Background: an optimization exercise with open tools, aiming at small area. Do not read the settings as production practice. Only simulation tests tie the RTL to the original design; equivalence was not proved. The series may have gaps, and a smaller design here may also do less where the tests do not look. The clock port is modelled as an ideal driver; clocking choices that lean on that would not hold on a real chip.

==> run.sh <==
#!/bin/bash
# synth_recipe.tcl (not shown) runs the flow's synth.tcl, then flattens the netlist and writes it again
# the make line also repeats each setting of config.mk as NAME=value (left out here)
make -C /OpenROAD-flow-scripts/flow DESIGN_CONFIG=/design/flow/config.mk WORK_HOME=/design/flow/orfs CLKGATE_MAP_FILE= SYNTH_SCRIPT=/design/flow/synth_recipe.tcl finish
==> config.mk <==
export PLATFORM = sky130hd
export DESIGN_NAME = HW21
export DESIGN_NICKNAME = HW21
export VERILOG_FILES = /design/flow/design.v
export SDC_FILE = /design/flow/constraint.sdc
export NUM_CORES = 4
export LEC_CHECK = 0
export CAP_MARGIN = 20
export CORE_MARGIN = 2
export CORE_UTILIZATION = 40
export SLEW_MARGIN = 20
==> constraint.sdc <==
create_clock -name core_clock -period 10.0 [get_ports {CLK}]
set_input_delay 2.0000 -clock core_clock [delete_from_list [all_inputs] [get_ports {CLK}]]
set_output_delay 2.0000 -clock core_clock [all_outputs]
set_load 0.01 [all_outputs]
==> design.v <==
module lcd_controller (	
	idata,irs,istart,odone,iclk,irst_n,
	lcd_data,lcd_rw,lcd_en,lcd_rs	);
input	[7:0]	idata;
input	irs,istart;
input	iclk,irst_n;
output reg odone;
output [7:0] lcd_data;
output reg lcd_en;
output lcd_rw;
output lcd_rs;
reg [4:0]	cont;
reg	[1:0]	state;
reg	prestart,mstart;
assign	lcd_data	=	idata; 
assign	lcd_rw		=	1'b0;
assign	lcd_rs		=	irs;
always@(posedge iclk or negedge irst_n)
begin
	if(!irst_n)
	begin
		odone<=0;	lcd_en<=0;
		prestart<=0;	mstart<=0;
		cont<=0;	state<=0;
	end
	else
	begin
		prestart<=	istart;
		if({prestart,istart}==2'b01)
		begin
			mstart	<=	1'b1;
			odone	<=	1'b0;
		end
		if(mstart)
		begin
			case(state)
			0:	state	<=	1;	 
			1:	begin
					lcd_en	<=	1'b1;
					state		<=	2;
				end
			2:	begin					
					if(cont<25)
					cont	<=	cont+1;
					else
					state		<=	3;
				end
			3:	begin
					lcd_en	<=	1'b0;
					mstart	<=	1'b0;
					odone	<=	1'b1;
					cont	<=	0;
					state		<=	0;
				end
			endcase
		end
	end
end
endmodule
module HW21(btn,CLK,rst_n,sw,
	lcd_on,lcd_data,lcd_rs,lcd_rw,lcd_en);
input  CLK;
input  rst_n;
input [3:0] btn;
input [3:0]sw;
output [7:0] lcd_data;
output lcd_on,lcd_rs,lcd_rw,lcd_en;
reg	[5+2:0]	lut_index;
reg	[8:0]	lut_data;
reg	[5:0]	mlcd_st;
reg	[17:0]	mdly;
reg			mlcd_start;
reg	[7:0]	mlcd_data;
reg			mlcd_rs;
wire		mlcd_done;
wire		rst;
reg [7:0]	string_data[15:0][1:0];
reg [1:0]	string_state;
reg [9:0] tim;
reg [3:0] a,b;
reg [30:0] q;
reg flag;
wire tick;
integer i;
assign rst = rst_n & btn[0] & btn[1] & btn[2] & btn[3];
localparam	
	lcd_intial	=	0,
	lcd_line1	=	5,
	lcd_ch_line	=	lcd_line1+16,
	lcd_line2	=	lcd_line1+16+1,
	lut_size	=	lcd_line1+32+1;
assign lcd_on=1'b1;
always@(posedge CLK or negedge rst)
begin
	if(!rst)
	begin
		lut_index	<=	0;
		mlcd_st		<=	0;
		mdly		<=	0;
		mlcd_start	<=	0;
		mlcd_data	<=	0;
		mlcd_rs		<=	0;
	end
	else
	begin
		if(lut_index<lut_size)
		begin
			case(mlcd_st)
			0:	begin
					mlcd_data	<=	lut_data[7:0];
					mlcd_rs		<=	lut_data[8];
					mlcd_start	<=	1;
					mlcd_st		<=	1;
				end
			1:	begin
					if(mlcd_done)
					begin
						mlcd_start	<=	0;
						mlcd_st		<=	2;					
					end
				end
			2:	begin
					if(mdly<18'h00ffe)
					mdly	<=	mdly+1;
					else
					begin
						mdly	<=	0;
						mlcd_st	<=	3;
					end
				end
			3:	begin
					lut_index	<=	lut_index+1;
					mlcd_st	<=	0;
				end
			endcase
		end
	end
end
always @*
begin
	case(lut_index)
	lcd_intial+0:	lut_data	=	9'h038;
	lcd_intial+1:	lut_data	=	9'h00c;
	lcd_intial+2:	lut_data	=	9'h001;
	lcd_intial+3:	lut_data	=	9'h006;
	lcd_intial+4:	lut_data	=	9'h080;
	lcd_line1+0:	lut_data	=	{1'b1,string_data[0] [0]};	 
	lcd_line1+1:	lut_data	=	{1'b1,string_data[1] [0]};
	lcd_line1+2:	lut_data	=	{1'b1,string_data[2] [0]};
	lcd_line1+3:	lut_data	=	{1'b1,string_data[3] [0]};
	lcd_line1+4:	lut_data	=	{1'b1,string_data[4] [0]};
	lcd_line1+5:	lut_data	=	{1'b1,string_data[5] [0]};
	lcd_line1+6:	lut_data	=	{1'b1,string_data[6] [0]};
	lcd_line1+7:	lut_data	=	{1'b1,string_data[7] [0]};
	lcd_line1+8:	lut_data	=	{1'b1,string_data[8] [0]};
	lcd_line1+9:	lut_data	=	{1'b1,string_data[9] [0]};
	lcd_line1+10:	lut_data	=	{1'b1,string_data[10][0]};
	lcd_line1+11:	lut_data	=	{1'b1,string_data[11][0]};
	lcd_line1+12:	lut_data	=	{1'b1,string_data[12][0]};
	lcd_line1+13:	lut_data	=	{1'b1,string_data[13][0]};
	lcd_line1+14:	lut_data	=	{1'b1,string_data[14][0]};
	lcd_line1+15:	lut_data	=	{1'b1,string_data[15][0]};
	lcd_ch_line:	lut_data	=	9'h0c0;
	lcd_line2+0:	lut_data	=	{1'b1,string_data[0] [1]};	 
	lcd_line2+1:	lut_data	=	{1'b1,string_data[1] [1]};	
	lcd_line2+2:	lut_data	=	{1'b1,string_data[2] [1]};
	lcd_line2+3:	lut_data	=	{1'b1,string_data[3] [1]};
	lcd_line2+4:	lut_data	=	{1'b1,string_data[4] [1]};
	lcd_line2+5:	lut_data	=	{1'b1,string_data[5] [1]};
	lcd_line2+6:	lut_data	=	{1'b1,string_data[6] [1]};
	lcd_line2+7:	lut_data	=	{1'b1,string_data[7] [1]};
	lcd_line2+8:	lut_data	=	{1'b1,string_data[8] [1]};
	lcd_line2+9:	lut_data	=	{1'b1,string_data[9] [1]};
	lcd_line2+10:	lut_data	=	{1'b1,string_data[10][1]};
	lcd_line2+11:	lut_data	=	{1'b1,string_data[11][1]};
	lcd_line2+12:	lut_data	=	{1'b1,string_data[12][1]};
	lcd_line2+13:	lut_data	=	{1'b1,string_data[13][1]};
	lcd_line2+14:	lut_data	=	{1'b1,string_data[14][1]};
	lcd_line2+15:	lut_data	=	{1'b1,string_data[15][1]};
	default:		lut_data	=	9'h120;
	endcase
end
always @(posedge CLK)
begin
	a <= tim % 10;
	b <= tim	/ 10 % 10;
	string_data[0][0]	<=	"C";
	string_data[1][0]	<=	"L";
	string_data[2][0]	<=	"K";
	string_data[3][0]	<=	" ";
	string_data[4][0]	<=	"S";
	string_data[5][0]	<=	"E";
	string_data[6][0]	<=	"T";
	string_data[7][0]	<=	":";
	string_data[8][0]	<=	"0"+b;
	string_data[9][0]	<=	"0"+a;
	string_data[10][0]	<=	" ";
	string_data[11][0]	<=	" ";
	string_data[12][0]	<=	" ";
	string_data[13][0]	<=	" ";
	string_data[14][0]	<=	" ";
	string_data[15][0]	<=	" ";
	for(i=0;i<16;i=i+1)
		string_data[i][1]	<=	8'h20;
end
always @(posedge CLK or negedge rst_n)
begin
	if(!rst_n)
		q <= 0;
	else
		q <= q + 1;
end
assign tick = (q[14:0] == 15'h3fff);
always @(posedge CLK or negedge rst_n)
begin
	if(!rst_n) begin tim <= 0; flag <= 0; end
	else if(tick) begin
	if(!btn[3])tim <= 0;
	else if(!(btn[0] || flag))begin tim <= tim + 1;flag <= 1; end
	else if(!(btn[1] || flag))begin tim <= tim - 1;flag <= 1; end
	else if(btn == 4'b1111)flag<= 0;
	end
end
lcd_controller 		u0	(	 
							.idata(mlcd_data),
							.irs(mlcd_rs),
							.istart(mlcd_start),
							.odone(mlcd_done),
							.iclk(CLK),
							.irst_n(rst),
							.lcd_data(lcd_data),
							.lcd_rw(lcd_rw),
							.lcd_en(lcd_en),
							.lcd_rs(lcd_rs)	);
endmodule
==> metrics.log, run 1 <==
INFO  metric numCtsBuffers = 9
INFO  metric global_route.usage.met3 = 2.77%
INFO  metric fmax = 132 MHz
INFO  metric biggestCellCategory = multi-input combinational cells
INFO  metric crit_path_top_delay_cell = sky130_fd_sc_hd__or4_1
INFO  metric synth_compound_area_share = 24.2%
INFO  metric ctsResizeCount = 0
INFO  metric netlist_top_cells_area = sky130_fd_sc_hd__dfrtp_1 30%, sky130_fd_sc_hd__ha_1 5.8%, sky130_fd_sc_hd__dfxtp_1 5.1%, sky130_fd_sc_hd__nor2_1 4.6%, sky130_fd_sc_hd__nand2_1 4.0%
INFO  metric cp_data_arrival_time = 7.81 ns
INFO  metric initial_utilization = 41.2%
INFO  metric maxUsedRoutingLayer = met4
INFO  metric detailroute.wirelength.met3 = 423 um
INFO  metric portBuffers = 15
INFO  metric dpl_worst_slack = 2.53 ns
INFO  metric tns = 0 ns
INFO  metric tightest_slew = 0.824 ns
INFO  metric synthToLayoutAreaGrowth = 9.39%
INFO  metric critical_path.startpoint = tim[8]$_DFFE_PN0P_
INFO  metric largest_net_degree_at_the_start_of_global_routing = 50
INFO  metric routed-via-count = 5200
INFO  metric std_cell_rows = 45
INFO  metric cts_tree = built
INFO  metric max-cap-violations = 0
INFO  metric synthMuxAreaShare = 2.60%
INFO  metric post_cts_buffers = 0
INFO  metric setup.worst_path.start_class = register
INFO  metric r2r_start = tim[8]$_DFFE_PN0P_
INFO  metric largest_register_ffs = 18
INFO  metric reg_top3 = mdly x18, q x15, tim x10
INFO  metric most_used_cells_in_the_layout_excluding_fill_and_tap_cells = 76 x sky130_fd_sc_hd__nor2_1, 75 x sky130_fd_sc_hd__dfrtp_1, 68 x sky130_fd_sc_hd__nand2_1, 41 x sky130_fd_sc_hd__a21oi_1, 38 x sky130_fd_sc_hd__o21ai_0
INFO  metric die_w = 130 um
INFO  metric status = timing/DRC/antenna clean
INFO  metric met1_layer_wirelength_in_the_final_routing = 6320 um
INFO  metric count_of_synthesis_stage_warnings_from_yosys = 3
INFO  metric finalWirelength = 13300 um
INFO  metric hpwl = 9690 um
INFO  metric largest_fanout_of_any_net_on_the_critical_path = 20
INFO  metric clock_sink_count = 91
INFO  metric avgViaCountPerCell = 5.60
INFO  metric nClkBuffers = 10
INFO  metric cpLargestDelayFamily = simple AND/OR/NAND/NOR gates
### The worst timing path, run 1

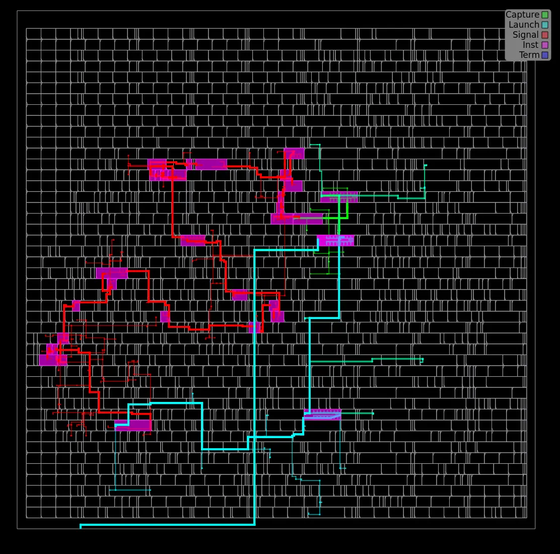
Min Clock Period, post-route: 7.56 ns
worst setup margin: 2.44 ns
number of non-filler instances in the completed layout: 929

### Wiring heat map, run 1

The die is cut into 26 by 26 equal tiles; dark blue is low, red is high, scaled to the fullest tile. Values are wire area over tile area, all layers added.
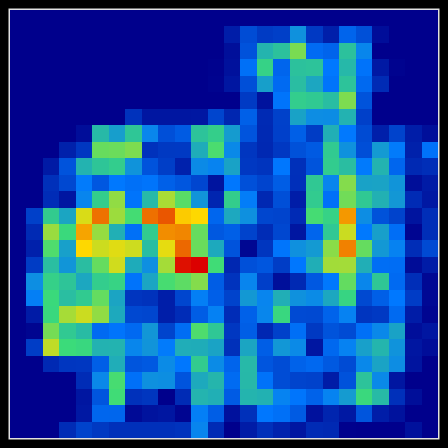
nearly empty tiles: 27%
fullest tile: 0.61
mean over tiles: 0.12
tiles over half the peak: 8.9%
emptiest ninth of the die: upper left

### Sequential cells grouped by signal name, run 1

Scale bar: 50 um. Other sequential cells in the stronger grey, the rest of the logic in the fainter grey.
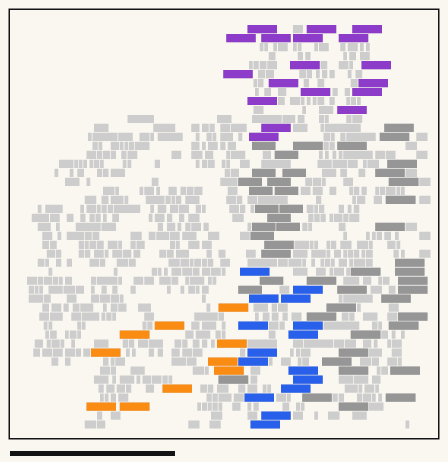
[orange] tim | sequential cells: 10
[blue] q | sequential cells: 15
[purple] mdly | sequential cells: 18
not coloured: 48
Register Area: 2200 um^2
utilization after layout: 45.0%

==> run 2, diff against run 1 <==
==> design.v (replaced) <==
module lcd_controller(iclk, irst_n, tens, units, lcd_data, lcd_rs, lcd_en);
input iclk, irst_n;
input [3:0] tens, units;
output [7:0] lcd_data;
output lcd_rs, lcd_en;
reg [12:0] c;
reg [5:0] k;
reg [8:0] rom;
wire first = (k == 6'd25);
wire done  = (k == 6'd63);
wire wrap  = c[12] & c[0] & (~first | (&c[4:1]));
always @(posedge iclk or negedge irst_n)
	if (!irst_n) begin
		c <= 13'd4097;
		k <= 6'd24;
	end else begin
		c <= wrap ? 13'd0 : c + 13'd1;
		if (wrap & ~done) k <= k + 6'd1;
	end
always @*
	case (k)
	6'd24: rom = 9'h000;
	6'd25: rom = 9'h038;
	6'd26: rom = 9'h00c;
	6'd27: rom = 9'h001;
	6'd28: rom = 9'h006;
	6'd29: rom = 9'h080;
	6'd30: rom = 9'h143;
	6'd31: rom = 9'h14c;
	6'd32: rom = 9'h14b;
	6'd33: rom = 9'h120;
	6'd34: rom = 9'h153;
	6'd35: rom = 9'h145;
	6'd36: rom = 9'h154;
	6'd37: rom = 9'h13a;
	6'd38: rom = {5'h13, tens};
	6'd39: rom = {5'h13, units};
	6'd40: rom = 9'h120;
	6'd41: rom = 9'h120;
	6'd42: rom = 9'h120;
	6'd43: rom = 9'h120;
	6'd44: rom = 9'h120;
	6'd45: rom = 9'h120;
	6'd46: rom = 9'h0c0;
	6'd47: rom = 9'h120;
	6'd48: rom = 9'h120;
	6'd49: rom = 9'h120;
	6'd50: rom = 9'h120;
	6'd51: rom = 9'h120;
	6'd52: rom = 9'h120;
	6'd53: rom = 9'h120;
	6'd54: rom = 9'h120;
	6'd55: rom = 9'h120;
	6'd56: rom = 9'h120;
	6'd57: rom = 9'h120;
	6'd58: rom = 9'h120;
	6'd59: rom = 9'h120;
	6'd60: rom = 9'h120;
	6'd61: rom = 9'h120;
	6'd62: rom = 9'h120;
	6'd63: rom = 9'h120;
	default: rom = 9'h120;
	endcase
assign lcd_en = ~done & ~|c[12:5] & (c[4:0] >= 5'd3) & (c[4:0] <= 5'd29);
assign lcd_data = rom[7:0];
assign lcd_rs = rom[8];
endmodule
module HW21(btn,CLK,rst_n,sw,
	lcd_on,lcd_data,lcd_rs,lcd_rw,lcd_en);
input  CLK;
input  rst_n;
input [3:0] btn;
input [3:0]sw;
output [7:0] lcd_data;
output lcd_on,lcd_rs,lcd_rw,lcd_en;
wire rst = rst_n & btn[0] & btn[1] & btn[2] & btn[3];
assign lcd_on = 1'b1;
assign lcd_rw = 1'b0;
reg [14:0] q;
wire qz = ~|q[13:0];
wire tick = qz & ~q[14];
always @(posedge CLK or negedge rst_n)
	if (!rst_n) q <= 15'h0102;
	else        q <= {q[13:0], q[14] ^ q[13] ^ qz};
reg [3:0] u, t, h;
reg flag;
wire top  = h[3] & h[1] & t[1] & u[1] & u[0];    
wire zero = ~|{u, t, h};                         
wire u9 = u[3] & u[0];
wire t9 = t[3] & t[0];
wire u0 = ~|u;
wire t0 = ~|t;
always @(posedge CLK or negedge rst_n)
begin
	if (!rst_n) begin
		u <= 0; t <= 0; h <= 0; flag <= 0;
	end else if (tick) begin
		if (!btn[3]) begin
			u <= 0; t <= 0; h <= 0;
		end else if (!(btn[0] || flag)) begin
			flag <= 1;
			if (top) begin
				u <= 0; t <= 0; h <= 0;
			end else if (!u9) u <= u + 1;
			else begin
				u <= 0;
				if (!t9) t <= t + 1;
				else begin t <= 0; h <= h + 1; end
			end
		end else if (!(btn[1] || flag)) begin
			flag <= 1;
			if (zero) begin
				u <= 3; t <= 2; h <= 10;
			end else if (!u0) u <= u - 1;
			else begin
				u <= 9;
				if (!t0) t <= t - 1;
				else begin t <= 9; h <= h - 1; end
			end
		end else if (btn == 4'b1111) flag <= 0;
	end
end
lcd_controller u0_lcd (
	.iclk(CLK), .irst_n(rst), .tens(t), .units(u),
	.lcd_data(lcd_data), .lcd_rs(lcd_rs), .lcd_en(lcd_en));
endmodule
==> run 2 against run 1 <==
- still clean
- first-iteration DRC count decreased by 61%
- core utilization is 0.13 points lower
- clock skew shrank 0.0039 ns
- synthesized cell count shrank 55%
- final cell count fell by 54%
==> metrics.log, run 2 <==
INFO  metric synth_compound_area_share = 19.3% (-4.9 points)
INFO  metric avgViaCountPerCell = 5.52 (-1.3%)
INFO  metric tightest_slew = 0.835 ns (+0.0105 ns)
INFO  metric clock_sink_count = 47 (-48%)
INFO  metric count_of_synthesis_stage_warnings_from_yosys = 2 (-1)
INFO  metric status = timing/DRC/antenna clean
INFO  metric tns = 0 ns (unchanged)
INFO  metric std_cell_rows = 31 (-31%)
INFO  metric design.seq.count = 47
INFO  metric largest_net_degree_at_the_start_of_global_routing = 30 (-40%)
INFO  metric most_used_cells_in_the_layout_excluding_fill_and_tap_cells = 41 x sky130_fd_sc_hd__dfrtp_1, 29 x sky130_fd_sc_hd__nor2_1, 28 x sky130_fd_sc_hd__nand2_1, 26 x sky130_fd_sc_hd__o21ai_0
INFO  metric crit_path_top_delay_cell = sky130_fd_sc_hd__clkdlybuf4s50_1
INFO  metric regArea = 1180 um^2 (-46%)
INFO  metric detailroute.wirelength.met3 = 208 um (-51%)
INFO  metric layout_setup_ws = 5.10 ns (+2.66 ns)
INFO  metric die_w = 89.3 um (-31%)
INFO  metric hpwl = 4160 um (-57%)
INFO  metric routed-via-count = 2353 (-55%)
INFO  metric global_route.usage.met3 = 3.14% (+0.37 points)
INFO  metric finalWirelength = 5890 um (-56%)
INFO  metric synthMuxAreaShare = 0.730% (-1.9 points)
INFO  metric nClkBuffers = 6 (-4)
INFO  metric synthToLayoutAreaGrowth = 10.0%
INFO  metric setup.worst_path.start_class = register
INFO  metric post_cts_buffers = 0 (unchanged)
INFO  metric synth.cells.most_frequent = 41 x sky130_fd_sc_hd__dfrtp_1, 29 x sky130_fd_sc_hd__nor2_1, 28 x sky130_fd_sc_hd__nand2_1
INFO  metric fmax = 204 MHz (+54%)
INFO  metric ctsResizeCount = 0 (unchanged)
INFO  metric biggestCellCategory = multi-input combinational cells
INFO  metric r2r_start = u0_lcd.k[2]$_DFFE_PN0P_
INFO  metric maxUsedRoutingLayer = met4
INFO  metric dpl_worst_slack = 5.44 ns (+2.91 ns)
INFO  metric met1_layer_wirelength_in_the_final_routing = 2950 um (-53%)
INFO  metric largest_register_ffs = 15 (-3)
INFO  metric critical_path.startpoint = u0_lcd.k[0]$_DFFE_PN0P_
INFO  metric reg_top3 = q x15, u0_lcd.c x13, u0_lcd.k x6
INFO  metric numCtsBuffers = 5 (-4)
INFO  metric async_reset_ff_share = 100%
INFO  metric netlist_top_cells_area = sky130_fd_sc_hd__dfrtp_1 35%, sky130_fd_sc_hd__ha_1 6.0%, sky130_fd_sc_hd__dfstp_2 5.4%, sky130_fd_sc_hd__o21ai_0 4.5%, sky130_fd_sc_hd__nor2_1 3.7%
INFO  metric cts_tree = built
INFO  metric cpLargestDelayFamily = simple AND/OR/NAND/NOR gates
### Wiring heat map, run 2

The die is cut into 18 by 18 equal tiles; dark blue is low, red is high, scaled to the fullest tile. Values are wire area over tile area, all layers added.
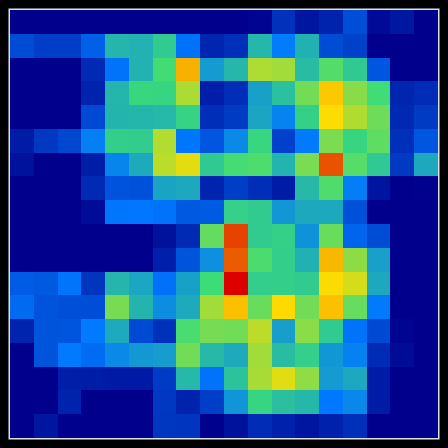
fullest tile: 0.47
nearly empty tiles: 26%
mean over tiles: 0.12
tiles over half the peak: 16%

### The worst timing path, run 2

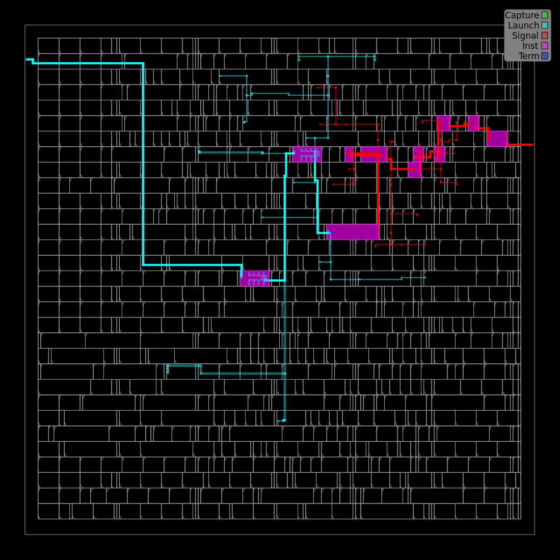
number of non-filler instances in the completed layout: 426
utilization after layout: 44.9%
Min Clock Period, post-route: 4.90 ns

### Clock network drawn from the DEF, run 2

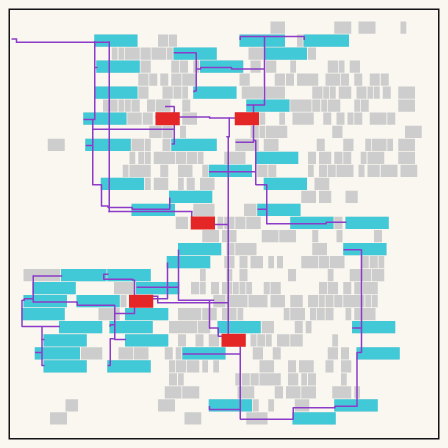

==> run 3, diff against run 2 <==
==> flow/run.sh (new file) <==
#!/bin/bash
# Own layout flow: the standard synthesis, then its combinational logic mapped
# again by ABC for area (registers untouched: same instances, names and cells),
# then the standard ORFS flow from floorplan on, with buf_1 port buffers and a
# clock tree without dummy loads.  Each tool's output goes to a log_*.txt here.
set -euo pipefail
W=$(pwd)
F=$W/flow
PLAT=${FLOW_PLATFORM:-sky130hd}
LIB=$FLOW_HOME/platforms/$PLAT/lib/sky130_fd_sc_hd__tt_025C_1v80.lib
R=$W/orfs/results/$PLAT/HW21/base
YOSYS=${YOSYS_EXE:-$(command -v yosys || echo $FLOW_HOME/../tools/install/yosys/bin/yosys)}

# 1. standard synthesis
bash standard.sh synth > $W/log_1_synth.txt 2>&1
cp $R/1_2_yosys.v $W/std_1_2_yosys.v

# 2. area remapping of the combinational cells
DU=""
for c in $(grep -o 'sky130_fd_sc_hd__\(lpflow_[a-z0-9_]*\|probec\?_p_8\)' $LIB | sort -u); do DU="$DU -dont_use $c"; done
cat > $W/resyn.ys <<YS
read_liberty -ignore_miss_func $LIB
read_verilog $W/std_1_2_yosys.v
hierarchy -top $FLOW_TOP
setattr -mod -set blackbox 1 sky130_fd_sc_hd__df*
flatten
delete t:\$scopeinfo
opt_clean
stat -liberty $LIB
abc -liberty $LIB $DU -script $F/area.abc
opt_clean -purge
read_liberty -lib -overwrite -ignore_miss_func $LIB
hilomap -singleton -hicell sky130_fd_sc_hd__conb_1 HI -locell sky130_fd_sc_hd__conb_1 LO
splitnets
opt_clean -purge
insbuf -buf sky130_fd_sc_hd__buf_1 A X
check -assert
stat -liberty $LIB
select $FLOW_TOP
write_verilog -selected -noattr -noexpr -nohex -nodec $W/resyn.v
YS
$YOSYS -s $W/resyn.ys > $W/log_2_resyn.txt 2>&1
cp $W/resyn.v $R/1_2_yosys.v
bash standard.sh do-1_synth > $W/log_3_synth_odb.txt 2>&1

# 3. the rest of the standard flow
export BUFFER_PORTS_ARGS="-buffer_cell sky130_fd_sc_hd__buf_1"
export CTS_ARGS="-sink_clustering_enable -repair_clock_nets -dont_use_dummy_load"
bash standard.sh finish > $W/log_4_finish.txt 2>&1
==> flow/area.abc (new file) <==
strash
&get -n
&st
&dch -f
&nf -R 1000
&put
strash
&get -n
&st
&dch -f
&nf -R 1000
&put
==> standard.sh (new file) <==
#!/bin/bash
# synth_recipe.tcl (not shown) runs the flow's synth.tcl, then flattens the netlist and writes it again
# the make line also repeats each setting of config.mk as NAME=value (left out here)
make -C /OpenROAD-flow-scripts/flow DESIGN_CONFIG=/design/flow/config.mk WORK_HOME=/design/flow/orfs CLKGATE_MAP_FILE= SYNTH_SCRIPT=/design/flow/synth_recipe.tcl "${@:-finish}"
removed: run.sh
### Clock network drawn from the DEF, run 3

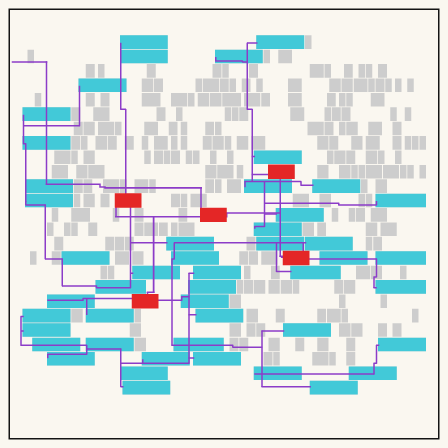
[red] clock-net drivers | count: 5
[cyan] flip-flops | count: 47
[purple] clock wires | length: 614 um
flops lie: widely spread

### Wiring heat map, run 3

The die is cut into 16 by 16 equal tiles; dark blue is low, red is high, scaled to the fullest tile. Values are wire area over tile area, all layers added.
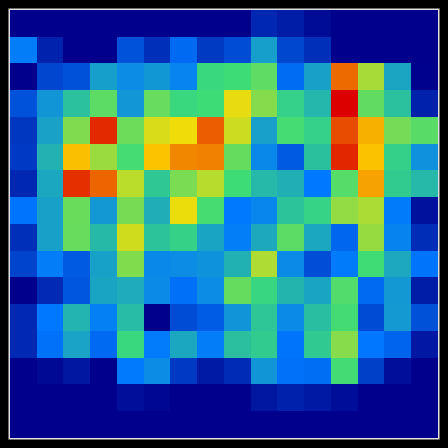
tiles over half the peak: 23%
nearly empty tiles: 21%
fullest tile: 0.41
densest ninth of the die: centre
mean over tiles: 0.12
emptiest ninth of the die: lower left
number of vias after detailed routing: 2048
All-Layer GR Usage: 17.7%

==> run 3 against run 2 <==
- area after synthesis down 19%
- die area down 18%
- sequential share of layout area up 8.7 points
- clock-buffer cell count down 1
- critical path type unchanged
- largest cell class is now registers
- highest routed layer unchanged
==> metrics.log, run 3 <==
INFO  metric std_cell_rows = 27 (-13%)
INFO  metric critical_path.startpoint = u0_lcd.k[4]$_DFFE_PN1P_
INFO  metric maxUsedRoutingLayer = met4
INFO  metric worst_setup_path_end_kind = output pin
INFO  metric min_period = 4.07 ns (-0.834 ns)
INFO  metric synthesis.area_per_instance = 8.95 um^2
INFO  metric post_cts_buffers = 0 (unchanged)
INFO  metric signal_buffer_area_fraction = 2.75%
INFO  metric synthToLayoutAreaGrowth = 9.74%
INFO  metric reg_top3 = q x15, u0_lcd.c x13, u0_lcd.k x6
INFO  metric clk_path_buf_depth = 2
INFO  metric die_w = 80.9 um (-9.5%)
INFO  metric fillers = 561
INFO  metric cpLargestDelayFamily = simple AND/OR/NAND/NOR gates
INFO  metric largest_net_degree_at_the_start_of_global_routing = 30 (unchanged)
INFO  metric largest_register_ffs = 15 (unchanged)
INFO  metric tightest_slew = 0.650 ns (-0.185 ns)
INFO  metric h-tree-depth = 2
INFO  metric r2r_start = q[3]$_DFF_PN0_
INFO  metric biggestCellCategory = registers
INFO  metric most_used_cells_in_the_layout_excluding_fill_and_tap_cells = 41 x sky130_fd_sc_hd__dfrtp_1, 38 x sky130_fd_sc_hd__nand2_1, 26 x sky130_fd_sc_hd__nor2_1, 24 x sky130_fd_sc_hd__a21oi_1, 23 x sky130_fd_sc_hd__o21ai_0
INFO  metric met1_layer_wirelength_in_the_final_routing = 2620 um (-11%)
INFO  metric global_route.usage.met3 = 3.44% (+0.31 points)
INFO  metric setup.worst_path.start_class = register
INFO  metric nClkBuffers = 5 (-1)
INFO  metric ctsResizeCount = 0 (unchanged)
INFO  metric numCtsBuffers = 5 (unchanged)
INFO  metric tns = 0 ns (unchanged)
INFO  metric inv_count = 3
INFO  metric design.seq.count = 47 (unchanged)
INFO  metric fmax = 246 MHz (+21%)
INFO  metric portBuffers = 15
INFO  metric cts_tree = built
INFO  metric hpwl = 3680 um (-12%)
INFO  metric layout_setup_ws = 5.93 ns (+0.834 ns)
INFO  metric crit_path_top_delay_cell = sky130_fd_sc_hd__dfstp_2
INFO  metric number_of_non_filler_instances_in_the_completed_layout = 358 (-16%)
INFO  metric detailroute.wirelength.met3 = 173 um (-17%)
INFO  metric firstDrtPassIters = 4
INFO  metric avgViaCountPerCell = 5.72 (+3.6%)
INFO  metric count_of_synthesis_stage_warnings_from_yosys = 2 (unchanged)
INFO  metric syn_inst = 264
INFO  metric regArea = 1180 um^2 (unchanged)
INFO  metric dpl_worst_slack = 5.72 ns (+0.289 ns)
INFO  metric finish.utilization = 46.3% (+1.4 points)
INFO  metric netlist_area = 2360 um^2
INFO  metric nNonClkBuffers = 17
INFO  metric status = timing/DRC/antenna clean
INFO  metric clock_sink_count = 47 (unchanged)
### Sequential cells grouped by signal name, run 3

Scale bar: 20 um. Other sequential cells in the stronger grey, the rest of the logic in the fainter grey.
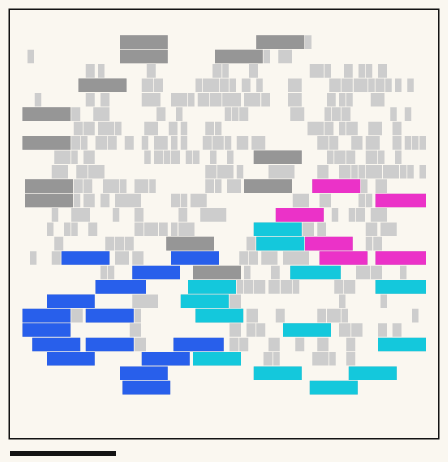

==> run 4, diff against run 3 <==
--- a/design.v
+++ b/design.v
@@ -86,38 +86,38 @@
 reg flag;
+wire E  = tick & btn[3];
+wire S  = E & ~flag & ~(btn[0] & btn[1]);    
+wire dn = btn[0];                             
 wire top  = h[3] & h[1] & t[1] & u[1] & u[0];    
-wire zero = ~|{u, t, h};                         
-wire u9 = u[3] & u[0];
-wire t9 = t[3] & t[0];
-wire u0 = ~|u;
-wire t0 = ~|t;
+wire uz = ~(u[3] | u[2] | u[1] | u[0]);
+wire tz = ~(t[3] | t[2] | t[1] | t[0]);
+wire hz = ~(h[3] | h[2] | h[1] | h[0]);
+wire zero = uz & tz & hz;                        
+function [3:0] tog(input [3:0] v, input d);
+  tog = d ? {~v[0] & ~v[1] & ~v[2],
+             ~v[0] & ~v[1] & (v[2] | v[3]),
+             ~v[0] & (v[3] | v[2] | v[1]),
+             1'b1}
+          : {v[0] & (v[3] | v[2] & v[1]),
+             v[1] & v[0],
+             v[0] & ~v[3],
+             1'b1};
+endfunction
+wire cu = dn ? uz : (u[3] & u[0]);      
+wire ct = cu & (dn ? tz : (t[3] & t[0]));
+wire [3:0] hT = {h[2:0] ^ {3{dn}}, 1'b1};
+wire [3:0] htog = {&hT[3:0], &hT[2:0], &hT[1:0], 1'b1};
+wire clr  = tick & ~btn[3] | S & ~dn & top;    
+wire setw = S & dn & zero;                     
+wire [3:0] un = u ^ ({4{S}} & tog(u, dn));
+wire [3:0] tn = t ^ ({4{S & cu}} & tog(t, dn));
+wire [3:0] hn = h ^ ({4{S & ct}} & htog);
 always @(posedge CLK or negedge rst_n)
-begin
 	if (!rst_n) begin
 		u <= 0; t <= 0; h <= 0; flag <= 0;
-	end else if (tick) begin
-		if (!btn[3]) begin
-			u <= 0; t <= 0; h <= 0;
-		end else if (!(btn[0] || flag)) begin
-			flag <= 1;
-			if (top) begin
-				u <= 0; t <= 0; h <= 0;
-			end else if (!u9) u <= u + 1;
-			else begin
-				u <= 0;
-				if (!t9) t <= t + 1;
-				else begin t <= 0; h <= h + 1; end
-			end
-		end else if (!(btn[1] || flag)) begin
-			flag <= 1;
-			if (zero) begin
-				u <= 3; t <= 2; h <= 10;
-			end else if (!u0) u <= u - 1;
-			else begin
-				u <= 9;
-				if (!t0) t <= t - 1;
-				else begin t <= 9; h <= h - 1; end
-			end
-		end else if (btn == 4'b1111) flag <= 0;
+	end else begin
+		u <= clr ? 4'd0 : setw ? 4'd3  : un;
+		t <= clr ? 4'd0 : setw ? 4'd2  : tn;
+		h <= clr ? 4'd0 : setw ? 4'd10 : hn;
+		if (E) flag <= ~(btn[0] & btn[1] & (btn[2] | ~flag));
 	end
-end
 lcd_controller u0_lcd (
--- a/flow/run.sh
+++ b/flow/run.sh
@@ -47,3 +47,3 @@
 export BUFFER_PORTS_ARGS="-buffer_cell sky130_fd_sc_hd__buf_1"
-export CTS_ARGS="-sink_clustering_enable -repair_clock_nets -dont_use_dummy_load"
+export CTS_ARGS="-sink_clustering_enable -sink_clustering_size 50 -sink_clustering_max_diameter 1000 -repair_clock_nets -dont_use_dummy_load"
 bash standard.sh finish > $W/log_4_finish.txt 2>&1
### Sequential cells grouped by signal name, run 4

Scale bar: 20 um. Other sequential cells in the stronger grey, the rest of the logic in the fainter grey.
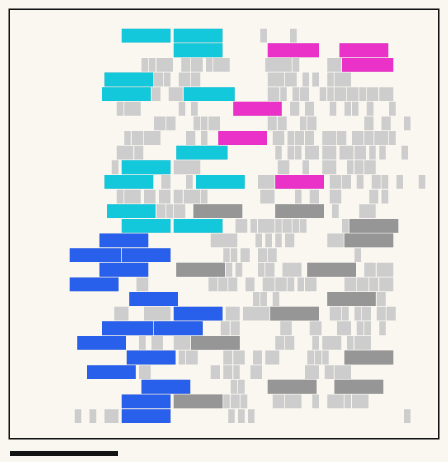
[magenta] u0_lcd.k | sequential cells: 6
[cyan] u0_lcd.c | sequential cells: 13
[blue] q | sequential cells: 15

==> run 4 against run 3 <==
- area after synthesis decreased by 3.4%
- sequential share of layout area increased by 1.5 points
- global-route usage decreased by 1.7 points
- final cell count decreased by 3.1%
- critical path type unchanged
- largest cell class unchanged
==> metrics.log, run 4 <==
INFO  metric clock_sink_count = 47 (unchanged)
INFO  metric tns = 0 ns (unchanged)
INFO  metric syn_inst = 253 (-4.2%)
INFO  metric report.final.slew_viol_count = 0
INFO  metric std_cell_rows = 27 (unchanged)
INFO  metric min_period = 4.24 ns (+0.167 ns)
INFO  metric reg_top3 = q x15, u0_lcd.c x13, u0_lcd.k x6
INFO  metric coreArea = 5510 um^2
INFO  metric most_used_cells_in_the_layout_excluding_fill_and_tap_cells = 41 x sky130_fd_sc_hd__dfrtp_1, 38 x sky130_fd_sc_hd__nand2_1, 36 x sky130_fd_sc_hd__nor2_1, 19 x sky130_fd_sc_hd__o21ai_0, 15 x sky130_fd_sc_hd__buf_1
INFO  metric count_of_synthesis_stage_warnings_from_yosys = 2 (unchanged)
INFO  metric worst_setup_path_end_kind = output pin
INFO  metric dpl_worst_slack = 5.46 ns (-0.260 ns)
INFO  metric die_area = 6330 um^2
INFO  metric signal_buffer_area_fraction = 2.84% (+0.088 points)
INFO  metric crit_path_top_delay_cell = sky130_fd_sc_hd__dfstp_2
INFO  metric ctsResizeCount = 0 (unchanged)
INFO  metric cts_tree = built
INFO  metric synthesis.area_per_instance = 9.03 um^2 (+0.81%)
INFO  metric inv_count = 4 (+1)
INFO  metric avgViaCountPerCell = 5.35 (-6.5%)
INFO  metric cpLargestDelayFamily = simple AND/OR/NAND/NOR gates
INFO  metric detailroute.wirelength.met3 = 123 um (-29%)
INFO  metric met1_layer_wirelength_in_the_final_routing = 2230 um (-15%)
INFO  metric fillers = 556 (-0.89%)
INFO  metric firstDrtPassIters = 4 (unchanged)
INFO  metric nClkBuffers = 5 (unchanged)
INFO  metric regArea = 1180 um^2 (unchanged)
INFO  metric setup.worst_path.start_class = register
INFO  metric groute.usage.overall = 16.0% (-1.7 points)
INFO  metric die_w = 79.6 um (-1.6%)
INFO  metric status = timing/DRC/antenna clean
INFO  metric global_route.usage.met3 = 3.17% (-0.28 points)
INFO  metric number_of_non_filler_instances_in_the_completed_layout = 347 (-3.1%)
INFO  metric synthToLayoutAreaGrowth = 10.1%
INFO  metric nNonClkBuffers = 17 (unchanged)
INFO  metric r2r_start = q[0]$_DFF_PN0_
INFO  metric portBuffers = 15 (unchanged)
INFO  metric largest_register_ffs = 15 (unchanged)
INFO  metric clk_path_buf_depth = 2 (unchanged)
INFO  metric largest_net_degree_at_the_start_of_global_routing = 30 (unchanged)
INFO  metric numCtsBuffers = 5 (unchanged)
INFO  metric post_cts_buffers = 0 (unchanged)
INFO  metric design.seq.count = 47 (unchanged)
INFO  metric netlist_area = 2280 um^2 (-3.4%)
INFO  metric critical_path.startpoint = u0_lcd.k[4]$_DFFE_PN1P_
INFO  metric fmax = 236 MHz (-3.9%)
INFO  metric hpwl = 3180 um (-14%)
INFO  metric h-tree-depth = 2 (unchanged)
INFO  metric tightest_slew = 0.901 ns (+0.251 ns)
INFO  metric layout_setup_ws = 5.76 ns (-0.167 ns)
INFO  metric biggestCellCategory = registers
INFO  metric routed-via-count = 1856 (-9.4%)
### Wiring heat map, run 4

The die is cut into 16 by 16 equal tiles; dark blue is low, red is high, scaled to the fullest tile. Values are wire area over tile area, all layers added.
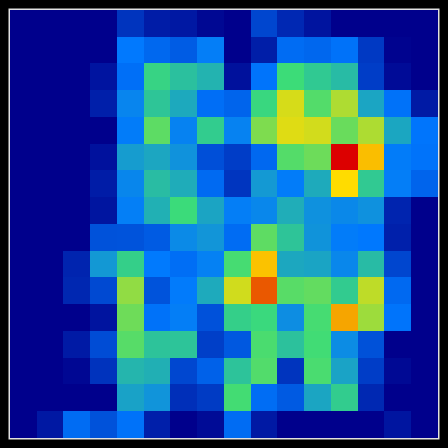
tiles over half the peak: 13%
nearly empty tiles: 29%
densest ninth of the die: centre
emptiest ninth of the die: upper left

==> run 5, diff against run 4 <==
--- a/design.v
+++ b/design.v
@@ -4,4 +4,5 @@
 output [7:0] lcd_data;
-output lcd_rs, lcd_en;
-reg [12:0] c;
+output lcd_rs;
+output reg lcd_en;
+reg [12:0] s;
 reg [5:0] k;
@@ -10,10 +11,14 @@
 wire done  = (k == 6'd63);
-wire wrap  = c[12] & c[0] & (~first | (&c[4:1]));
+wire last  = (s[11:0] == 12'h5ca);
+wire flip  = last & s[12] | first & (s == 13'h0ca7);
+wire fb    = s[4] ^ s[5] ^ s[6] ^ s[12] ^ flip;
 always @(posedge iclk or negedge irst_n)
 	if (!irst_n) begin
-		c <= 13'd4097;
+		s <= 13'h05ca;
 		k <= 6'd24;
+		lcd_en <= 1'b0;
 	end else begin
-		c <= wrap ? 13'd0 : c + 13'd1;
-		if (wrap & ~done) k <= k + 6'd1;
+		s <= {s[11:0], fb};
+		if (last & ~done) k <= k + 6'd1;
+		lcd_en <= (lcd_en | (s == 13'h0e56) & ~done) & ~(s == 13'h0efe);
 	end
@@ -63,3 +68,2 @@
 	endcase
-assign lcd_en = ~done & ~|c[12:5] & (c[4:0] >= 5'd3) & (c[4:0] <= 5'd29);
 assign lcd_data = rom[7:0];
--- a/flow/run.sh
+++ b/flow/run.sh
@@ -3,4 +3,4 @@
 # again by ABC for area (registers untouched: same instances, names and cells),
-# then the standard ORFS flow from floorplan on, with buf_1 port buffers and a
-# clock tree without dummy loads.  Each tool's output goes to a log_*.txt here.
+# then the standard ORFS flow with buf_1 port buffers and, in place of its
+# CTS step, a single clock buffer driving every register (flow/cts.tcl).  Each tool's output goes to a log_*.txt here.
 set -euo pipefail
@@ -45,5 +45,11 @@
 
-# 3. the rest of the standard flow
+# 3. placement, standard
 export BUFFER_PORTS_ARGS="-buffer_cell sky130_fd_sc_hd__buf_1"
-export CTS_ARGS="-sink_clustering_enable -sink_clustering_size 50 -sink_clustering_max_diameter 1000 -repair_clock_nets -dont_use_dummy_load"
-bash standard.sh finish > $W/log_4_finish.txt 2>&1
+bash standard.sh place > $W/log_4_place.txt 2>&1
+
+# 4. clock tree: one buffer (flow/cts.tcl) in place of the standard CTS
+RESULTS=$R LIB=$LIB PLAT=$PLAT CLKBUF=${CLKBUF:-sky130_fd_sc_hd__clkbuf_8} NCLK=${NCLK:-3} \
+  openroad -no_init -exit $F/cts.tcl > $W/log_5_cts.txt 2>&1
+
+# 5. routing and the rest of the standard flow
+bash standard.sh finish > $W/log_6_finish.txt 2>&1
==> flow/cts.tcl (new file) <==
# Clock tree: the registers are split into NCLK groups of neighbours
# (k-means on their positions) and one clock buffer, placed at the centre of its
# group, drives each group straight from the clock port.  Reads 3_place.odb,
# writes 4_1_cts.odb and 4_cts.sdc in place of the standard CTS step.
set R $::env(RESULTS)
read_db $R/3_place.odb
read_liberty $::env(LIB)
read_sdc $R/3_place.sdc
source $::env(FLOW_HOME)/platforms/$::env(PLAT)/setRC.tcl

set block [ord::get_db_block]
set dbu [$block getDbUnitsPerMicron]
set ngroups $::env(NCLK)
set sinks {}
foreach it [[$block findNet CLK] getITerms] {
  set inst [$it getInst]
  set bb [$inst getBBox]
  set x [expr {([$bb xMin] + [$bb xMax]) / 2.0 / $dbu}]
  set y [expr {([$bb yMin] + [$bb yMax]) / 2.0 / $dbu}]
  lappend sinks [list $x $y "[$inst getName]/[[$it getMTerm] getName]"]
}
set sinks [lsort -real -index 0 $sinks]
set n [llength $sinks]
puts "clock sinks: $n, groups: $ngroups"
# k-means on the sink positions, started from equal-count strips by x
set centres {}
for {set g 0} {$g < $ngroups} {incr g} {
  set s [lindex $sinks [expr {(2 * $g + 1) * $n / (2 * $ngroups)}]]
  lappend centres [list [lindex $s 0] [lindex $s 1]]
}
for {set iter 0} {$iter < 30} {incr iter} {
  set groups {}
  for {set g 0} {$g < $ngroups} {incr g} { lappend groups {} }
  foreach s $sinks {
    set best 0; set bd 1e18
    for {set g 0} {$g < $ngroups} {incr g} {
      set c [lindex $centres $g]
      set d [expr {abs([lindex $s 0] - [lindex $c 0]) + abs([lindex $s 1] - [lindex $c 1])}]
      if {$d < $bd} { set bd $d; set best $g }
    }
    lset groups $best [concat [lindex $groups $best] [list $s]]
  }
  set centres {}
  foreach grp $groups {
    set sx 0.0; set sy 0.0
    foreach s $grp { set sx [expr {$sx + [lindex $s 0]}]; set sy [expr {$sy + [lindex $s 1]}] }
    set m [expr {max(1, [llength $grp])}]
    lappend centres [list [expr {$sx / $m}] [expr {$sy / $m}]]
  }
}
for {set g 0} {$g < $ngroups} {incr g} {
  set grp [lindex $groups $g]
  if {[llength $grp] == 0} { continue }
  set pins {}
  foreach s $grp { lappend pins [get_pins [lindex $s 2]] }
  set loc [lindex $centres $g]
  insert_buffer -buffer_cell $::env(CLKBUF) -net CLK -load_pins $pins -location $loc \
    -buffer_name clkbuf_leaf_$g -net_name clknet_leaf_$g
  puts "group $g: [llength $grp] sinks, buffer at $loc"
}
foreach it [[$block findNet CLK] getITerms] {
  set net [[[$it getInst] findITerm X] getNet]
  $net setSigType CLOCK
  puts "clock buffer [[$it getInst] getName] drives [llength [$net getITerms]] pins"
}
detailed_placement
check_placement -verbose
set_propagated_clock [all_clocks]
estimate_parasitics -placement
report_clock_skew
report_checks -path_delay min_max
report_check_types -max_slew -max_capacitance -violators
write_db $R/4_1_cts.odb
write_sdc -no_timestamp $R/4_cts.sdc
file copy -force $R/4_1_cts.odb $R/4_cts.odb
==> run 5 against run 4 <==
- clock-buffer cell count decreased by 2
- final area shrank 1.6%
- register-to-register slack gained 0.65 ns
- critical endpoint unchanged
- largest cell class unchanged
==> metrics.log, run 5 <==
INFO  metric number_of_non_filler_instances_in_the_completed_layout = 330 (-4.9%)
INFO  metric most_used_cells_in_the_layout_excluding_fill_and_tap_cells = 38 x sky130_fd_sc_hd__dfrtp_1, 31 x sky130_fd_sc_hd__nand2_1, 27 x sky130_fd_sc_hd__nor2_1, 20 x sky130_fd_sc_hd__a21oi_1, 17 x sky130_fd_sc_hd__o21ai_0
INFO  metric biggestCellCategory = registers
INFO  metric fp.dieH = 79.3 um
INFO  metric synthesis.area_per_instance = 9.54 um^2 (+5.7%)
INFO  metric worst_setup_path_end_kind = output pin
INFO  metric die_area = 6300 um^2 (-0.53%)
INFO  metric detailroute.wirelength.met3 = 164 um (+33%)
INFO  metric coreArea = 5510 um^2 (unchanged)
INFO  metric r2r_start = q[0]$_DFF_PN0_
INFO  metric avgViaCountPerCell = 5.51 (+3.1%)
INFO  metric hpwl = 3400 um (+6.9%)
INFO  metric global_route.usage.met3 = 1.25% (-1.9 points)
INFO  metric status = timing/DRC/antenna clean
INFO  metric syn_inst = 238 (-5.9%)
INFO  metric portBuffers = 15 (unchanged)
INFO  metric regArea = 1210 um^2 (+2.5%)
INFO  metric firstDrtPassIters = 4 (unchanged)
INFO  metric largest_register_ffs = 15 (unchanged)
INFO  metric count_of_synthesis_stage_warnings_from_yosys = 2 (unchanged)
INFO  metric nNonClkBuffers = 17 (unchanged)
INFO  metric nClkBuffers = 3 (-2)
INFO  metric globalplace.congestion = 0.857
INFO  metric fmax = 229 MHz (-3.2%)
INFO  metric design.seq.count = 48 (+2.1%)
INFO  metric std_cell_rows = 27 (unchanged)
INFO  metric netlist_area = 2270 um^2 (-0.55%)
INFO  metric routed-via-count = 1819 (-2.0%)
INFO  metric crit_path_top_delay_cell = sky130_fd_sc_hd__nor3b_1
INFO  metric layout_setup_ws = 5.63 ns (-0.139 ns)
INFO  metric critical_path.startpoint = u0_lcd.k[5]$_DFFE_PN0P_
INFO  metric inv_count = 4 (unchanged)
INFO  metric cpLargestDelayFamily = simple AND/OR/NAND/NOR gates
INFO  metric dpl_worst_slack = 5.78 ns (+0.317 ns)
INFO  metric groute.usage.overall = 15.4% (-0.57 points)
INFO  metric die_w = 79.3 um (-0.26%)
INFO  metric grt_setup_unrepaired = false
INFO  metric tightest_slew = 0.894 ns (-0.00694 ns)
### Wiring heat map, run 5

The die is cut into 16 by 16 equal tiles; dark blue is low, red is high, scaled to the fullest tile. Values are wire area over tile area, all layers added.
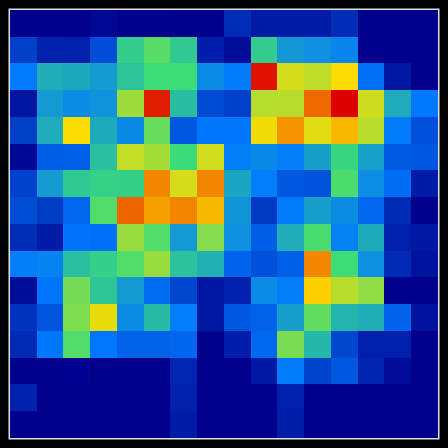
tiles over half the peak: 19%
densest ninth of the die: centre
mean over tiles: 0.12
fullest tile: 0.43

### The worst timing path, run 5

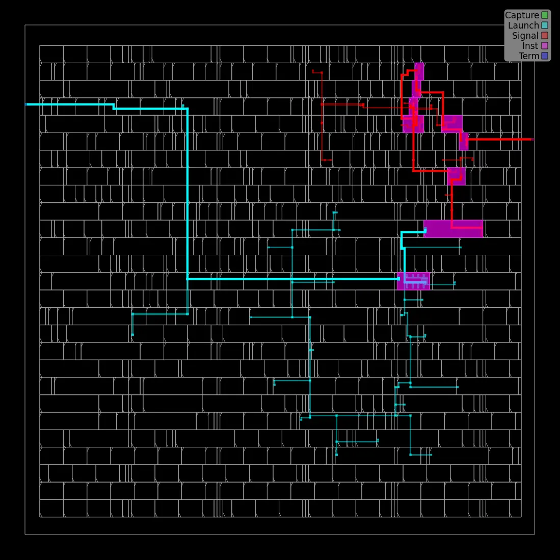
Min Clock Period, post-route: 4.37 ns
utilization after layout: 44.9%
Total Negative Setup Slacks: 0 ns

==> run 6, diff against run 5 <==
--- a/flow/run.sh
+++ b/flow/run.sh
@@ -50,3 +50,3 @@
 # 4. clock tree: one buffer (flow/cts.tcl) in place of the standard CTS
-RESULTS=$R LIB=$LIB PLAT=$PLAT CLKBUF=${CLKBUF:-sky130_fd_sc_hd__clkbuf_8} NCLK=${NCLK:-3} \
+RESULTS=$R LIB=$LIB PLAT=$PLAT CLKBUF=sky130_fd_sc_hd__clkbuf_8 NCLK=4 \
   openroad -no_init -exit $F/cts.tcl > $W/log_5_cts.txt 2>&1
==> run 6 against run 5 <==
- final area increased by 0.56%
- final cell count increased by 0.30%
- sequential share of layout area decreased by 0.27 points
- register-to-register slack about the same
- global-route usage increased by 0.12 points
- highest routed layer unchanged
==> metrics.log, run 6 <==
INFO  metric worst_setup_path_end_kind = output pin
INFO  metric detailroute.wirelength.met3 = 219 um (+34%)
INFO  metric globalplace.congestion = 0.857 (unchanged)
INFO  metric grt_setup_unrepaired = false
INFO  metric die_w = 79.3 um (unchanged)
INFO  metric tightest_slew = 0.878 ns (-0.0163 ns)
INFO  metric nNonClkBuffers = 17 (unchanged)
INFO  metric firstDrtPassIters = 4 (unchanged)
INFO  metric finish.utilization = 45.2% (+0.25 points)
INFO  metric hpwl = 3400 um (unchanged)
INFO  metric fp.dieH = 79.3 um (unchanged)
INFO  metric tns = 0 ns (unchanged)
INFO  metric avgViaCountPerCell = 5.59 (+1.4%)
INFO  metric count_of_synthesis_stage_warnings_from_yosys = 2 (unchanged)
INFO  metric global_route.usage.met3 = 1.36% (+0.11 points)
INFO  metric portBuffers = 15 (unchanged)
INFO  metric inv_count = 4 (unchanged)
INFO  metric number_of_non_filler_instances_in_the_completed_layout = 331 (+0.30%)
INFO  metric layout_setup_ws = 5.71 ns (+0.0807 ns)
INFO  metric synthesis.area_per_instance = 9.54 um^2 (unchanged)
INFO  metric r2r_start = q[0]$_DFF_PN0_
INFO  metric fmax = 233 MHz (+1.9%)
INFO  metric die_area = 6300 um^2 (unchanged)
INFO  metric nClkBuffers = 4 (+1)
INFO  metric status = timing/DRC/antenna clean
INFO  metric crit_path_top_delay_cell = sky130_fd_sc_hd__nor3b_1
INFO  metric most_used_cells_in_the_layout_excluding_fill_and_tap_cells = 38 x sky130_fd_sc_hd__dfrtp_1, 31 x sky130_fd_sc_hd__nand2_1, 27 x sky130_fd_sc_hd__nor2_1, 20 x sky130_fd_sc_hd__a21oi_1, 17 x sky130_fd_sc_hd__o21ai_0
INFO  metric cpLargestDelayFamily = simple AND/OR/NAND/NOR gates
### Wiring heat map, run 6

The die is cut into 16 by 16 equal tiles; dark blue is low, red is high, scaled to the fullest tile. Values are wire area over tile area, all layers added.
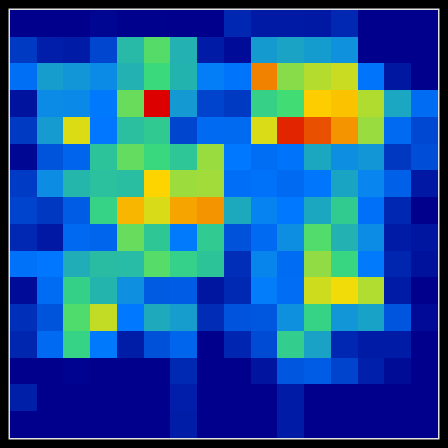
mean over tiles: 0.12
densest ninth of the die: centre
tiles over half the peak: 14%
nearly empty tiles: 22%
fullest tile: 0.48
WL/cell: 14.2 um
All-Layer GR Usage: 15.5%
number of vias after detailed routing: 1850
total routed wirelength: 4680 um

### Sequential cells grouped by signal name, run 6

Scale bar: 20 um. Other sequential cells in the stronger grey, the rest of the logic in the fainter grey.
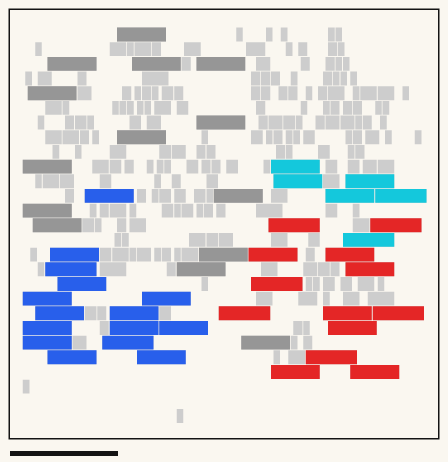
[blue] q | sequential cells: 15
[cyan] u0_lcd.k | sequential cells: 6 | where: middle right
[red] u0_lcd.s | sequential cells: 13
not coloured: 14
fraction of area in registers: 48.8%
Register Area: 1210 um^2

### Clock network drawn from the DEF, run 6

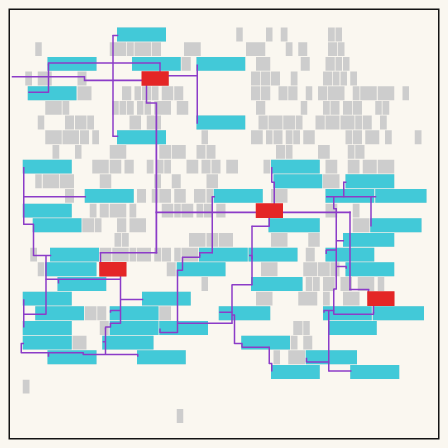

==> run 7, diff against run 6 <==
--- a/flow/run.sh
+++ b/flow/run.sh
@@ -50,3 +50,3 @@
 # 4. clock tree: one buffer (flow/cts.tcl) in place of the standard CTS
-RESULTS=$R LIB=$LIB PLAT=$PLAT CLKBUF=sky130_fd_sc_hd__clkbuf_8 NCLK=4 \
+RESULTS=$R LIB=$LIB PLAT=$PLAT CLKBUF=sky130_fd_sc_hd__clkbuf_16 NCLK=2 \
   openroad -no_init -exit $F/cts.tcl > $W/log_5_cts.txt 2>&1
### Clock network drawn from the DEF, run 7

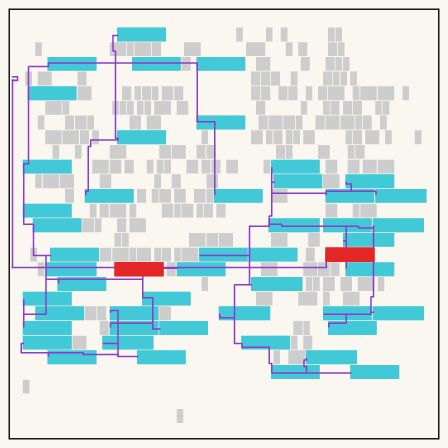
[purple] clock wires | length: 507 um
[red] clock-net drivers | count: 2
[cyan] flip-flops | count: 48
routed clock nets: 3
worst clock skew: 0.0184 ns

==> run 7 against run 6 <==
- sequential share of layout area up 0.098 points
- via count shrank 3.2%
- clock skew is 0.014 ns lower
- non-clock buffer count is the same
- clock-buffer cell count decreased by 2
- global-route usage down 0.10 points
- sequential cell count unchanged
- worst hold slack better by 0.0010 ns
- final cell count is 0.60% lower
- critical endpoint unchanged
==> metrics.log, run 7 <==
INFO  metric groute.usage.overall = 15.4% (-0.10 points)
INFO  metric synthesis.area_per_instance = 9.54 um^2 (unchanged)
INFO  metric count_of_synthesis_stage_warnings_from_yosys = 2 (unchanged)
INFO  metric globalplace.congestion = 0.857 (unchanged)
INFO  metric portBuffers = 15 (unchanged)
INFO  metric worst_setup_path_end_kind = output pin
INFO  metric r2r_start = q[0]$_DFF_PN0_
INFO  metric firstDrtPassIters = 4 (unchanged)
INFO  metric pin_count = 22
INFO  metric maxUsedRoutingLayer = met4
INFO  metric crit_path_top_delay_cell = sky130_fd_sc_hd__nor3b_1
INFO  metric die_area = 6300 um^2 (unchanged)
INFO  metric fp.dieH = 79.3 um (unchanged)
INFO  metric detailroute.wirelength.met3 = 150 um (-32%)
INFO  metric finish.utilization = 45.1% (-0.091 points)
INFO  metric nClkBuffers = 2 (-2)
INFO  metric layout_setup_ws = 5.67 ns (-0.0343 ns)
INFO  metric path_type_of_the_worst_setup_path = reg -> out
INFO  metric fmax = 231 MHz (-0.79%)
INFO  metric fraction_of_area_in_registers = 48.9% (+0.098 points)
INFO  metric number_of_non_filler_instances_in_the_completed_layout = 329 (-0.60%)
INFO  metric tightest_slew = 0.886 ns (+0.00825 ns)
INFO  metric routed-via-count = 1790 (-3.2%)
INFO  metric syn_inst = 238
INFO  metric route.detailed.wl_per_inst = 14.3 um (+0.91%)
INFO  metric tns = 0 ns (unchanged)
INFO  metric synthToLayoutAreaGrowth = 9.31%
INFO  metric status = timing/DRC/antenna clean
INFO  metric cpLargestDelayFamily = simple AND/OR/NAND/NOR gates
INFO  metric finalWirelength = 4700 um (+0.30%)
INFO  metric inv_count = 4 (unchanged)
INFO  metric hpwl = 3400 um (unchanged)
INFO  metric cp_common_cell = sky130_fd_sc_hd__nand2_1
INFO  metric most_used_cells_in_the_layout_excluding_fill_and_tap_cells = 38 x sky130_fd_sc_hd__dfrtp_1, 31 x sky130_fd_sc_hd__nand2_1, 27 x sky130_fd_sc_hd__nor2_1, 20 x sky130_fd_sc_hd__a21oi_1, 17 x sky130_fd_sc_hd__o21ai_0
INFO  metric nNonClkBuffers = 17 (unchanged)
INFO  metric avgViaCountPerCell = 5.44 (-2.7%)
### Wiring heat map, run 7

The die is cut into 16 by 16 equal tiles; dark blue is low, red is high, scaled to the fullest tile. Values are wire area over tile area, all layers added.
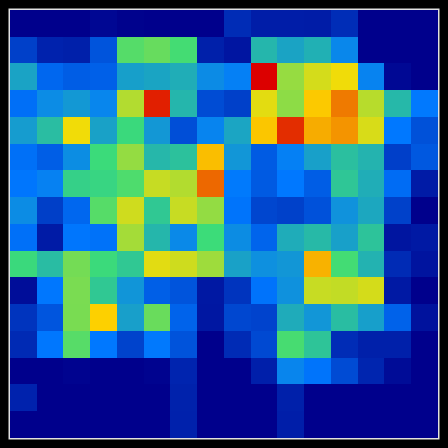
mean over tiles: 0.12
emptiest ninth of the die: bottom centre
fullest tile: 0.43

==> run 8, diff against run 7 <==
--- a/flow/run.sh
+++ b/flow/run.sh
@@ -50,3 +50,3 @@
 # 4. clock tree: one buffer (flow/cts.tcl) in place of the standard CTS
-RESULTS=$R LIB=$LIB PLAT=$PLAT CLKBUF=sky130_fd_sc_hd__clkbuf_16 NCLK=2 \
+RESULTS=$R LIB=$LIB PLAT=$PLAT CLKBUF=${CLKBUF:-sky130_fd_sc_hd__clkbuf_8} NCLK=${NCLK:-3} \
   openroad -no_init -exit $F/cts.tcl > $W/log_5_cts.txt 2>&1
--- a/flow/cts.tcl
+++ b/flow/cts.tcl
@@ -1,3 +1,3 @@
 # Clock tree: the registers are split into NCLK groups of neighbours
-# (k-means on their positions) and one clock buffer, placed at the centre of its
+# (k-means on their positions, at most ceil(n / NCLK) in a group) and one clock buffer, placed at the centre of its
 # group, drives each group straight from the clock port.  Reads 3_place.odb,
@@ -30,13 +30,28 @@
 }
+set cap [expr {($n + $ngroups - 1) / $ngroups}]
 for {set iter 0} {$iter < 30} {incr iter} {
+  # balanced assignment: closest (sink, centre) pairs first, at most cap per group
+  set pairs {}
+  for {set i 0} {$i < $n} {incr i} {
+    set s [lindex $sinks $i]
+    for {set g 0} {$g < $ngroups} {incr g} {
+      set c [lindex $centres $g]
+      lappend pairs [list [expr {abs([lindex $s 0] - [lindex $c 0]) + abs([lindex $s 1] - [lindex $c 1])}] $i $g]
+    }
+  }
+  set pairs [lsort -real -index 0 $pairs]
+  array unset owner
+  set count {}
+  for {set g 0} {$g < $ngroups} {incr g} { lappend count 0 }
+  foreach p $pairs {
+    lassign $p d i g
+    if {[info exists owner($i)] || [lindex $count $g] >= $cap} { continue }
+    set owner($i) $g
+    lset count $g [expr {[lindex $count $g] + 1}]
+  }
   set groups {}
   for {set g 0} {$g < $ngroups} {incr g} { lappend groups {} }
-  foreach s $sinks {
-    set best 0; set bd 1e18
-    for {set g 0} {$g < $ngroups} {incr g} {
-      set c [lindex $centres $g]
-      set d [expr {abs([lindex $s 0] - [lindex $c 0]) + abs([lindex $s 1] - [lindex $c 1])}]
-      if {$d < $bd} { set bd $d; set best $g }
-    }
-    lset groups $best [concat [lindex $groups $best] [list $s]]
+  for {set i 0} {$i < $n} {incr i} {
+    set g $owner($i)
+    lset groups $g [concat [lindex $groups $g] [list [lindex $sinks $i]]]
   }
### Wiring heat map, run 8

The die is cut into 16 by 16 equal tiles; dark blue is low, red is high, scaled to the fullest tile. Values are wire area over tile area, all layers added.
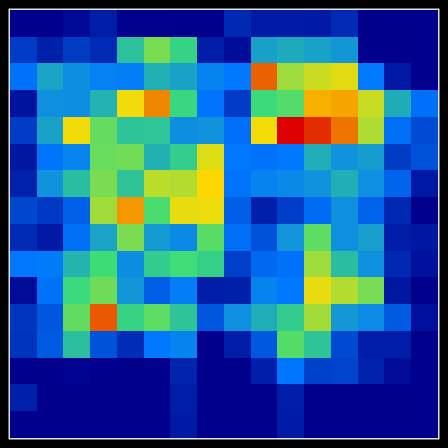
tiles over half the peak: 18%
mean over tiles: 0.12
fullest tile: 0.46
nearly empty tiles: 21%

### The worst timing path, run 8

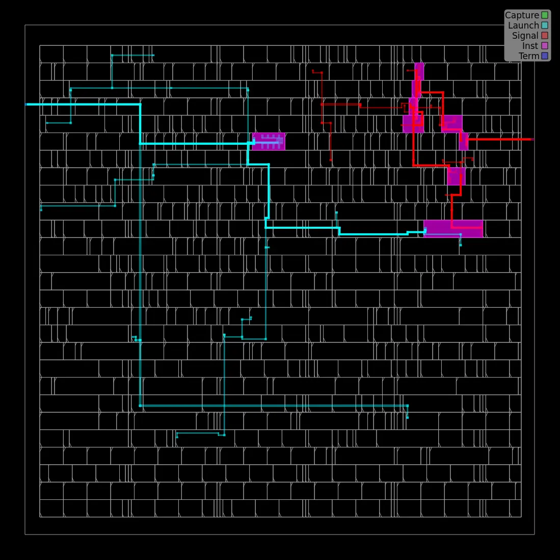
number of non-filler instances in the completed layout: 330
Min Clock Period, post-route: 4.34 ns

==> run 8 against run 7 <==
- first-iteration DRC count down 25%
- highest routed layer unchanged
- die area unchanged
- still clean on timing, DRC and antenna
- non-clock buffer count unchanged
- critical path type unchanged
==> metrics.log, run 8 <==
INFO  metric status = timing/DRC/antenna clean
INFO  metric hpwl = 3400 um (unchanged)
INFO  metric fp.dieH = 79.3 um (unchanged)
INFO  metric portBuffers = 15 (unchanged)
INFO  metric nClkBuffers = 3 (+1)
INFO  metric fraction_of_area_in_registers = 49.1% (+0.17 points)
INFO  metric tightest_slew = 0.879 ns (-0.00708 ns)
INFO  metric avgViaCountPerCell = 5.59 (+2.7%)
INFO  metric path_type_of_the_worst_setup_path = reg -> out
INFO  metric synthesis.area_per_instance = 9.54 um^2 (unchanged)
INFO  metric r2r_start = q[0]$_DFF_PN0_
INFO  metric layout_setup_ws = 5.66 ns (-0.0148 ns)
INFO  metric worst_setup_path_end_kind = output pin
INFO  metric maxUsedRoutingLayer = met4
INFO  metric inv_count = 4 (unchanged)
INFO  metric finish.utilization = 44.9% (-0.16 points)
INFO  metric crit_path_top_delay_cell = sky130_fd_sc_hd__nor3b_1
INFO  metric globalplace.congestion = 0.857 (unchanged)
INFO  metric worst_clock_skew = 0.0221 ns (+0.00377 ns)
INFO  metric cpLargestDelayFamily = simple AND/OR/NAND/NOR gates
INFO  metric detailroute.wirelength.met3 = 227 um (+51%)
INFO  metric cp_common_cell = sky130_fd_sc_hd__nand2_1
INFO  metric firstDrtPassIters = 4 (unchanged)
INFO  metric routed-via-count = 1844 (+3.0%)
INFO  metric pin_count = 22 (unchanged)
==> run 9, diff against run 8 <==
--- a/flow/run.sh
+++ b/flow/run.sh
@@ -42,2 +42,3 @@
 $YOSYS -s $W/resyn.ys > $W/log_2_resyn.txt 2>&1
+python3 $F/mergetie.py $W/resyn.v > $W/log_2b_mergetie.txt 2>&1
 cp $W/resyn.v $R/1_2_yosys.v
==> flow/mergetie.py (new file) <==
# Drive both constant outputs from one tie cell: the HI and LO pins of a
# single sky130_fd_sc_hd__conb_1 instead of one cell for each.
import re, sys
p = sys.argv[1]
s = open(p).read()
cells = re.findall(r'(  sky130_fd_sc_hd__conb_1 (\S+) \((.*?)\);\n)', s, re.S)
hi = [c for c in cells if '.HI(' in c[2] and '.LO(' not in c[2]]
lo = [c for c in cells if '.LO(' in c[2] and '.HI(' not in c[2]]
if len(hi) == 1 and len(lo) == 1:
    lonet = re.search(r'\.LO\(([^)]*)\)', lo[0][2]).group(1)
    hinet = re.search(r'\.HI\(([^)]*)\)', hi[0][2]).group(1)
    merged = '  sky130_fd_sc_hd__conb_1 %s (\n    .HI(%s),\n    .LO(%s)\n  );\n' % (hi[0][1], hinet, lonet)
    s = s.replace(hi[0][0], merged).replace(lo[0][0], '')
    print('merged tie cells %s and %s' % (hi[0][1], lo[0][1]))
open(p, 'w').write(s)
### Clock network drawn from the DEF, run 9

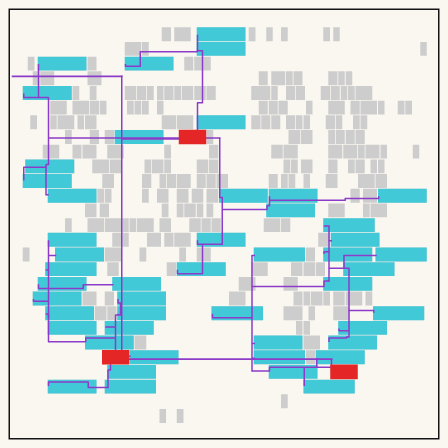
[cyan] flip-flops | count: 48
[red] clock-net drivers | count: 3
[purple] clock wires | length: 512 um
routed clock nets: 4

### The worst timing path, run 9

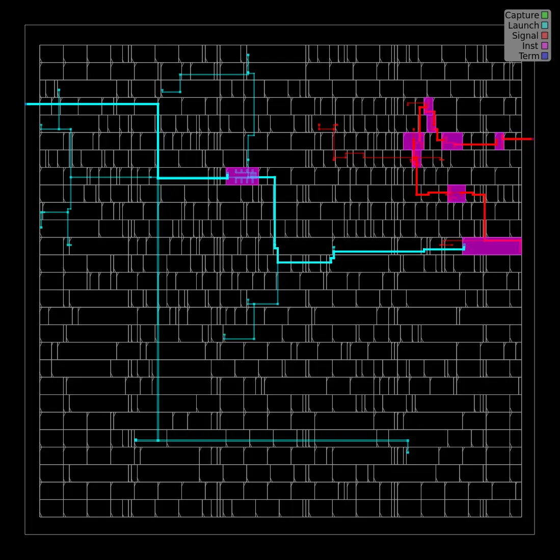
Min Clock Period, post-route: 4.25 ns
worst setup margin: 5.75 ns

==> run 9 against run 8 <==
- still clean
- first-iteration DRC count is 4.7% lower
- sequential cell count stayed put
- routed wire length is 4.8% lower
- synthesized cell count is 0.42% lower
- register-to-register slack hardly changed
- area after synthesis is 0.17% lower
- final cell count stayed put
- non-clock buffer count stayed put
- clock-buffer cell count stayed put
- largest cell class unchanged
==> metrics.log, run 9 <==
INFO  metric status = timing/DRC/antenna clean
INFO  metric worst_clock_skew = 0.0148 ns (-0.00739 ns)
INFO  metric crit_path_top_delay_cell = sky130_fd_sc_hd__nor3b_1
INFO  metric cp_slowest_stage_delay = 0.68 ns
INFO  metric hpwl = 3280 um (-3.3%)
INFO  metric number_of_non_filler_instances_in_the_completed_layout = 330 (unchanged)
INFO  metric globalplace.congestion = 0.831 (-3.0%)
INFO  metric path_type_of_the_worst_setup_path = reg -> out
INFO  metric worst_setup_path_end_kind = output pin
INFO  metric nClkBuffers = 3 (unchanged)
INFO  metric fmax = 235 MHz
INFO  metric r2r_start = q[0]$_DFF_PN0_
INFO  metric cpLargestDelayFamily = simple AND/OR/NAND/NOR gates
INFO  metric timing.hold.worst.class = reg -> reg
INFO  metric setup.reg_to_reg.worst_slack = 7.17 ns
INFO  metric cp_common_cell = sky130_fd_sc_hd__nand2_1
INFO  metric reg_top3 = q x15, u0_lcd.s x13, u0_lcd.k x6
INFO  metric avgViaCountPerCell = 5.45 (-2.5%)
INFO  metric insertion_delay = 0.16 ns
INFO  metric largest_net_degree_at_the_start_of_global_routing = 30
INFO  metric maxUsedRoutingLayer = met4
INFO  metric pin_count = 22 (unchanged)
INFO  metric grt.met1_usage = 21.6%
INFO  metric finish.utilization = 44.9% (unchanged)
INFO  metric fp.dieH = 79.3 um (about the same)
INFO  metric fraction_of_area_in_registers = 49.1% (unchanged)
INFO  metric routed-via-count = 1798 (-2.5%)
INFO  metric detailroute.wirelength.met3 = 146 um (-36%)
INFO  metric post_route_cells_drive_above_1_share = 5.81%
INFO  metric tightest_slew = 0.796 ns (-0.0830 ns)
INFO  metric finalWirelength = 4520 um
INFO  metric inv_count = 4 (unchanged)
INFO  metric synthesis.area_per_instance = 9.57 um^2 (+0.26%)
==> run 10, diff against run 9 <==
--- a/flow/run.sh
+++ b/flow/run.sh
@@ -1,6 +1,8 @@
 #!/bin/bash
-# Own layout flow: the standard synthesis, then its combinational logic mapped
-# again by ABC for area (registers untouched: same instances, names and cells),
-# then the standard ORFS flow with buf_1 port buffers and, in place of its
-# CTS step, a single clock buffer driving every register (flow/cts.tcl).  Each tool's output goes to a log_*.txt here.
+# Own layout flow: the standard synthesis; its combinational logic mapped again
+# by ABC for area, the best of a few scripts (registers untouched: the same
+# instances, names and cells); then the standard ORFS flow with buf_1 port
+# buffers and, in place of its CTS step, a few clock buffers each driving a
+# group of neighbouring registers (flow/cts.tcl).  Each tool's output goes to
+# a log_*.txt file here.
 set -euo pipefail
@@ -20,3 +22,7 @@
 for c in $(grep -o 'sky130_fd_sc_hd__\(lpflow_[a-z0-9_]*\|probec\?_p_8\)' $LIB | sort -u); do DU="$DU -dont_use $c"; done
-cat > $W/resyn.ys <<YS
+# Several ABC scripts run side by side (flow/a*.abc); the smallest result is kept.
+best=""; best_area=""
+for sc in $F/a*.abc; do
+  n=$(basename $sc .abc)
+  cat > $W/resyn_$n.ys <<YS
 read_liberty -ignore_miss_func $LIB
@@ -29,3 +35,3 @@
 stat -liberty $LIB
-abc -liberty $LIB $DU -script $F/area.abc
+abc -liberty $LIB $DU -script $sc
 opt_clean -purge
@@ -37,8 +43,18 @@
 check -assert
-stat -liberty $LIB
+tee -o $W/resyn_$n.area stat -liberty $LIB
 select $FLOW_TOP
-write_verilog -selected -noattr -noexpr -nohex -nodec $W/resyn.v
+write_verilog -selected -noattr -noexpr -nohex -nodec $W/resyn_$n.v
 YS
-$YOSYS -s $W/resyn.ys > $W/log_2_resyn.txt 2>&1
-python3 $F/mergetie.py $W/resyn.v > $W/log_2b_mergetie.txt 2>&1
+  ( $YOSYS -s $W/resyn_$n.ys > $W/log_2_resyn_$n.txt 2>&1 || true ) &
+done
+wait
+for sc in $F/a*.abc; do
+  n=$(basename $sc .abc)
+  [[ -s $W/resyn_$n.v ]] || continue
+  a=$(grep "Chip area" $W/resyn_$n.area | awk '{print $NF}')
+  echo "$n $a" >> $W/log_2_resyn_areas.txt
+  if [[ -z "$best" ]] || python3 -c "import sys; sys.exit(0 if $a < $best_area else 1)"; then best=$n; best_area=$a; fi
+done
+echo "kept $best ($best_area)" >> $W/log_2_resyn_areas.txt
+cp $W/resyn_$best.v $W/resyn.v
 cp $W/resyn.v $R/1_2_yosys.v
@@ -50,3 +66,3 @@
 
-# 4. clock tree: one buffer (flow/cts.tcl) in place of the standard CTS
+# 4. clock tree (flow/cts.tcl) in place of the standard CTS step
 RESULTS=$R LIB=$LIB PLAT=$PLAT CLKBUF=${CLKBUF:-sky130_fd_sc_hd__clkbuf_8} NCLK=${NCLK:-3} \
==> flow/a1.abc (new file) <==
strash
&get -n
&deepsyn -T 90 -S 1
&put
strash
&get -n
&st
&dch -f
&nf -R 1000
&put
==> flow/a2.abc (new file) <==
strash
&get -n
&deepsyn -T 90 -S 2
&put
strash
&get -n
&st
&nf -R 1000
&put
==> flow/a3.abc (new file) <==
strash
&get -n
&deepsyn -T 90 -S 3
&put
strash
&get -n
&st
&dch -f
&nf -R 1000
&put
strash
&get -n
&st
&dch -f
&nf -R 1000
&put
==> flow/a4.abc (new file) <==
strash
dc2
&get -n
&st
&dch -f
&nf -R 1000
&put
strash
&get -n
&st
&dch -f
&nf -R 1000
&put
removed: flow/area.abc
removed: flow/mergetie.py
### Sequential cells grouped by signal name, run 10

Scale bar: 20 um. Other sequential cells in the stronger grey, the rest of the logic in the fainter grey.
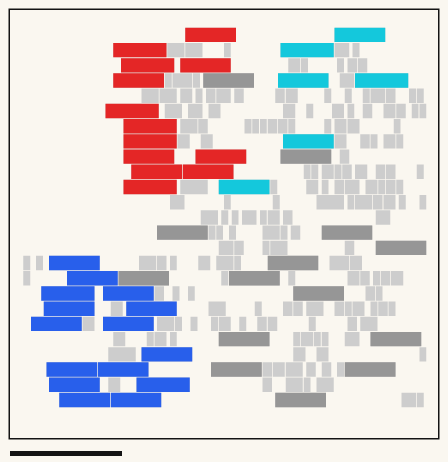
[cyan] u0_lcd.k | sequential cells: 6
[blue] q | sequential cells: 15 | where: lower left
[red] u0_lcd.s | sequential cells: 13

### Wiring heat map, run 10

The die is cut into 15 by 15 equal tiles; dark blue is low, red is high, scaled to the fullest tile. Values are wire area over tile area, all layers added.
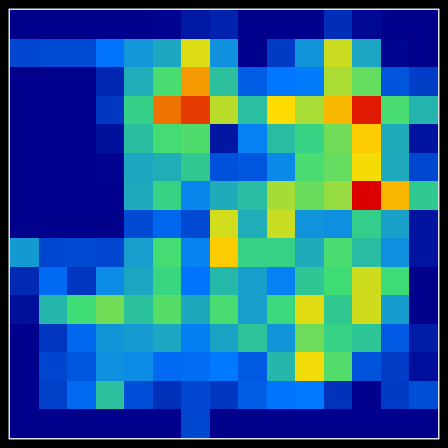
fullest tile: 0.38
tiles over half the peak: 19%
nearly empty tiles: 25%
densest ninth of the die: middle right
emptiest ninth of the die: upper left
mean over tiles: 0.10
number of vias after detailed routing: 1582
total routed wirelength: 3900 um

==> run 10 against run 9 <==
- final area down 6.8%
- global-route usage shrank 0.90 points
- area after synthesis decreased by 7.2%
- clock skew is 0.0055 ns higher
- critical path type is now in -> reg
- still clean
- worst hold slack improved by 0.0017 ns
==> metrics.log, run 10 <==
INFO  metric reg_top3 = q x15, u0_lcd.s x13, u0_lcd.k x6
INFO  metric insertedDiodeCount = 0
INFO  metric finish.utilization = 45.1% (+0.20 points)
INFO  metric crit_path_top_delay_cell = sky130_fd_sc_hd__o21ai_0
INFO  metric timing.hold.worst.class = reg -> reg
INFO  metric cpLargestDelayFamily = simple AND/OR/NAND/NOR gates
INFO  metric grt.met1_usage = 20.6% (-1.0 points)
INFO  metric path_type_of_the_worst_setup_path = in -> reg
INFO  metric number_of_non_filler_instances_in_the_completed_layout = 301 (-8.8%)
INFO  metric worst_setup_path_end_kind = register
INFO  metric avgViaCountPerCell = 5.26 (-3.5%)
INFO  metric r2r_start = q[0]$_DFF_PN0_
INFO  metric layout_setup_ws = 5.42 ns (-0.331 ns)
INFO  metric maxUsedRoutingLayer = met4
INFO  metric nClkBuffers = 3 (unchanged)
INFO  metric fmax = 218 MHz (-7.2%)
INFO  metric fraction_of_area_in_registers = 52.7% (+3.6 points)
INFO  metric grt_busiest_layer = met2
INFO  metric hpwl = 2860 um (-13%)
INFO  metric synthesis.area_per_instance = 9.97 um^2 (+4.3%)
INFO  metric inv_count = 3 (-1)
INFO  metric fp.dieH = 76.5 um (-3.5%)
INFO  metric post_route_cells_drive_above_1_share = 6.49% (+0.68 points)
INFO  metric status = timing/DRC/antenna clean
INFO  metric setup.reg_to_reg.worst_slack = 6.38 ns (-0.79 ns)
INFO  metric tightest_slew = 0.665 ns (-0.131 ns)
INFO  metric pin_count = 22 (unchanged)
INFO  metric insertion_delay = 0.16 ns (about the same)
### Clock network drawn from the DEF, run 10

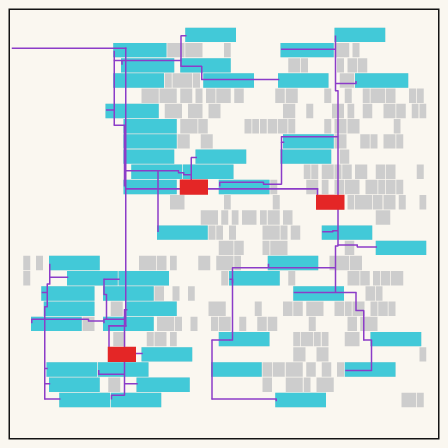

==> run 11, diff against run 10 <==
--- a/design.v
+++ b/design.v
@@ -112,16 +112,16 @@
 wire [3:0] htog = {&hT[3:0], &hT[2:0], &hT[1:0], 1'b1};
-wire clr  = tick & ~btn[3] | S & ~dn & top;    
-wire setw = S & dn & zero;                     
-wire [3:0] un = u ^ ({4{S}} & tog(u, dn));
-wire [3:0] tn = t ^ ({4{S & cu}} & tog(t, dn));
-wire [3:0] hn = h ^ ({4{S & ct}} & htog);
+wire C  = tick & ~btn[3];               
+wire sp = S & (dn ? zero : top);         
+wire [3:0] Tu = sp ? 4'b0011 : {4{S}} & tog(u, dn);
+wire [3:0] Tt = sp ? 4'b0010 : {4{S & cu}} & tog(t, dn);
+wire [3:0] Th = sp ? 4'b1010 : {4{S & ct}} & htog;
+wire keep = rst_n & ~C;
+always @(posedge CLK) begin
+	u <= {4{keep}} & (u ^ Tu);
+	t <= {4{keep}} & (t ^ Tt);
+	h <= {4{keep}} & (h ^ Th);
+end
 always @(posedge CLK or negedge rst_n)
-	if (!rst_n) begin
-		u <= 0; t <= 0; h <= 0; flag <= 0;
-	end else begin
-		u <= clr ? 4'd0 : setw ? 4'd3  : un;
-		t <= clr ? 4'd0 : setw ? 4'd2  : tn;
-		h <= clr ? 4'd0 : setw ? 4'd10 : hn;
-		if (E) flag <= ~(btn[0] & btn[1] & (btn[2] | ~flag));
-	end
+	if (!rst_n) flag <= 0;
+	else if (E) flag <= ~(btn[0] & btn[1] & (btn[2] | ~flag));
 lcd_controller u0_lcd (
==> flow/a4.abc (replaced) <==
strash
&get -n
&deepsyn -T 90 -S 4
&put
strash
&get -n
&st
&dch -f
&nf -R 1000
&put
--- a/config.mk
+++ b/config.mk
@@ -7,5 +7,5 @@
 export LEC_CHECK = 0
-export CAP_MARGIN = 20
+export CAP_MARGIN = 0
 export CORE_MARGIN = 2
 export CORE_UTILIZATION = 40
-export SLEW_MARGIN = 20
+export SLEW_MARGIN = 0
### Clock network drawn from the DEF, run 11

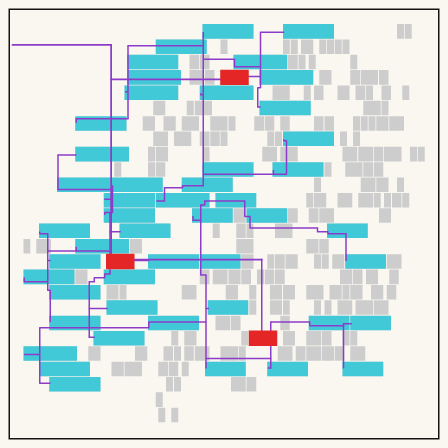
[red] clock-net drivers | count: 3
[cyan] flip-flops | count: 48
[purple] clock wires | length: 506 um
routed clock nets: 4

### Cell classes on the final placement, run 11

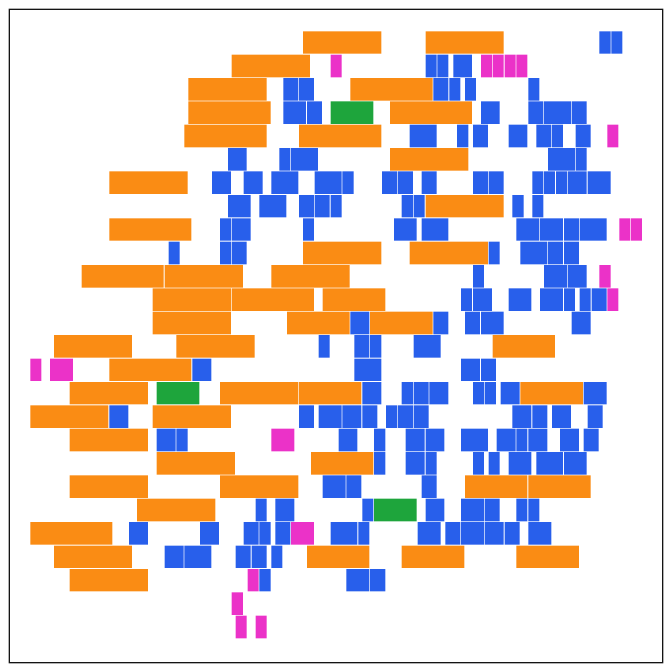
[orange] registers | cells: 48
[blue] remaining logic cells | cells: 164
[green] clock-net drivers | cells: 3
[magenta] remaining buffers and delay cells | cells: 18
placeable core region: 5040 um^2
utilization after layout: 45.1%
number of placement rows: 26
Non-Filler Cell Area, Final: 2270 um^2
fraction of area in registers: 50.7%

==> run 11 against run 10 <==
- worst hold slack got worse by 0.00098 ns
- routed wire length fell by 3.5%
- die area decreased by 1.7%
- highest routed layer unchanged
- first-iteration DRC count up 23%
- via count is 0.32% lower
- clock-buffer cell count unchanged
- register-to-register slack gained 0.17 ns
- critical path depth increased by 2
- area after synthesis is 1.8% lower
==> metrics.log, run 11 <==
INFO  metric number_of_non_filler_instances_in_the_completed_layout = 303 (+0.66%)
INFO  metric grt_busiest_layer = met1
INFO  metric setup.reg_to_reg.worst_slack = 6.55 ns (+0.17 ns)
INFO  metric insertedDiodeCount = 0 (unchanged)
INFO  metric worst_clock_skew = 0.0132 ns
INFO  metric path_type_of_the_worst_setup_path = in -> reg
INFO  metric fmax = 230 MHz (+5.4%)
INFO  metric die_area = 5760 um^2
INFO  metric min_delay_path_depth = 0
INFO  metric met2_usage = 21.0%
INFO  metric status = timing/DRC/antenna clean
INFO  metric tightest_slew = 0.538 ns (-0.126 ns)
INFO  metric routed-via-count = 1577 (-0.32%)
INFO  metric insertion_delay = 0.16 ns (about the same)
INFO  metric drtAntennaViolNets = 0
INFO  metric min_period = 4.35 ns
INFO  metric portion_of_the_layout_cell_area_used_by_clock_cells = 1.82%
INFO  metric clkSlewWorstSetupHoldPaths = 0.10 ns
INFO  metric cpLargestDelayFamily = simple AND/OR/NAND/NOR gates
INFO  metric initial_antenna_violation_count = 0
INFO  metric synthesis.area_per_instance = 9.74 um^2 (-2.3%)
INFO  metric timing.hold.worst.class = reg -> reg
INFO  metric inv_count = 5 (+2)
INFO  metric worst_setup_path_end_kind = register
INFO  metric hpwl = 2750 um (-3.6%)
INFO  metric post_route_cells_drive_above_1_share = 6.87% (+0.37 points)
INFO  metric crit_path_top_delay_cell = sky130_fd_sc_hd__or3_1
INFO  metric most_used_cells_in_the_layout_excluding_fill_and_tap_cells = 26 x sky130_fd_sc_hd__nand2_1, 26 x sky130_fd_sc_hd__dfrtp_1, 20 x sky130_fd_sc_hd__a21oi_1, 17 x sky130_fd_sc_hd__nor2_1, 15 x sky130_fd_sc_hd__buf_1
INFO  metric nClkBuffers = 3 (unchanged)
INFO  metric r2r_start = q[13]$_DFF_PN0_
INFO  metric reg_top3 = q x15, u0_lcd.s x13, u0_lcd.k x6
INFO  metric drt_first_iter_violations = 102
INFO  metric detailroute.wirelength.met3 = 106 um
INFO  metric max_slew_margin = 63.8%
INFO  metric avgViaCountPerCell = 5.20 (-0.97%)
INFO  metric dpl.cell_count = 300
INFO  metric fp.dieH = 75.9 um (-0.88%)
INFO  metric finalWirelength = 3760 um (-3.5%)
INFO  metric cp_common_cell = sky130_fd_sc_hd__nand2_1
INFO  metric grt.met1_usage = 22.6% (+2.0 points)
INFO  metric nNonClkBuffers = 18
INFO  metric num-multi-input-gates = 159
INFO  metric pin_count = 22 (unchanged)
INFO  metric signal_buffer_area_fraction = 3.47%
INFO  metric layout_setup_ws = 5.65 ns (+0.237 ns)
INFO  metric timing.final.hold_violations = 0
INFO  metric maxUsedRoutingLayer = met4
==> run 12, diff against run 11 <==
--- a/config.mk
+++ b/config.mk
@@ -7,5 +7,5 @@
 export LEC_CHECK = 0
-export CAP_MARGIN = 0
+export CAP_MARGIN = 20
 export CORE_MARGIN = 2
-export CORE_UTILIZATION = 40
-export SLEW_MARGIN = 0
+export CORE_UTILIZATION = 65
+export SLEW_MARGIN = 20
### Sequential cells grouped by signal name, run 12

Scale bar: 20 um. Other sequential cells in the stronger grey, the rest of the logic in the fainter grey.
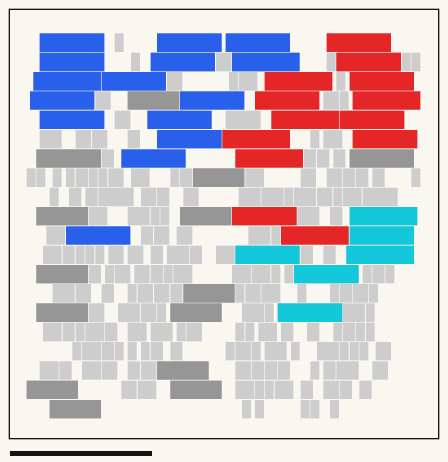
[red] u0_lcd.s | sequential cells: 13
[cyan] u0_lcd.k | sequential cells: 6 | where: middle right
[blue] q | sequential cells: 15
not coloured: 14

### Cell classes on the final placement, run 12

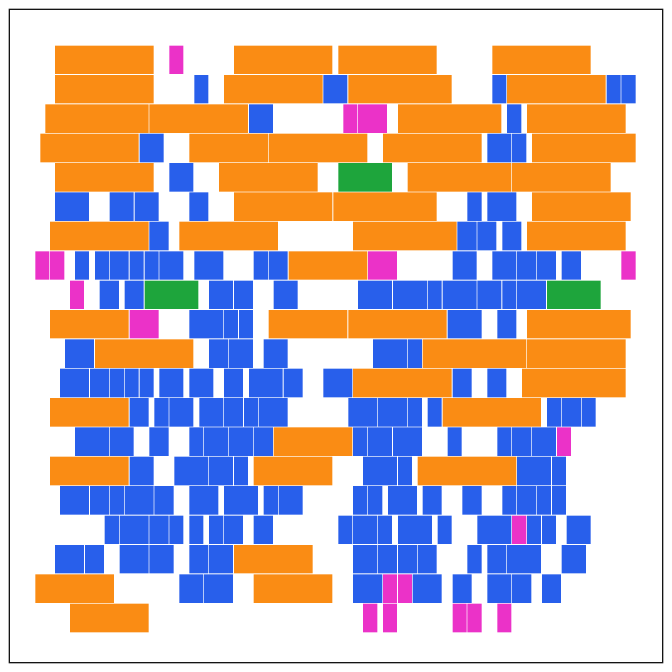
[green] clock-net drivers | cells: 3
[magenta] remaining buffers and delay cells | cells: 18
[orange] registers | cells: 48
[blue] remaining logic cells | cells: 164

==> run 12 against run 11 <==
- area after synthesis did not move
- core utilization is 29 points higher
- routed wire length increased by 1.3%
- still clean
- largest cell class unchanged
- sequential share of layout area increased by 0.74 points
- register-to-register slack got worse by 0.11 ns
==> metrics.log, run 12 <==
INFO  metric status = timing/DRC/antenna clean
INFO  metric path_type_of_the_worst_setup_path = in -> reg
INFO  metric r2r_start = q[7]$_DFF_PN0_
INFO  metric drtAntennaViolNets = 0 (unchanged)
INFO  metric nClkBuffers = 3 (unchanged)
INFO  metric grt_busiest_layer = met2
INFO  metric die_area = 3650 um^2 (-37%)
INFO  metric drt_first_iter_violations = 78 (-24%)
INFO  metric detailroute.wirelength.met3 = 176 um (+66%)
INFO  metric most_used_cells_in_the_layout_excluding_fill_and_tap_cells = 26 x sky130_fd_sc_hd__nand2_1, 26 x sky130_fd_sc_hd__dfrtp_1, 20 x sky130_fd_sc_hd__a21oi_1, 17 x sky130_fd_sc_hd__nor2_1, 15 x sky130_fd_sc_hd__buf_1
INFO  metric signal_buffer_area_fraction = 3.52% (+0.050 points)
INFO  metric initial_antenna_violation_count = 0 (unchanged)
INFO  metric nNonClkBuffers = 18 (unchanged)
INFO  metric finish.utilization = 74.0% (+29 points)
INFO  metric min_delay_path_depth = 0 (unchanged)
INFO  metric clkSlewWorstSetupHoldPaths = 0.09 ns (about the same)
INFO  metric maxUsedRoutingLayer = met4
INFO  metric std_cell_rows = 20 (-23%)
INFO  metric fp.dieH = 60.4 um (-20%)
INFO  metric met2_usage = 39.4% (+18 points)
INFO  metric tightest_slew = 0.512 ns (-0.0258 ns)
INFO  metric insertedDiodeCount = 0 (unchanged)
### Wiring heat map, run 12

The die is cut into 12 by 12 equal tiles; dark blue is low, red is high, scaled to the fullest tile. Values are wire area over tile area, all layers added.
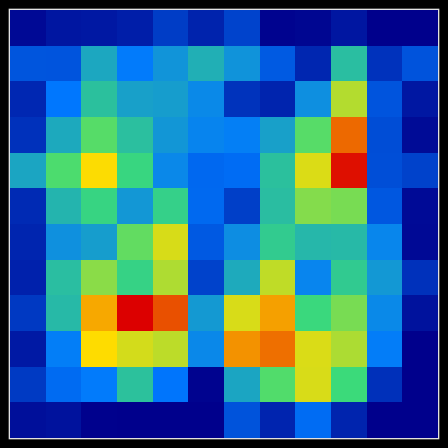

==> run 13, diff against run 12 <==
--- a/config.mk
+++ b/config.mk
@@ -10,2 +10,3 @@
 export CORE_UTILIZATION = 65
+export GPL_TIMING_DRIVEN = 0
 export SLEW_MARGIN = 20
### Wiring heat map, run 13

The die is cut into 12 by 12 equal tiles; dark blue is low, red is high, scaled to the fullest tile. Values are wire area over tile area, all layers added.
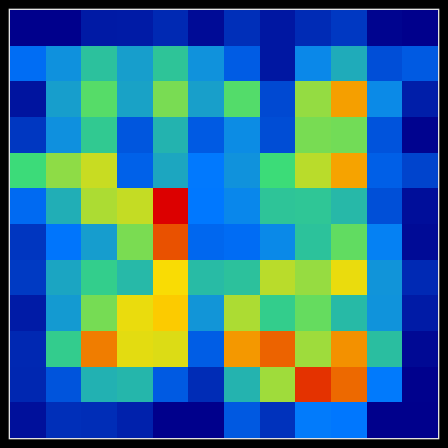
fullest tile: 0.49
mean over tiles: 0.17
nearly empty tiles: 7.6%
tiles over half the peak: 25%

### Sequential cells grouped by signal name, run 13

Scale bar: 20 um. Other sequential cells in the stronger grey, the rest of the logic in the fainter grey.
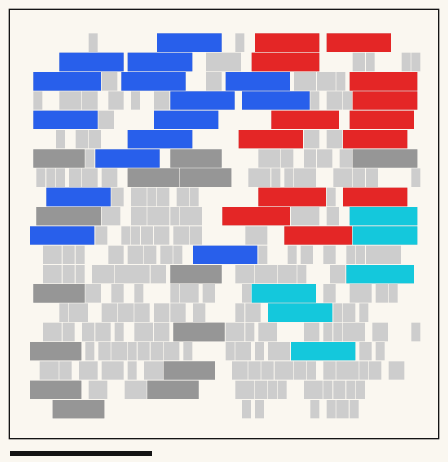
[blue] q | sequential cells: 15
[cyan] u0_lcd.k | sequential cells: 6
[red] u0_lcd.s | sequential cells: 13
not coloured: 14

==> run 13 against run 12 <==
- via count down 1.7%
- critical path type unchanged
- critical path depth is the same
- final area down 0.39%
- still clean on timing, DRC and antenna
==> metrics.log, run 13 <==
INFO  metric dpl_worst_slack = 5.48 ns
INFO  metric portBuffers = 15
INFO  metric finalWirelength = 3870 um
INFO  metric max-cap-violations = 0
INFO  metric drtAntennaViolNets = 0 (unchanged)
INFO  metric initial_utilization = 68.2%
INFO  metric r2r_start = q[7]$_DFF_PN0_
INFO  metric grt.met1_usage = 32.3%
INFO  metric status = timing/DRC/antenna clean
INFO  metric report.final.slew_viol_count = 0
INFO  metric route.detailed.wl_per_inst = 14.1 um
INFO  metric portion_of_the_layout_cell_area_used_by_clock_cells = 1.85%
INFO  metric number_of_non_filler_instances_in_the_completed_layout = 275
INFO  metric insertion_delay = 0.15 ns
INFO  metric design.seq.count = 48
INFO  metric multi_input_area_share = 40.1%
INFO  metric initial_antenna_violation_count = 0 (unchanged)
INFO  metric die_area = 3650 um^2 (unchanged)
INFO  metric most_used_cells_in_the_layout_excluding_fill_and_tap_cells = 26 x sky130_fd_sc_hd__nand2_1, 26 x sky130_fd_sc_hd__dfrtp_1, 20 x sky130_fd_sc_hd__a21oi_1, 16 x sky130_fd_sc_hd__nor2_1, 15 x sky130_fd_sc_hd__buf_1
INFO  metric std_cell_rows = 20 (unchanged)
INFO  metric finish.utilization = 73.7% (-0.29 points)
INFO  metric nNonClkBuffers = 16 (-2)
INFO  metric nClkBuffers = 3 (unchanged)
INFO  metric timing.hold.worst.class = reg -> reg
INFO  metric maxUsedRoutingLayer = met4
INFO  metric fraction_of_area_in_registers = 51.7%
INFO  metric min_period = 4.33 ns
INFO  metric cp_data_arrival_time = 4.39 ns
INFO  metric design_area = 2230 um^2
INFO  metric whs = 0.382 ns
INFO  metric insertedDiodeCount = 0 (unchanged)
INFO  metric grt_busiest_layer = met2
INFO  metric signal_buffer_area_fraction = 3.03% (-0.49 points)
INFO  metric path_type_of_the_worst_setup_path = in -> reg
INFO  metric drt_first_iter_violations = 94 (+21%)
INFO  metric met2_usage = 40.8% (+1.4 points)
INFO  metric synthesis.area_per_instance = 9.74 um^2
INFO  metric num-multi-input-gates = 159
INFO  metric min_delay_path_depth = 0 (unchanged)
INFO  metric critical_path.startpoint = btn[0]
INFO  metric clkSlewWorstSetupHoldPaths = 0.09 ns (about the same)
INFO  metric setup.reg_to_reg.worst_slack = 6.55 ns
INFO  metric timing.final.hold_violations = 0
INFO  metric fp.dieH = 60.4 um (unchanged)
INFO  metric global_route.usage.met3 = 1.92%
INFO  metric tightest_slew = 0.896 ns (+0.384 ns)
INFO  metric detailroute.wirelength.met3 = 170 um (-3.4%)
INFO  metric post_route_cells_drive_above_1_share = 6.49%
INFO  metric regArea = 1150 um^2
==> run 14, diff against run 13 <==
==> flow/a4.abc (replaced) <==
strash
dc2
&get -n
&st
&dch -f
&nf -R 1000
&put
strash
&get -n
&st
&dch -f
&nf -R 1000
&put
--- a/config.mk
+++ b/config.mk
@@ -9,4 +9,3 @@
 export CORE_MARGIN = 2
-export CORE_UTILIZATION = 65
-export GPL_TIMING_DRIVEN = 0
+export CORE_UTILIZATION = 40
 export SLEW_MARGIN = 20
==> run 14 against run 13 <==
- worst setup slack got worse by 0.012 ns
- critical path depth did not move
- sequential share of layout area fell by 0.94 points
- sequential cell count did not move
- area after synthesis did not move
- die area rose by 58%
- final area rose by 1.8%
- largest cell class unchanged
==> metrics.log, run 14 <==
INFO  metric path_type_of_the_worst_setup_path = in -> reg
INFO  metric synthesis.area_per_instance = 9.74 um^2 (unchanged)
INFO  metric met2_usage = 21.0% (-20 points)
INFO  metric largest_fanout_of_any_net_on_the_critical_path = 5
INFO  metric global_route.usage.met3 = 1.19% (-0.73 points)
INFO  metric setup_violations = 0
INFO  metric whs = 0.381 ns (-0.000647 ns)
INFO  metric insertedDiodeCount = 0 (unchanged)
INFO  metric fp.dieH = 75.9 um (+26%)
INFO  metric initial_antenna_violation_count = 0 (unchanged)
INFO  metric route.detailed.wl_per_inst = 12.4 um (-12%)
INFO  metric design.seq.count = 48 (unchanged)
INFO  metric design_area = 2270 um^2 (+1.8%)
INFO  metric num-multi-input-gates = 159 (unchanged)
INFO  metric initial_utilization = 41.0% (-27 points)
INFO  metric finalWirelength = 3760 um (-2.8%)
INFO  metric clkSlewWorstSetupHoldPaths = 0.10 ns (about the same)
INFO  metric min_period = 4.35 ns (+0.0121 ns)
INFO  metric most_used_cells_in_the_layout_excluding_fill_and_tap_cells = 26 x sky130_fd_sc_hd__nand2_1, 26 x sky130_fd_sc_hd__dfrtp_1, 20 x sky130_fd_sc_hd__a21oi_1, 17 x sky130_fd_sc_hd__nor2_1, 15 x sky130_fd_sc_hd__buf_1
INFO  metric drtAntennaViolNets = 0 (unchanged)
INFO  metric status = timing/DRC/antenna clean
INFO  metric fraction_of_area_in_registers = 50.7% (-0.94 points)
INFO  metric number_of_non_filler_instances_in_the_completed_layout = 303 (+10%)
INFO  metric multi_input_area_share = 39.3% (-0.84 points)
INFO  metric critical_path.startpoint = btn[0]
INFO  metric report.final.slew_viol_count = 0 (unchanged)
INFO  metric drt_first_iter_violations = 102 (+8.5%)
INFO  metric timing.hold.worst.class = reg -> reg
INFO  metric setup.reg_to_reg.worst_slack = 6.55 ns (about the same)
INFO  metric grt.met1_usage = 22.6% (-9.7 points)
INFO  metric dpl_worst_slack = 5.45 ns (-0.0367 ns)
INFO  metric die_area = 5760 um^2 (+58%)
INFO  metric portBuffers = 15 (unchanged)
INFO  metric worst_clock_skew = 0.0132 ns
INFO  metric max-cap-violations = 0 (unchanged)
INFO  metric std_cell_rows = 26 (+30%)
INFO  metric r2r_start = q[13]$_DFF_PN0_
INFO  metric largest_net_degree_at_the_start_of_global_routing = 21
INFO  metric timing.final.hold_violations = 0 (unchanged)
INFO  metric signal_buffer_area_fraction = 3.47% (+0.44 points)
INFO  metric finish.utilization = 45.1% (-29 points)
INFO  metric min_delay_path_depth = 0 (unchanged)
INFO  metric multi_input_area = 893 um^2
INFO  metric nClkBuffers = 3 (unchanged)
INFO  metric cp_data_arrival_time = 4.41 ns (+0.02 ns)
INFO  metric grt_busiest_layer = met1
INFO  metric detailroute.wirelength.met3 = 106 um (-38%)
INFO  metric insertion_delay = 0.16 ns (about the same)
INFO  metric nNonClkBuffers = 18 (+2)
INFO  metric post_route_cells_drive_above_1_share = 6.87% (+0.37 points)
### Sequential cells grouped by signal name, run 14

Scale bar: 20 um. Other sequential cells in the stronger grey, the rest of the logic in the fainter grey.
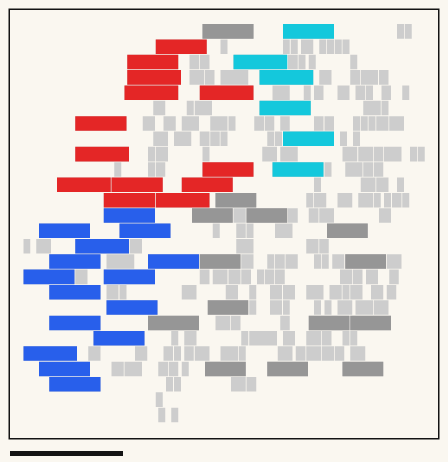
[red] u0_lcd.s | sequential cells: 13
[cyan] u0_lcd.k | sequential cells: 6
[blue] q | sequential cells: 15
Register Area: 1150 um^2

### Wiring heat map, run 14

The die is cut into 15 by 15 equal tiles; dark blue is low, red is high, scaled to the fullest tile. Values are wire area over tile area, all layers added.
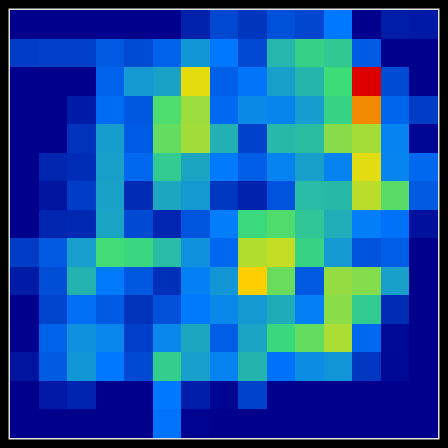
tiles over half the peak: 10%
mean over tiles: 0.10
emptiest ninth of the die: upper left
fullest tile: 0.45

==> run 15, diff against run 14 <==
--- a/flow/run.sh
+++ b/flow/run.sh
@@ -48,2 +48,3 @@
   ( $YOSYS -s $W/resyn_$n.ys > $W/log_2_resyn_$n.txt 2>&1 || true ) &
+  while (( $(jobs -rp | wc -l) >= 3 )); do sleep 1; done
 done
==> flow/a1.abc (replaced) <==
strash
&get -n
&deepsyn -T 120 -S 1
&put
strash
&get -n
&st
&dch -f
&nf -R 1000
&put
==> flow/a2.abc (replaced) <==
strash
&get -n
&deepsyn -T 120 -S 2
&put
strash
&get -n
&st
&nf -R 1000
&put
==> flow/a3.abc (replaced) <==
strash
&get -n
&deepsyn -T 120 -S 3
&put
strash
&get -n
&st
&dch -f
&nf -R 1000
&put
==> flow/a4.abc (replaced) <==
strash
&get -n
&deepsyn -T 120 -S 4
&put
strash
&get -n
&st
&nf -R 1000
&put
==> flow/a5.abc (new file) <==
strash
&get -n
&deepsyn -T 120 -S 5
&put
strash
&get -n
&st
&dch -f
&nf -R 1000
&put
==> flow/a6.abc (new file) <==
strash
&get -n
&deepsyn -T 120 -S 6
&put
strash
&get -n
&st
&nf -R 1000
&put
--- a/config.mk
+++ b/config.mk
@@ -9,3 +9,4 @@
 export CORE_MARGIN = 2
-export CORE_UTILIZATION = 40
+export CORE_UTILIZATION = 65
+export GPL_TIMING_DRIVEN = 0
 export SLEW_MARGIN = 20
==> run 15 against run 14 <==
- worst setup slack improved by 0.012 ns
- worst hold slack improved by 0.00065 ns
- largest cell class unchanged
- area after synthesis is the same
- register-to-register slack barely moved
- final cell count fell by 9.2%
- critical endpoint unchanged
- clock skew fell by 0.0064 ns
- sequential cell count stayed put
- non-clock buffer count fell by 2
==> metrics.log, run 15 <==
INFO  metric timing.final.hold_violations = 0 (unchanged)
INFO  metric design_area = 2230 um^2 (-1.8%)
INFO  metric insertion_delay = 0.15 ns (about the same)
INFO  metric synthesis.area_per_instance = 9.74 um^2 (unchanged)
INFO  metric global_route.usage.met3 = 1.92% (+0.73 points)
INFO  metric grt_busiest_layer = met2
INFO  metric design.seq.count = 48 (unchanged)
INFO  metric std_cell_rows = 20 (-23%)
INFO  metric post_route_cells_drive_above_1_share = 6.49% (-0.37 points)
INFO  metric path_type_of_the_worst_setup_path = in -> reg
INFO  metric route.detailed.wl_per_inst = 14.1 um (+13%)
INFO  metric initial_antenna_violation_count = 0 (unchanged)
INFO  metric regArea = 1150 um^2 (unchanged)
INFO  metric multi_input_area_share = 40.1% (+0.84 points)
INFO  metric status = timing/DRC/antenna clean
INFO  metric setup_violations = 0 (unchanged)
INFO  metric num-multi-input-gates = 159 (unchanged)
INFO  metric finalWirelength = 3870 um (+2.8%)
INFO  metric drt_first_iter_violations = 94 (-7.8%)
INFO  metric drtAntennaViolNets = 0 (unchanged)
INFO  metric insertedDiodeCount = 0 (unchanged)
INFO  metric detailroute.wirelength.met3 = 170 um (+60%)
INFO  metric grt.met1_usage = 32.3% (+9.7 points)
INFO  metric whs = 0.382 ns (+0.000647 ns)
INFO  metric nNonClkBuffers = 16 (-2)
INFO  metric largest_fanout_of_any_net_on_the_critical_path = 5 (unchanged)
INFO  metric most_used_cells_in_the_layout_excluding_fill_and_tap_cells = 26 x sky130_fd_sc_hd__nand2_1, 26 x sky130_fd_sc_hd__dfrtp_1, 20 x sky130_fd_sc_hd__a21oi_1, 16 x sky130_fd_sc_hd__nor2_1, 15 x sky130_fd_sc_hd__buf_1
INFO  metric cp_data_arrival_time = 4.39 ns (-0.02 ns)
### Cell classes on the final placement, run 15

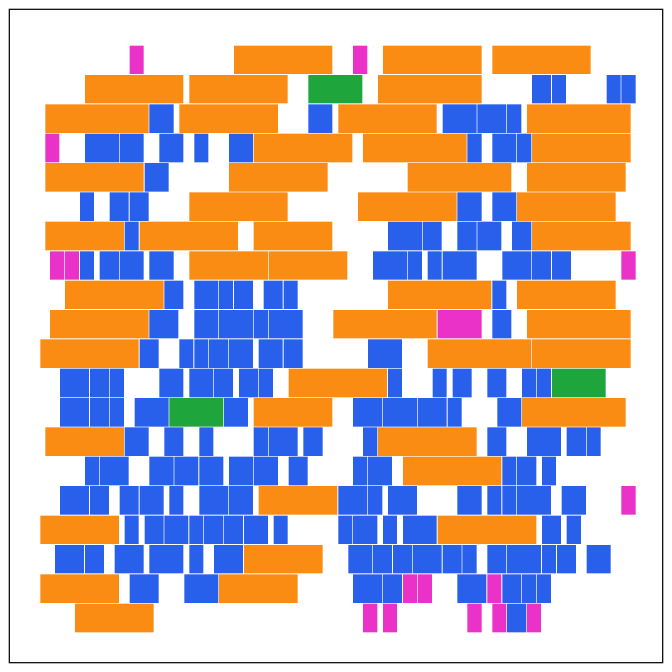
[magenta] remaining buffers and delay cells | cells: 16
[blue] remaining logic cells | cells: 164
[orange] registers | cells: 48
[green] clock-net drivers | cells: 3

### The worst timing path, run 15

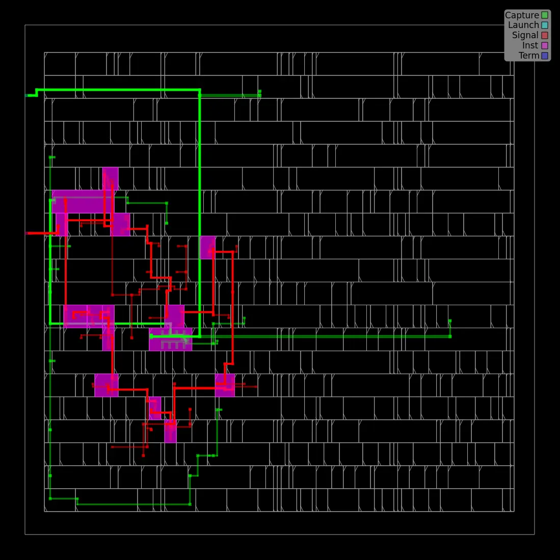
Min Clock Period, post-route: 4.33 ns
utilization after layout: 73.7%
number of non-filler instances in the completed layout: 275
worst setup margin: 5.67 ns

==> run 16, diff against run 15 <==
--- a/flow/run.sh
+++ b/flow/run.sh
@@ -68,3 +68,3 @@
 # 4. clock tree (flow/cts.tcl) in place of the standard CTS step
-RESULTS=$R LIB=$LIB PLAT=$PLAT CLKBUF=${CLKBUF:-sky130_fd_sc_hd__clkbuf_8} NCLK=${NCLK:-3} \
+RESULTS=$R LIB=$LIB PLAT=$PLAT CLKBUF=sky130_fd_sc_hd__clkbuf_4 NCLK=4 \
   openroad -no_init -exit $F/cts.tcl > $W/log_5_cts.txt 2>&1
==> run 16 against run 15 <==
- highest routed layer unchanged
- critical path depth stayed put
- final area shrank 0.50%
- final cell count up 0.36%
- clock skew increased by 0.0067 ns
- maximum frequency increased by 0.55%
- non-clock buffer count unchanged
==> metrics.log, run 16 <==
INFO  metric first_global_vias = 1424
INFO  metric fillers = 230
INFO  metric multi_input_area_share = 40.3% (+0.20 points)
INFO  metric clkSlewWorstSetupHoldPaths = 0.11 ns
INFO  metric cp_data_arrival_time = 4.38 ns (about the same)
INFO  metric nClkBuffers = 4
INFO  metric dpl.cell_count = 272
INFO  metric signal_buffer_area_fraction = 3.04%
INFO  metric finalWirelength = 3880 um (+0.39%)
INFO  metric count_of_synthesis_stage_warnings_from_yosys = 2
INFO  metric design.seq.count = 48 (unchanged)
INFO  metric post_route_cells_drive_above_1_share = 6.90% (+0.40 points)
INFO  metric timing.final.hold_violations = 0 (unchanged)
INFO  metric largest_fanout_of_any_net_on_the_critical_path = 5 (unchanged)
INFO  metric inv_count = 5
INFO  metric route.detailed.drc = 0
INFO  metric grt.met1_usage = 32.6% (+0.28 points)
INFO  metric reg2reg_to = h[3]$_DFF_P_
INFO  metric fin_nets = 244
INFO  metric whs = 0.387 ns (+0.00550 ns)
INFO  metric global_route.usage.met3 = 1.71% (-0.21 points)
INFO  metric route.detailed.wl_per_inst = 14.1 um (about the same)
INFO  metric most_used_cells_in_the_layout_excluding_fill_and_tap_cells = 26 x sky130_fd_sc_hd__nand2_1, 26 x sky130_fd_sc_hd__dfrtp_1, 20 x sky130_fd_sc_hd__a21oi_1, 16 x sky130_fd_sc_hd__nor2_1, 15 x sky130_fd_sc_hd__buf_1
INFO  metric std_cell_rows = 20 (unchanged)
INFO  metric grt_busiest_layer = met2
INFO  metric top_register = q
INFO  metric drtAntennaViolNets = 0 (unchanged)
INFO  metric setup_violations = 0 (unchanged)
INFO  metric synthesis.area_per_instance = 9.74 um^2 (unchanged)
INFO  metric die_w = 60.4 um
INFO  metric worstHoldStart = q[10]$_DFF_PN0_
INFO  metric critical_path_cell_count = 13
INFO  metric report.final.slew_viol_count = 0
INFO  metric grt_first_pass_wirelength = 6470 um
INFO  metric num-multi-input-gates = 159 (unchanged)
INFO  metric path_type_of_the_worst_setup_path = in -> reg
INFO  metric status = timing/DRC/antenna clean
INFO  metric insertedDiodeCount = 0 (unchanged)
INFO  metric worst_setup_path_end_kind = register
INFO  metric nNonClkBuffers = 16 (unchanged)
INFO  metric drt_first_iter_violations = 104 (+11%)
INFO  metric regArea = 1150 um^2 (unchanged)
INFO  metric insertion_delay = 0.18 ns (+0.03 ns)
INFO  metric tightest_slew = 0.918 ns
INFO  metric initial_antenna_violation_count = 0 (unchanged)
INFO  metric detailroute.wirelength.met3 = 161 um (-5.3%)
INFO  metric design_area = 2220 um^2 (-0.50%)
### Clock network drawn from the DEF, run 16

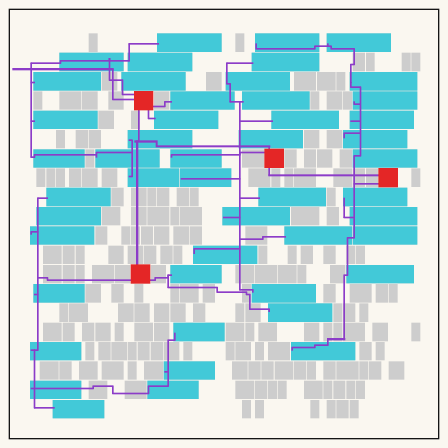
[red] clock-net drivers | count: 4
[cyan] flip-flops | count: 48
[purple] clock wires | length: 438 um
routed clock nets: 5
flops lie: widely spread

### The worst timing path, run 16

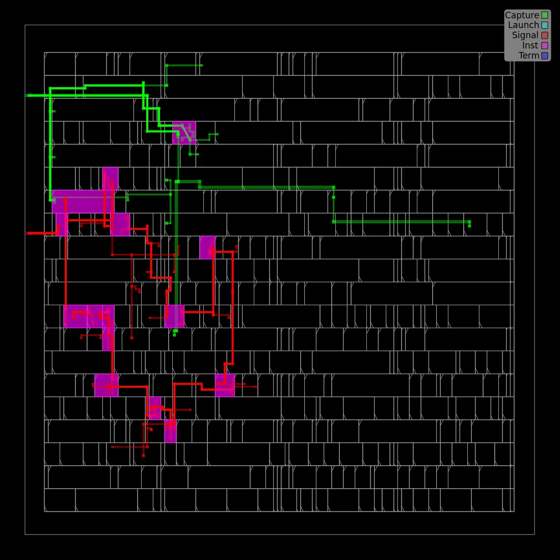
utilization after layout: 73.3%
number of non-filler instances in the completed layout: 276
Min Clock Period, post-route: 4.31 ns
worst setup margin: 5.69 ns

==> run 17, diff against run 16 <==
--- a/flow/run.sh
+++ b/flow/run.sh
@@ -48,3 +48,3 @@
   ( $YOSYS -s $W/resyn_$n.ys > $W/log_2_resyn_$n.txt 2>&1 || true ) &
-  while (( $(jobs -rp | wc -l) >= 3 )); do sleep 1; done
+  while (( $(jobs -rp | wc -l) >= 4 )); do sleep 1; done
 done
@@ -68,3 +68,3 @@
 # 4. clock tree (flow/cts.tcl) in place of the standard CTS step
-RESULTS=$R LIB=$LIB PLAT=$PLAT CLKBUF=sky130_fd_sc_hd__clkbuf_4 NCLK=4 \
+RESULTS=$R LIB=$LIB PLAT=$PLAT CLKBUF=${CLKBUF:-sky130_fd_sc_hd__clkbuf_8} NCLK=${NCLK:-3} \
   openroad -no_init -exit $F/cts.tcl > $W/log_5_cts.txt 2>&1
==> flow/a7.abc (new file) <==
strash
&get -n
&deepsyn -T 90 -S 2
&put
strash
&get -n
&st
&nf -R 1000
&put
strash
&get -n
&deepsyn -T 90 -S 5
&put
strash
&get -n
&st
&nf -R 1000
&put
==> flow/a8.abc (new file) <==
strash
&get -n
&deepsyn -T 120 -S 2
&put
strash
&get -n
&st
&nf -R 1000 -a
&put
### Clock network drawn from the DEF, run 17

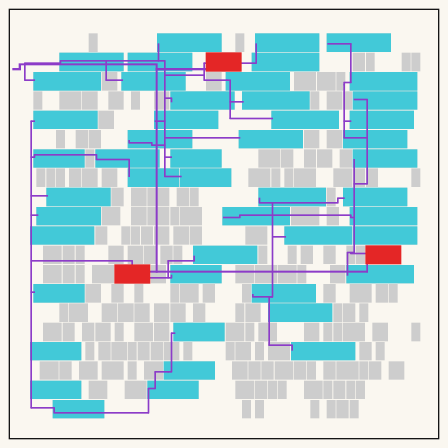
[cyan] flip-flops | count: 48
[purple] clock wires | length: 444 um
[red] clock-net drivers | count: 3
flops lie: widely spread
Clock Latency Late Sink: 0.15 ns
worst clock skew: 0.00681 ns

==> run 17 against run 16 <==
- final area grew 0.51%
- largest cell class unchanged
- first-iteration DRC count shrank 9.6%
- routed wire length shrank 0.39%
==> metrics.log, run 17 <==
INFO  metric status = timing/DRC/antenna clean
INFO  metric critical_path_cell_count = 13 (unchanged)
INFO  metric grt.met1_usage = 32.3% (-0.28 points)
INFO  metric most_used_cells_in_the_layout_excluding_fill_and_tap_cells = 26 x sky130_fd_sc_hd__nand2_1, 26 x sky130_fd_sc_hd__dfrtp_1, 20 x sky130_fd_sc_hd__a21oi_1, 16 x sky130_fd_sc_hd__nor2_1, 15 x sky130_fd_sc_hd__buf_1
INFO  metric layout_setup_ws = 5.67 ns (-0.0237 ns)
INFO  metric timing.final.hold_violations = 0 (unchanged)
INFO  metric count_of_synthesis_stage_warnings_from_yosys = 2 (unchanged)
INFO  metric drtAntennaViolNets = 0 (unchanged)
INFO  metric signal_buffer_area_fraction = 3.03% (-0.015 points)
INFO  metric setup_violations = 0 (unchanged)
INFO  metric std_cell_rows = 20 (unchanged)
INFO  metric drt_first_iter_violations = 94 (-9.6%)
INFO  metric route.detailed.wl_per_inst = 14.1 um (about the same)
INFO  metric min_period = 4.33 ns (+0.0237 ns)
INFO  metric top_register = q
INFO  metric report.final.slew_viol_count = 0 (unchanged)
INFO  metric regArea = 1150 um^2 (unchanged)
INFO  metric number_of_non_filler_instances_in_the_completed_layout = 275 (-0.36%)
INFO  metric clkSlewWorstSetupHoldPaths = 0.09 ns (-0.02 ns)
INFO  metric worstHoldStart = q[4]$_DFF_PN0_
INFO  metric route.detailed.drc = 0 (unchanged)
INFO  metric grt_first_pass_wirelength = 6390 um (-1.3%)
INFO  metric dpl.cell_count = 272 (unchanged)
INFO  metric design.seq.count = 48 (unchanged)
INFO  metric fin_nets = 243 (-0.41%)
INFO  metric insertedDiodeCount = 0 (unchanged)
INFO  metric inv_count = 5 (unchanged)
INFO  metric multi_input_area_share = 40.1% (-0.20 points)
INFO  metric cp_data_arrival_time = 4.39 ns (about the same)
INFO  metric tightest_slew = 0.896 ns (-0.0214 ns)
INFO  metric worst_setup_path_end_kind = register
INFO  metric design_area = 2230 um^2 (+0.51%)
INFO  metric num-multi-input-gates = 159 (unchanged)
INFO  metric reg2reg_to = h[3]$_DFF_P_
INFO  metric nNonClkBuffers = 16 (unchanged)
INFO  metric nClkBuffers = 3 (-1)
INFO  metric initial_antenna_violation_count = 0 (unchanged)
INFO  metric whs = 0.382 ns (-0.00550 ns)
INFO  metric first_global_vias = 1388 (-2.5%)
==> run 18, diff against run 17 <==
--- a/design.v
+++ b/design.v
@@ -112,16 +112,16 @@
 wire [3:0] htog = {&hT[3:0], &hT[2:0], &hT[1:0], 1'b1};
-wire C  = tick & ~btn[3];               
-wire sp = S & (dn ? zero : top);         
-wire [3:0] Tu = sp ? 4'b0011 : {4{S}} & tog(u, dn);
-wire [3:0] Tt = sp ? 4'b0010 : {4{S & cu}} & tog(t, dn);
-wire [3:0] Th = sp ? 4'b1010 : {4{S & ct}} & htog;
-wire keep = rst_n & ~C;
-always @(posedge CLK) begin
-	u <= {4{keep}} & (u ^ Tu);
-	t <= {4{keep}} & (t ^ Tt);
-	h <= {4{keep}} & (h ^ Th);
-end
+wire clr  = tick & ~btn[3] | S & ~dn & top;    
+wire setw = S & dn & zero;                     
+wire [3:0] un = u ^ ({4{S}} & tog(u, dn));
+wire [3:0] tn = t ^ ({4{S & cu}} & tog(t, dn));
+wire [3:0] hn = h ^ ({4{S & ct}} & htog);
 always @(posedge CLK or negedge rst_n)
-	if (!rst_n) flag <= 0;
-	else if (E) flag <= ~(btn[0] & btn[1] & (btn[2] | ~flag));
+	if (!rst_n) begin
+		u <= 0; t <= 0; h <= 0; flag <= 0;
+	end else begin
+		u <= clr ? 4'd0 : setw ? 4'd3  : un;
+		t <= clr ? 4'd0 : setw ? 4'd2  : tn;
+		h <= clr ? 4'd0 : setw ? 4'd10 : hn;
+		if (E) flag <= ~(btn[0] & btn[1] & (btn[2] | ~flag));
+	end
 lcd_controller u0_lcd (
==> run 18 against run 17 <==
- critical endpoint is now h[2]$_DFF_PN0_
- maximum frequency is 6.5% lower
- worst setup slack worse by 0.30 ns
- still clean
- critical path type unchanged
- largest cell class unchanged
- non-clock buffer count stayed put
==> metrics.log, run 18 <==
INFO  metric design_area = 2270 um^2 (+1.8%)
INFO  metric tightest_slew = 0.622 ns (-0.275 ns)
INFO  metric required = 10.06 ns
INFO  metric clkSlewWorstSetupHoldPaths = 0.10 ns (about the same)
INFO  metric multi_input_area_share = 38.8% (-1.3 points)
INFO  metric reg2reg_to = h[2]$_DFF_PN0_
INFO  metric fin_nets = 242 (-0.41%)
INFO  metric r2r_start = q[0]$_DFF_PN0_
INFO  metric nNonClkBuffers = 16 (unchanged)
INFO  metric cp_data_arrival_time = 4.69 ns (+0.30 ns)
INFO  metric initial_antenna_violation_count = 0 (unchanged)
INFO  metric route.detailed.wl_per_inst = 14.4 um (+2.7%)
INFO  metric top_register = q
INFO  metric largest_net_degree_at_the_start_of_global_routing = 30
INFO  metric inv_count = 3 (-2)
INFO  metric timing.final.hold_violations = 0 (unchanged)
INFO  metric critical_path_cell_count = 11 (-2)
INFO  metric status = timing/DRC/antenna clean
INFO  metric critical_path.startpoint = btn[3]
INFO  metric nClkBuffers = 3 (unchanged)
INFO  metric worst_setup_path_end_kind = register
INFO  metric count_of_synthesis_stage_warnings_from_yosys = 2 (unchanged)
INFO  metric worstHoldStart = q[12]$_DFF_PN0_
INFO  metric insertedDiodeCount = 0 (unchanged)
INFO  metric regArea = 1210 um^2 (+5.2%)
INFO  metric placed_area = 2230 um^2
INFO  metric route.detailed.drc = 0 (unchanged)
INFO  metric whs = 0.367 ns (-0.0146 ns)
INFO  metric syn_inst = 211
INFO  metric die_area = 3710 um^2
INFO  metric report.final.slew_viol_count = 0 (unchanged)
INFO  metric cpLargestDelayFamily = simple AND/OR/NAND/NOR gates
INFO  metric std_cell_rows = 20 (unchanged)
INFO  metric number_of_non_filler_instances_in_the_completed_layout = 274 (-0.36%)
INFO  metric first_global_vias = 1525 (+9.9%)
INFO  metric grt_first_pass_wirelength = 6960 um (+8.9%)
INFO  metric dpl.cell_count = 271 (-0.37%)
INFO  metric routed-via-count = 1650
INFO  metric num-multi-input-gates = 160 (+0.63%)
INFO  metric drt_first_iter_violations = 253 (+170%)
INFO  metric design.seq.count = 48 (unchanged)
INFO  metric synthesis.area_per_instance = 9.97 um^2
INFO  metric finalWirelength = 3960 um
INFO  metric drtAntennaViolNets = 0 (unchanged)
INFO  metric pin_count = 22
INFO  metric signal_buffer_area_fraction = 3.03% (about the same)
INFO  metric globalplace.congestion = 0.881
INFO  metric grt.met1_usage = 35.9% (+3.6 points)
INFO  metric setup_violations = 0 (unchanged)
INFO  metric worst_hold_path.endpoint = q[13]$_DFF_PN0_
INFO  metric multi_input_area = 882 um^2
INFO  metric groute.usage.overall = 24.4%
INFO  metric most_used_cells_in_the_layout_excluding_fill_and_tap_cells = 38 x sky130_fd_sc_hd__dfrtp_1, 31 x sky130_fd_sc_hd__nand2_1, 22 x sky130_fd_sc_hd__nor2_1, 14 x sky130_fd_sc_hd__buf_1
INFO  metric min_period = 4.63 ns (+0.300 ns)
### The worst timing path, run 18

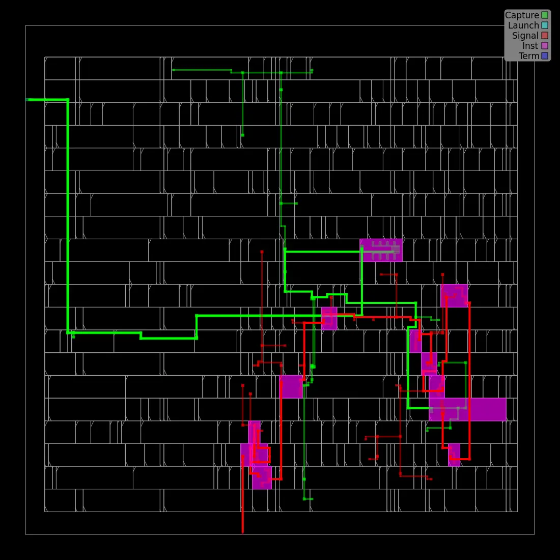
worst setup margin: 5.37 ns
utilization after layout: 73.8%

### Clock network drawn from the DEF, run 18

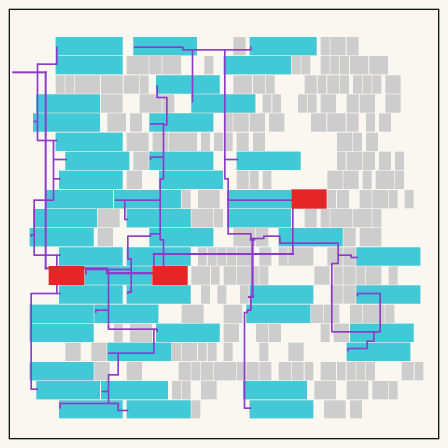
[red] clock-net drivers | count: 3
[cyan] flip-flops | count: 48
[purple] clock wires | length: 417 um
routed clock nets: 4
worst clock skew: 0.0194 ns
Clock Latency Late Sink: 0.16 ns

-- port drivers added, routing unchanged --
Ports are ideal in the flow. The routed layouts listed here were re-timed in OpenROAD. Step 1, drivers: a clkbuf_16 drives CLK and a buf_2 each remaining input, both assumed. Step 2 moves the port delays by t, midway between the first and last clock arrival at a register: inputs arrive t later, outputs are due t later. That takes back most of the time a late clock gives input paths. Slacks: ideal / step 1 / step 2; pairs: ideal / step 1.
run | t, ns | slack for setup (ns) | worst hold slack (ns) | worst register clock-pin slew, ns
run 1 | 0.374 | 2.435 / 2.435 / 2.435 | 0.326 / 0.326 / 0.326 | 0.07 / 0.07
run 2 | 0.329 | 5.097 / 5.069 / 5.398 | 0.383 / 0.383 / 0.383 | 0.09 / 0.09
run 3 | 0.312 | 5.932 / 5.904 / 5.686 | 0.379 / 0.379 / 0.379 | 0.09 / 0.09
run 4 | 0.316 | 5.765 / 5.738 / 5.472 | 0.386 / 0.386 / 0.386 | 0.09 / 0.09
run 5 | 0.192 | 5.626 / 5.581 / 5.773 | 0.381 / 0.381 / 0.381 | 0.12 / 0.12
run 6 | 0.191 | 5.706 / 5.651 / 5.772 | 0.379 / 0.379 / 0.379 | 0.09 / 0.09
run 7 | 0.200 | 5.672 / 5.625 / 5.802 | 0.380 / 0.380 / 0.380 | 0.10 / 0.10
run 8 | 0.209 | 5.657 / 5.605 / 5.805 | 0.378 / 0.378 / 0.378 | 0.11 / 0.11
run 9 | 0.203 | 5.748 / 5.698 / 5.763 | 0.381 / 0.381 / 0.381 | 0.10 / 0.10
run 10 | 0.200 | 5.418 / 5.431 / 5.231 | 0.382 / 0.382 / 0.382 | 0.11 / 0.11
run 11 | 0.201 | 5.654 / 5.684 / 5.483 | 0.381 / 0.381 / 0.381 | 0.10 / 0.10
run 12 | 0.190 | 5.569 / 5.591 / 5.401 | 0.385 / 0.385 / 0.385 | 0.09 / 0.09
run 13 | 0.196 | 5.666 / 5.693 / 5.497 | 0.382 / 0.382 / 0.382 | 0.10 / 0.09
run 14 | 0.201 | 5.654 / 5.684 / 5.483 | 0.381 / 0.381 / 0.381 | 0.10 / 0.10
run 15 | 0.196 | 5.666 / 5.693 / 5.497 | 0.382 / 0.382 / 0.382 | 0.10 / 0.09
run 16 | 0.212 | 5.690 / 5.710 / 5.498 | 0.387 / 0.388 / 0.388 | 0.12 / 0.12
run 17 | 0.196 | 5.666 / 5.693 / 5.497 | 0.382 / 0.382 / 0.382 | 0.10 / 0.09
run 18 | 0.190 | 5.366 / 5.381 / 5.192 | 0.367 / 0.367 / 0.367 | 0.10 / 0.10
After both steps every run listed still meets setup and hold. The setup slack of run 4, which loses most, moves by -0.027 ns with the drivers and by -0.293 ns with both steps.
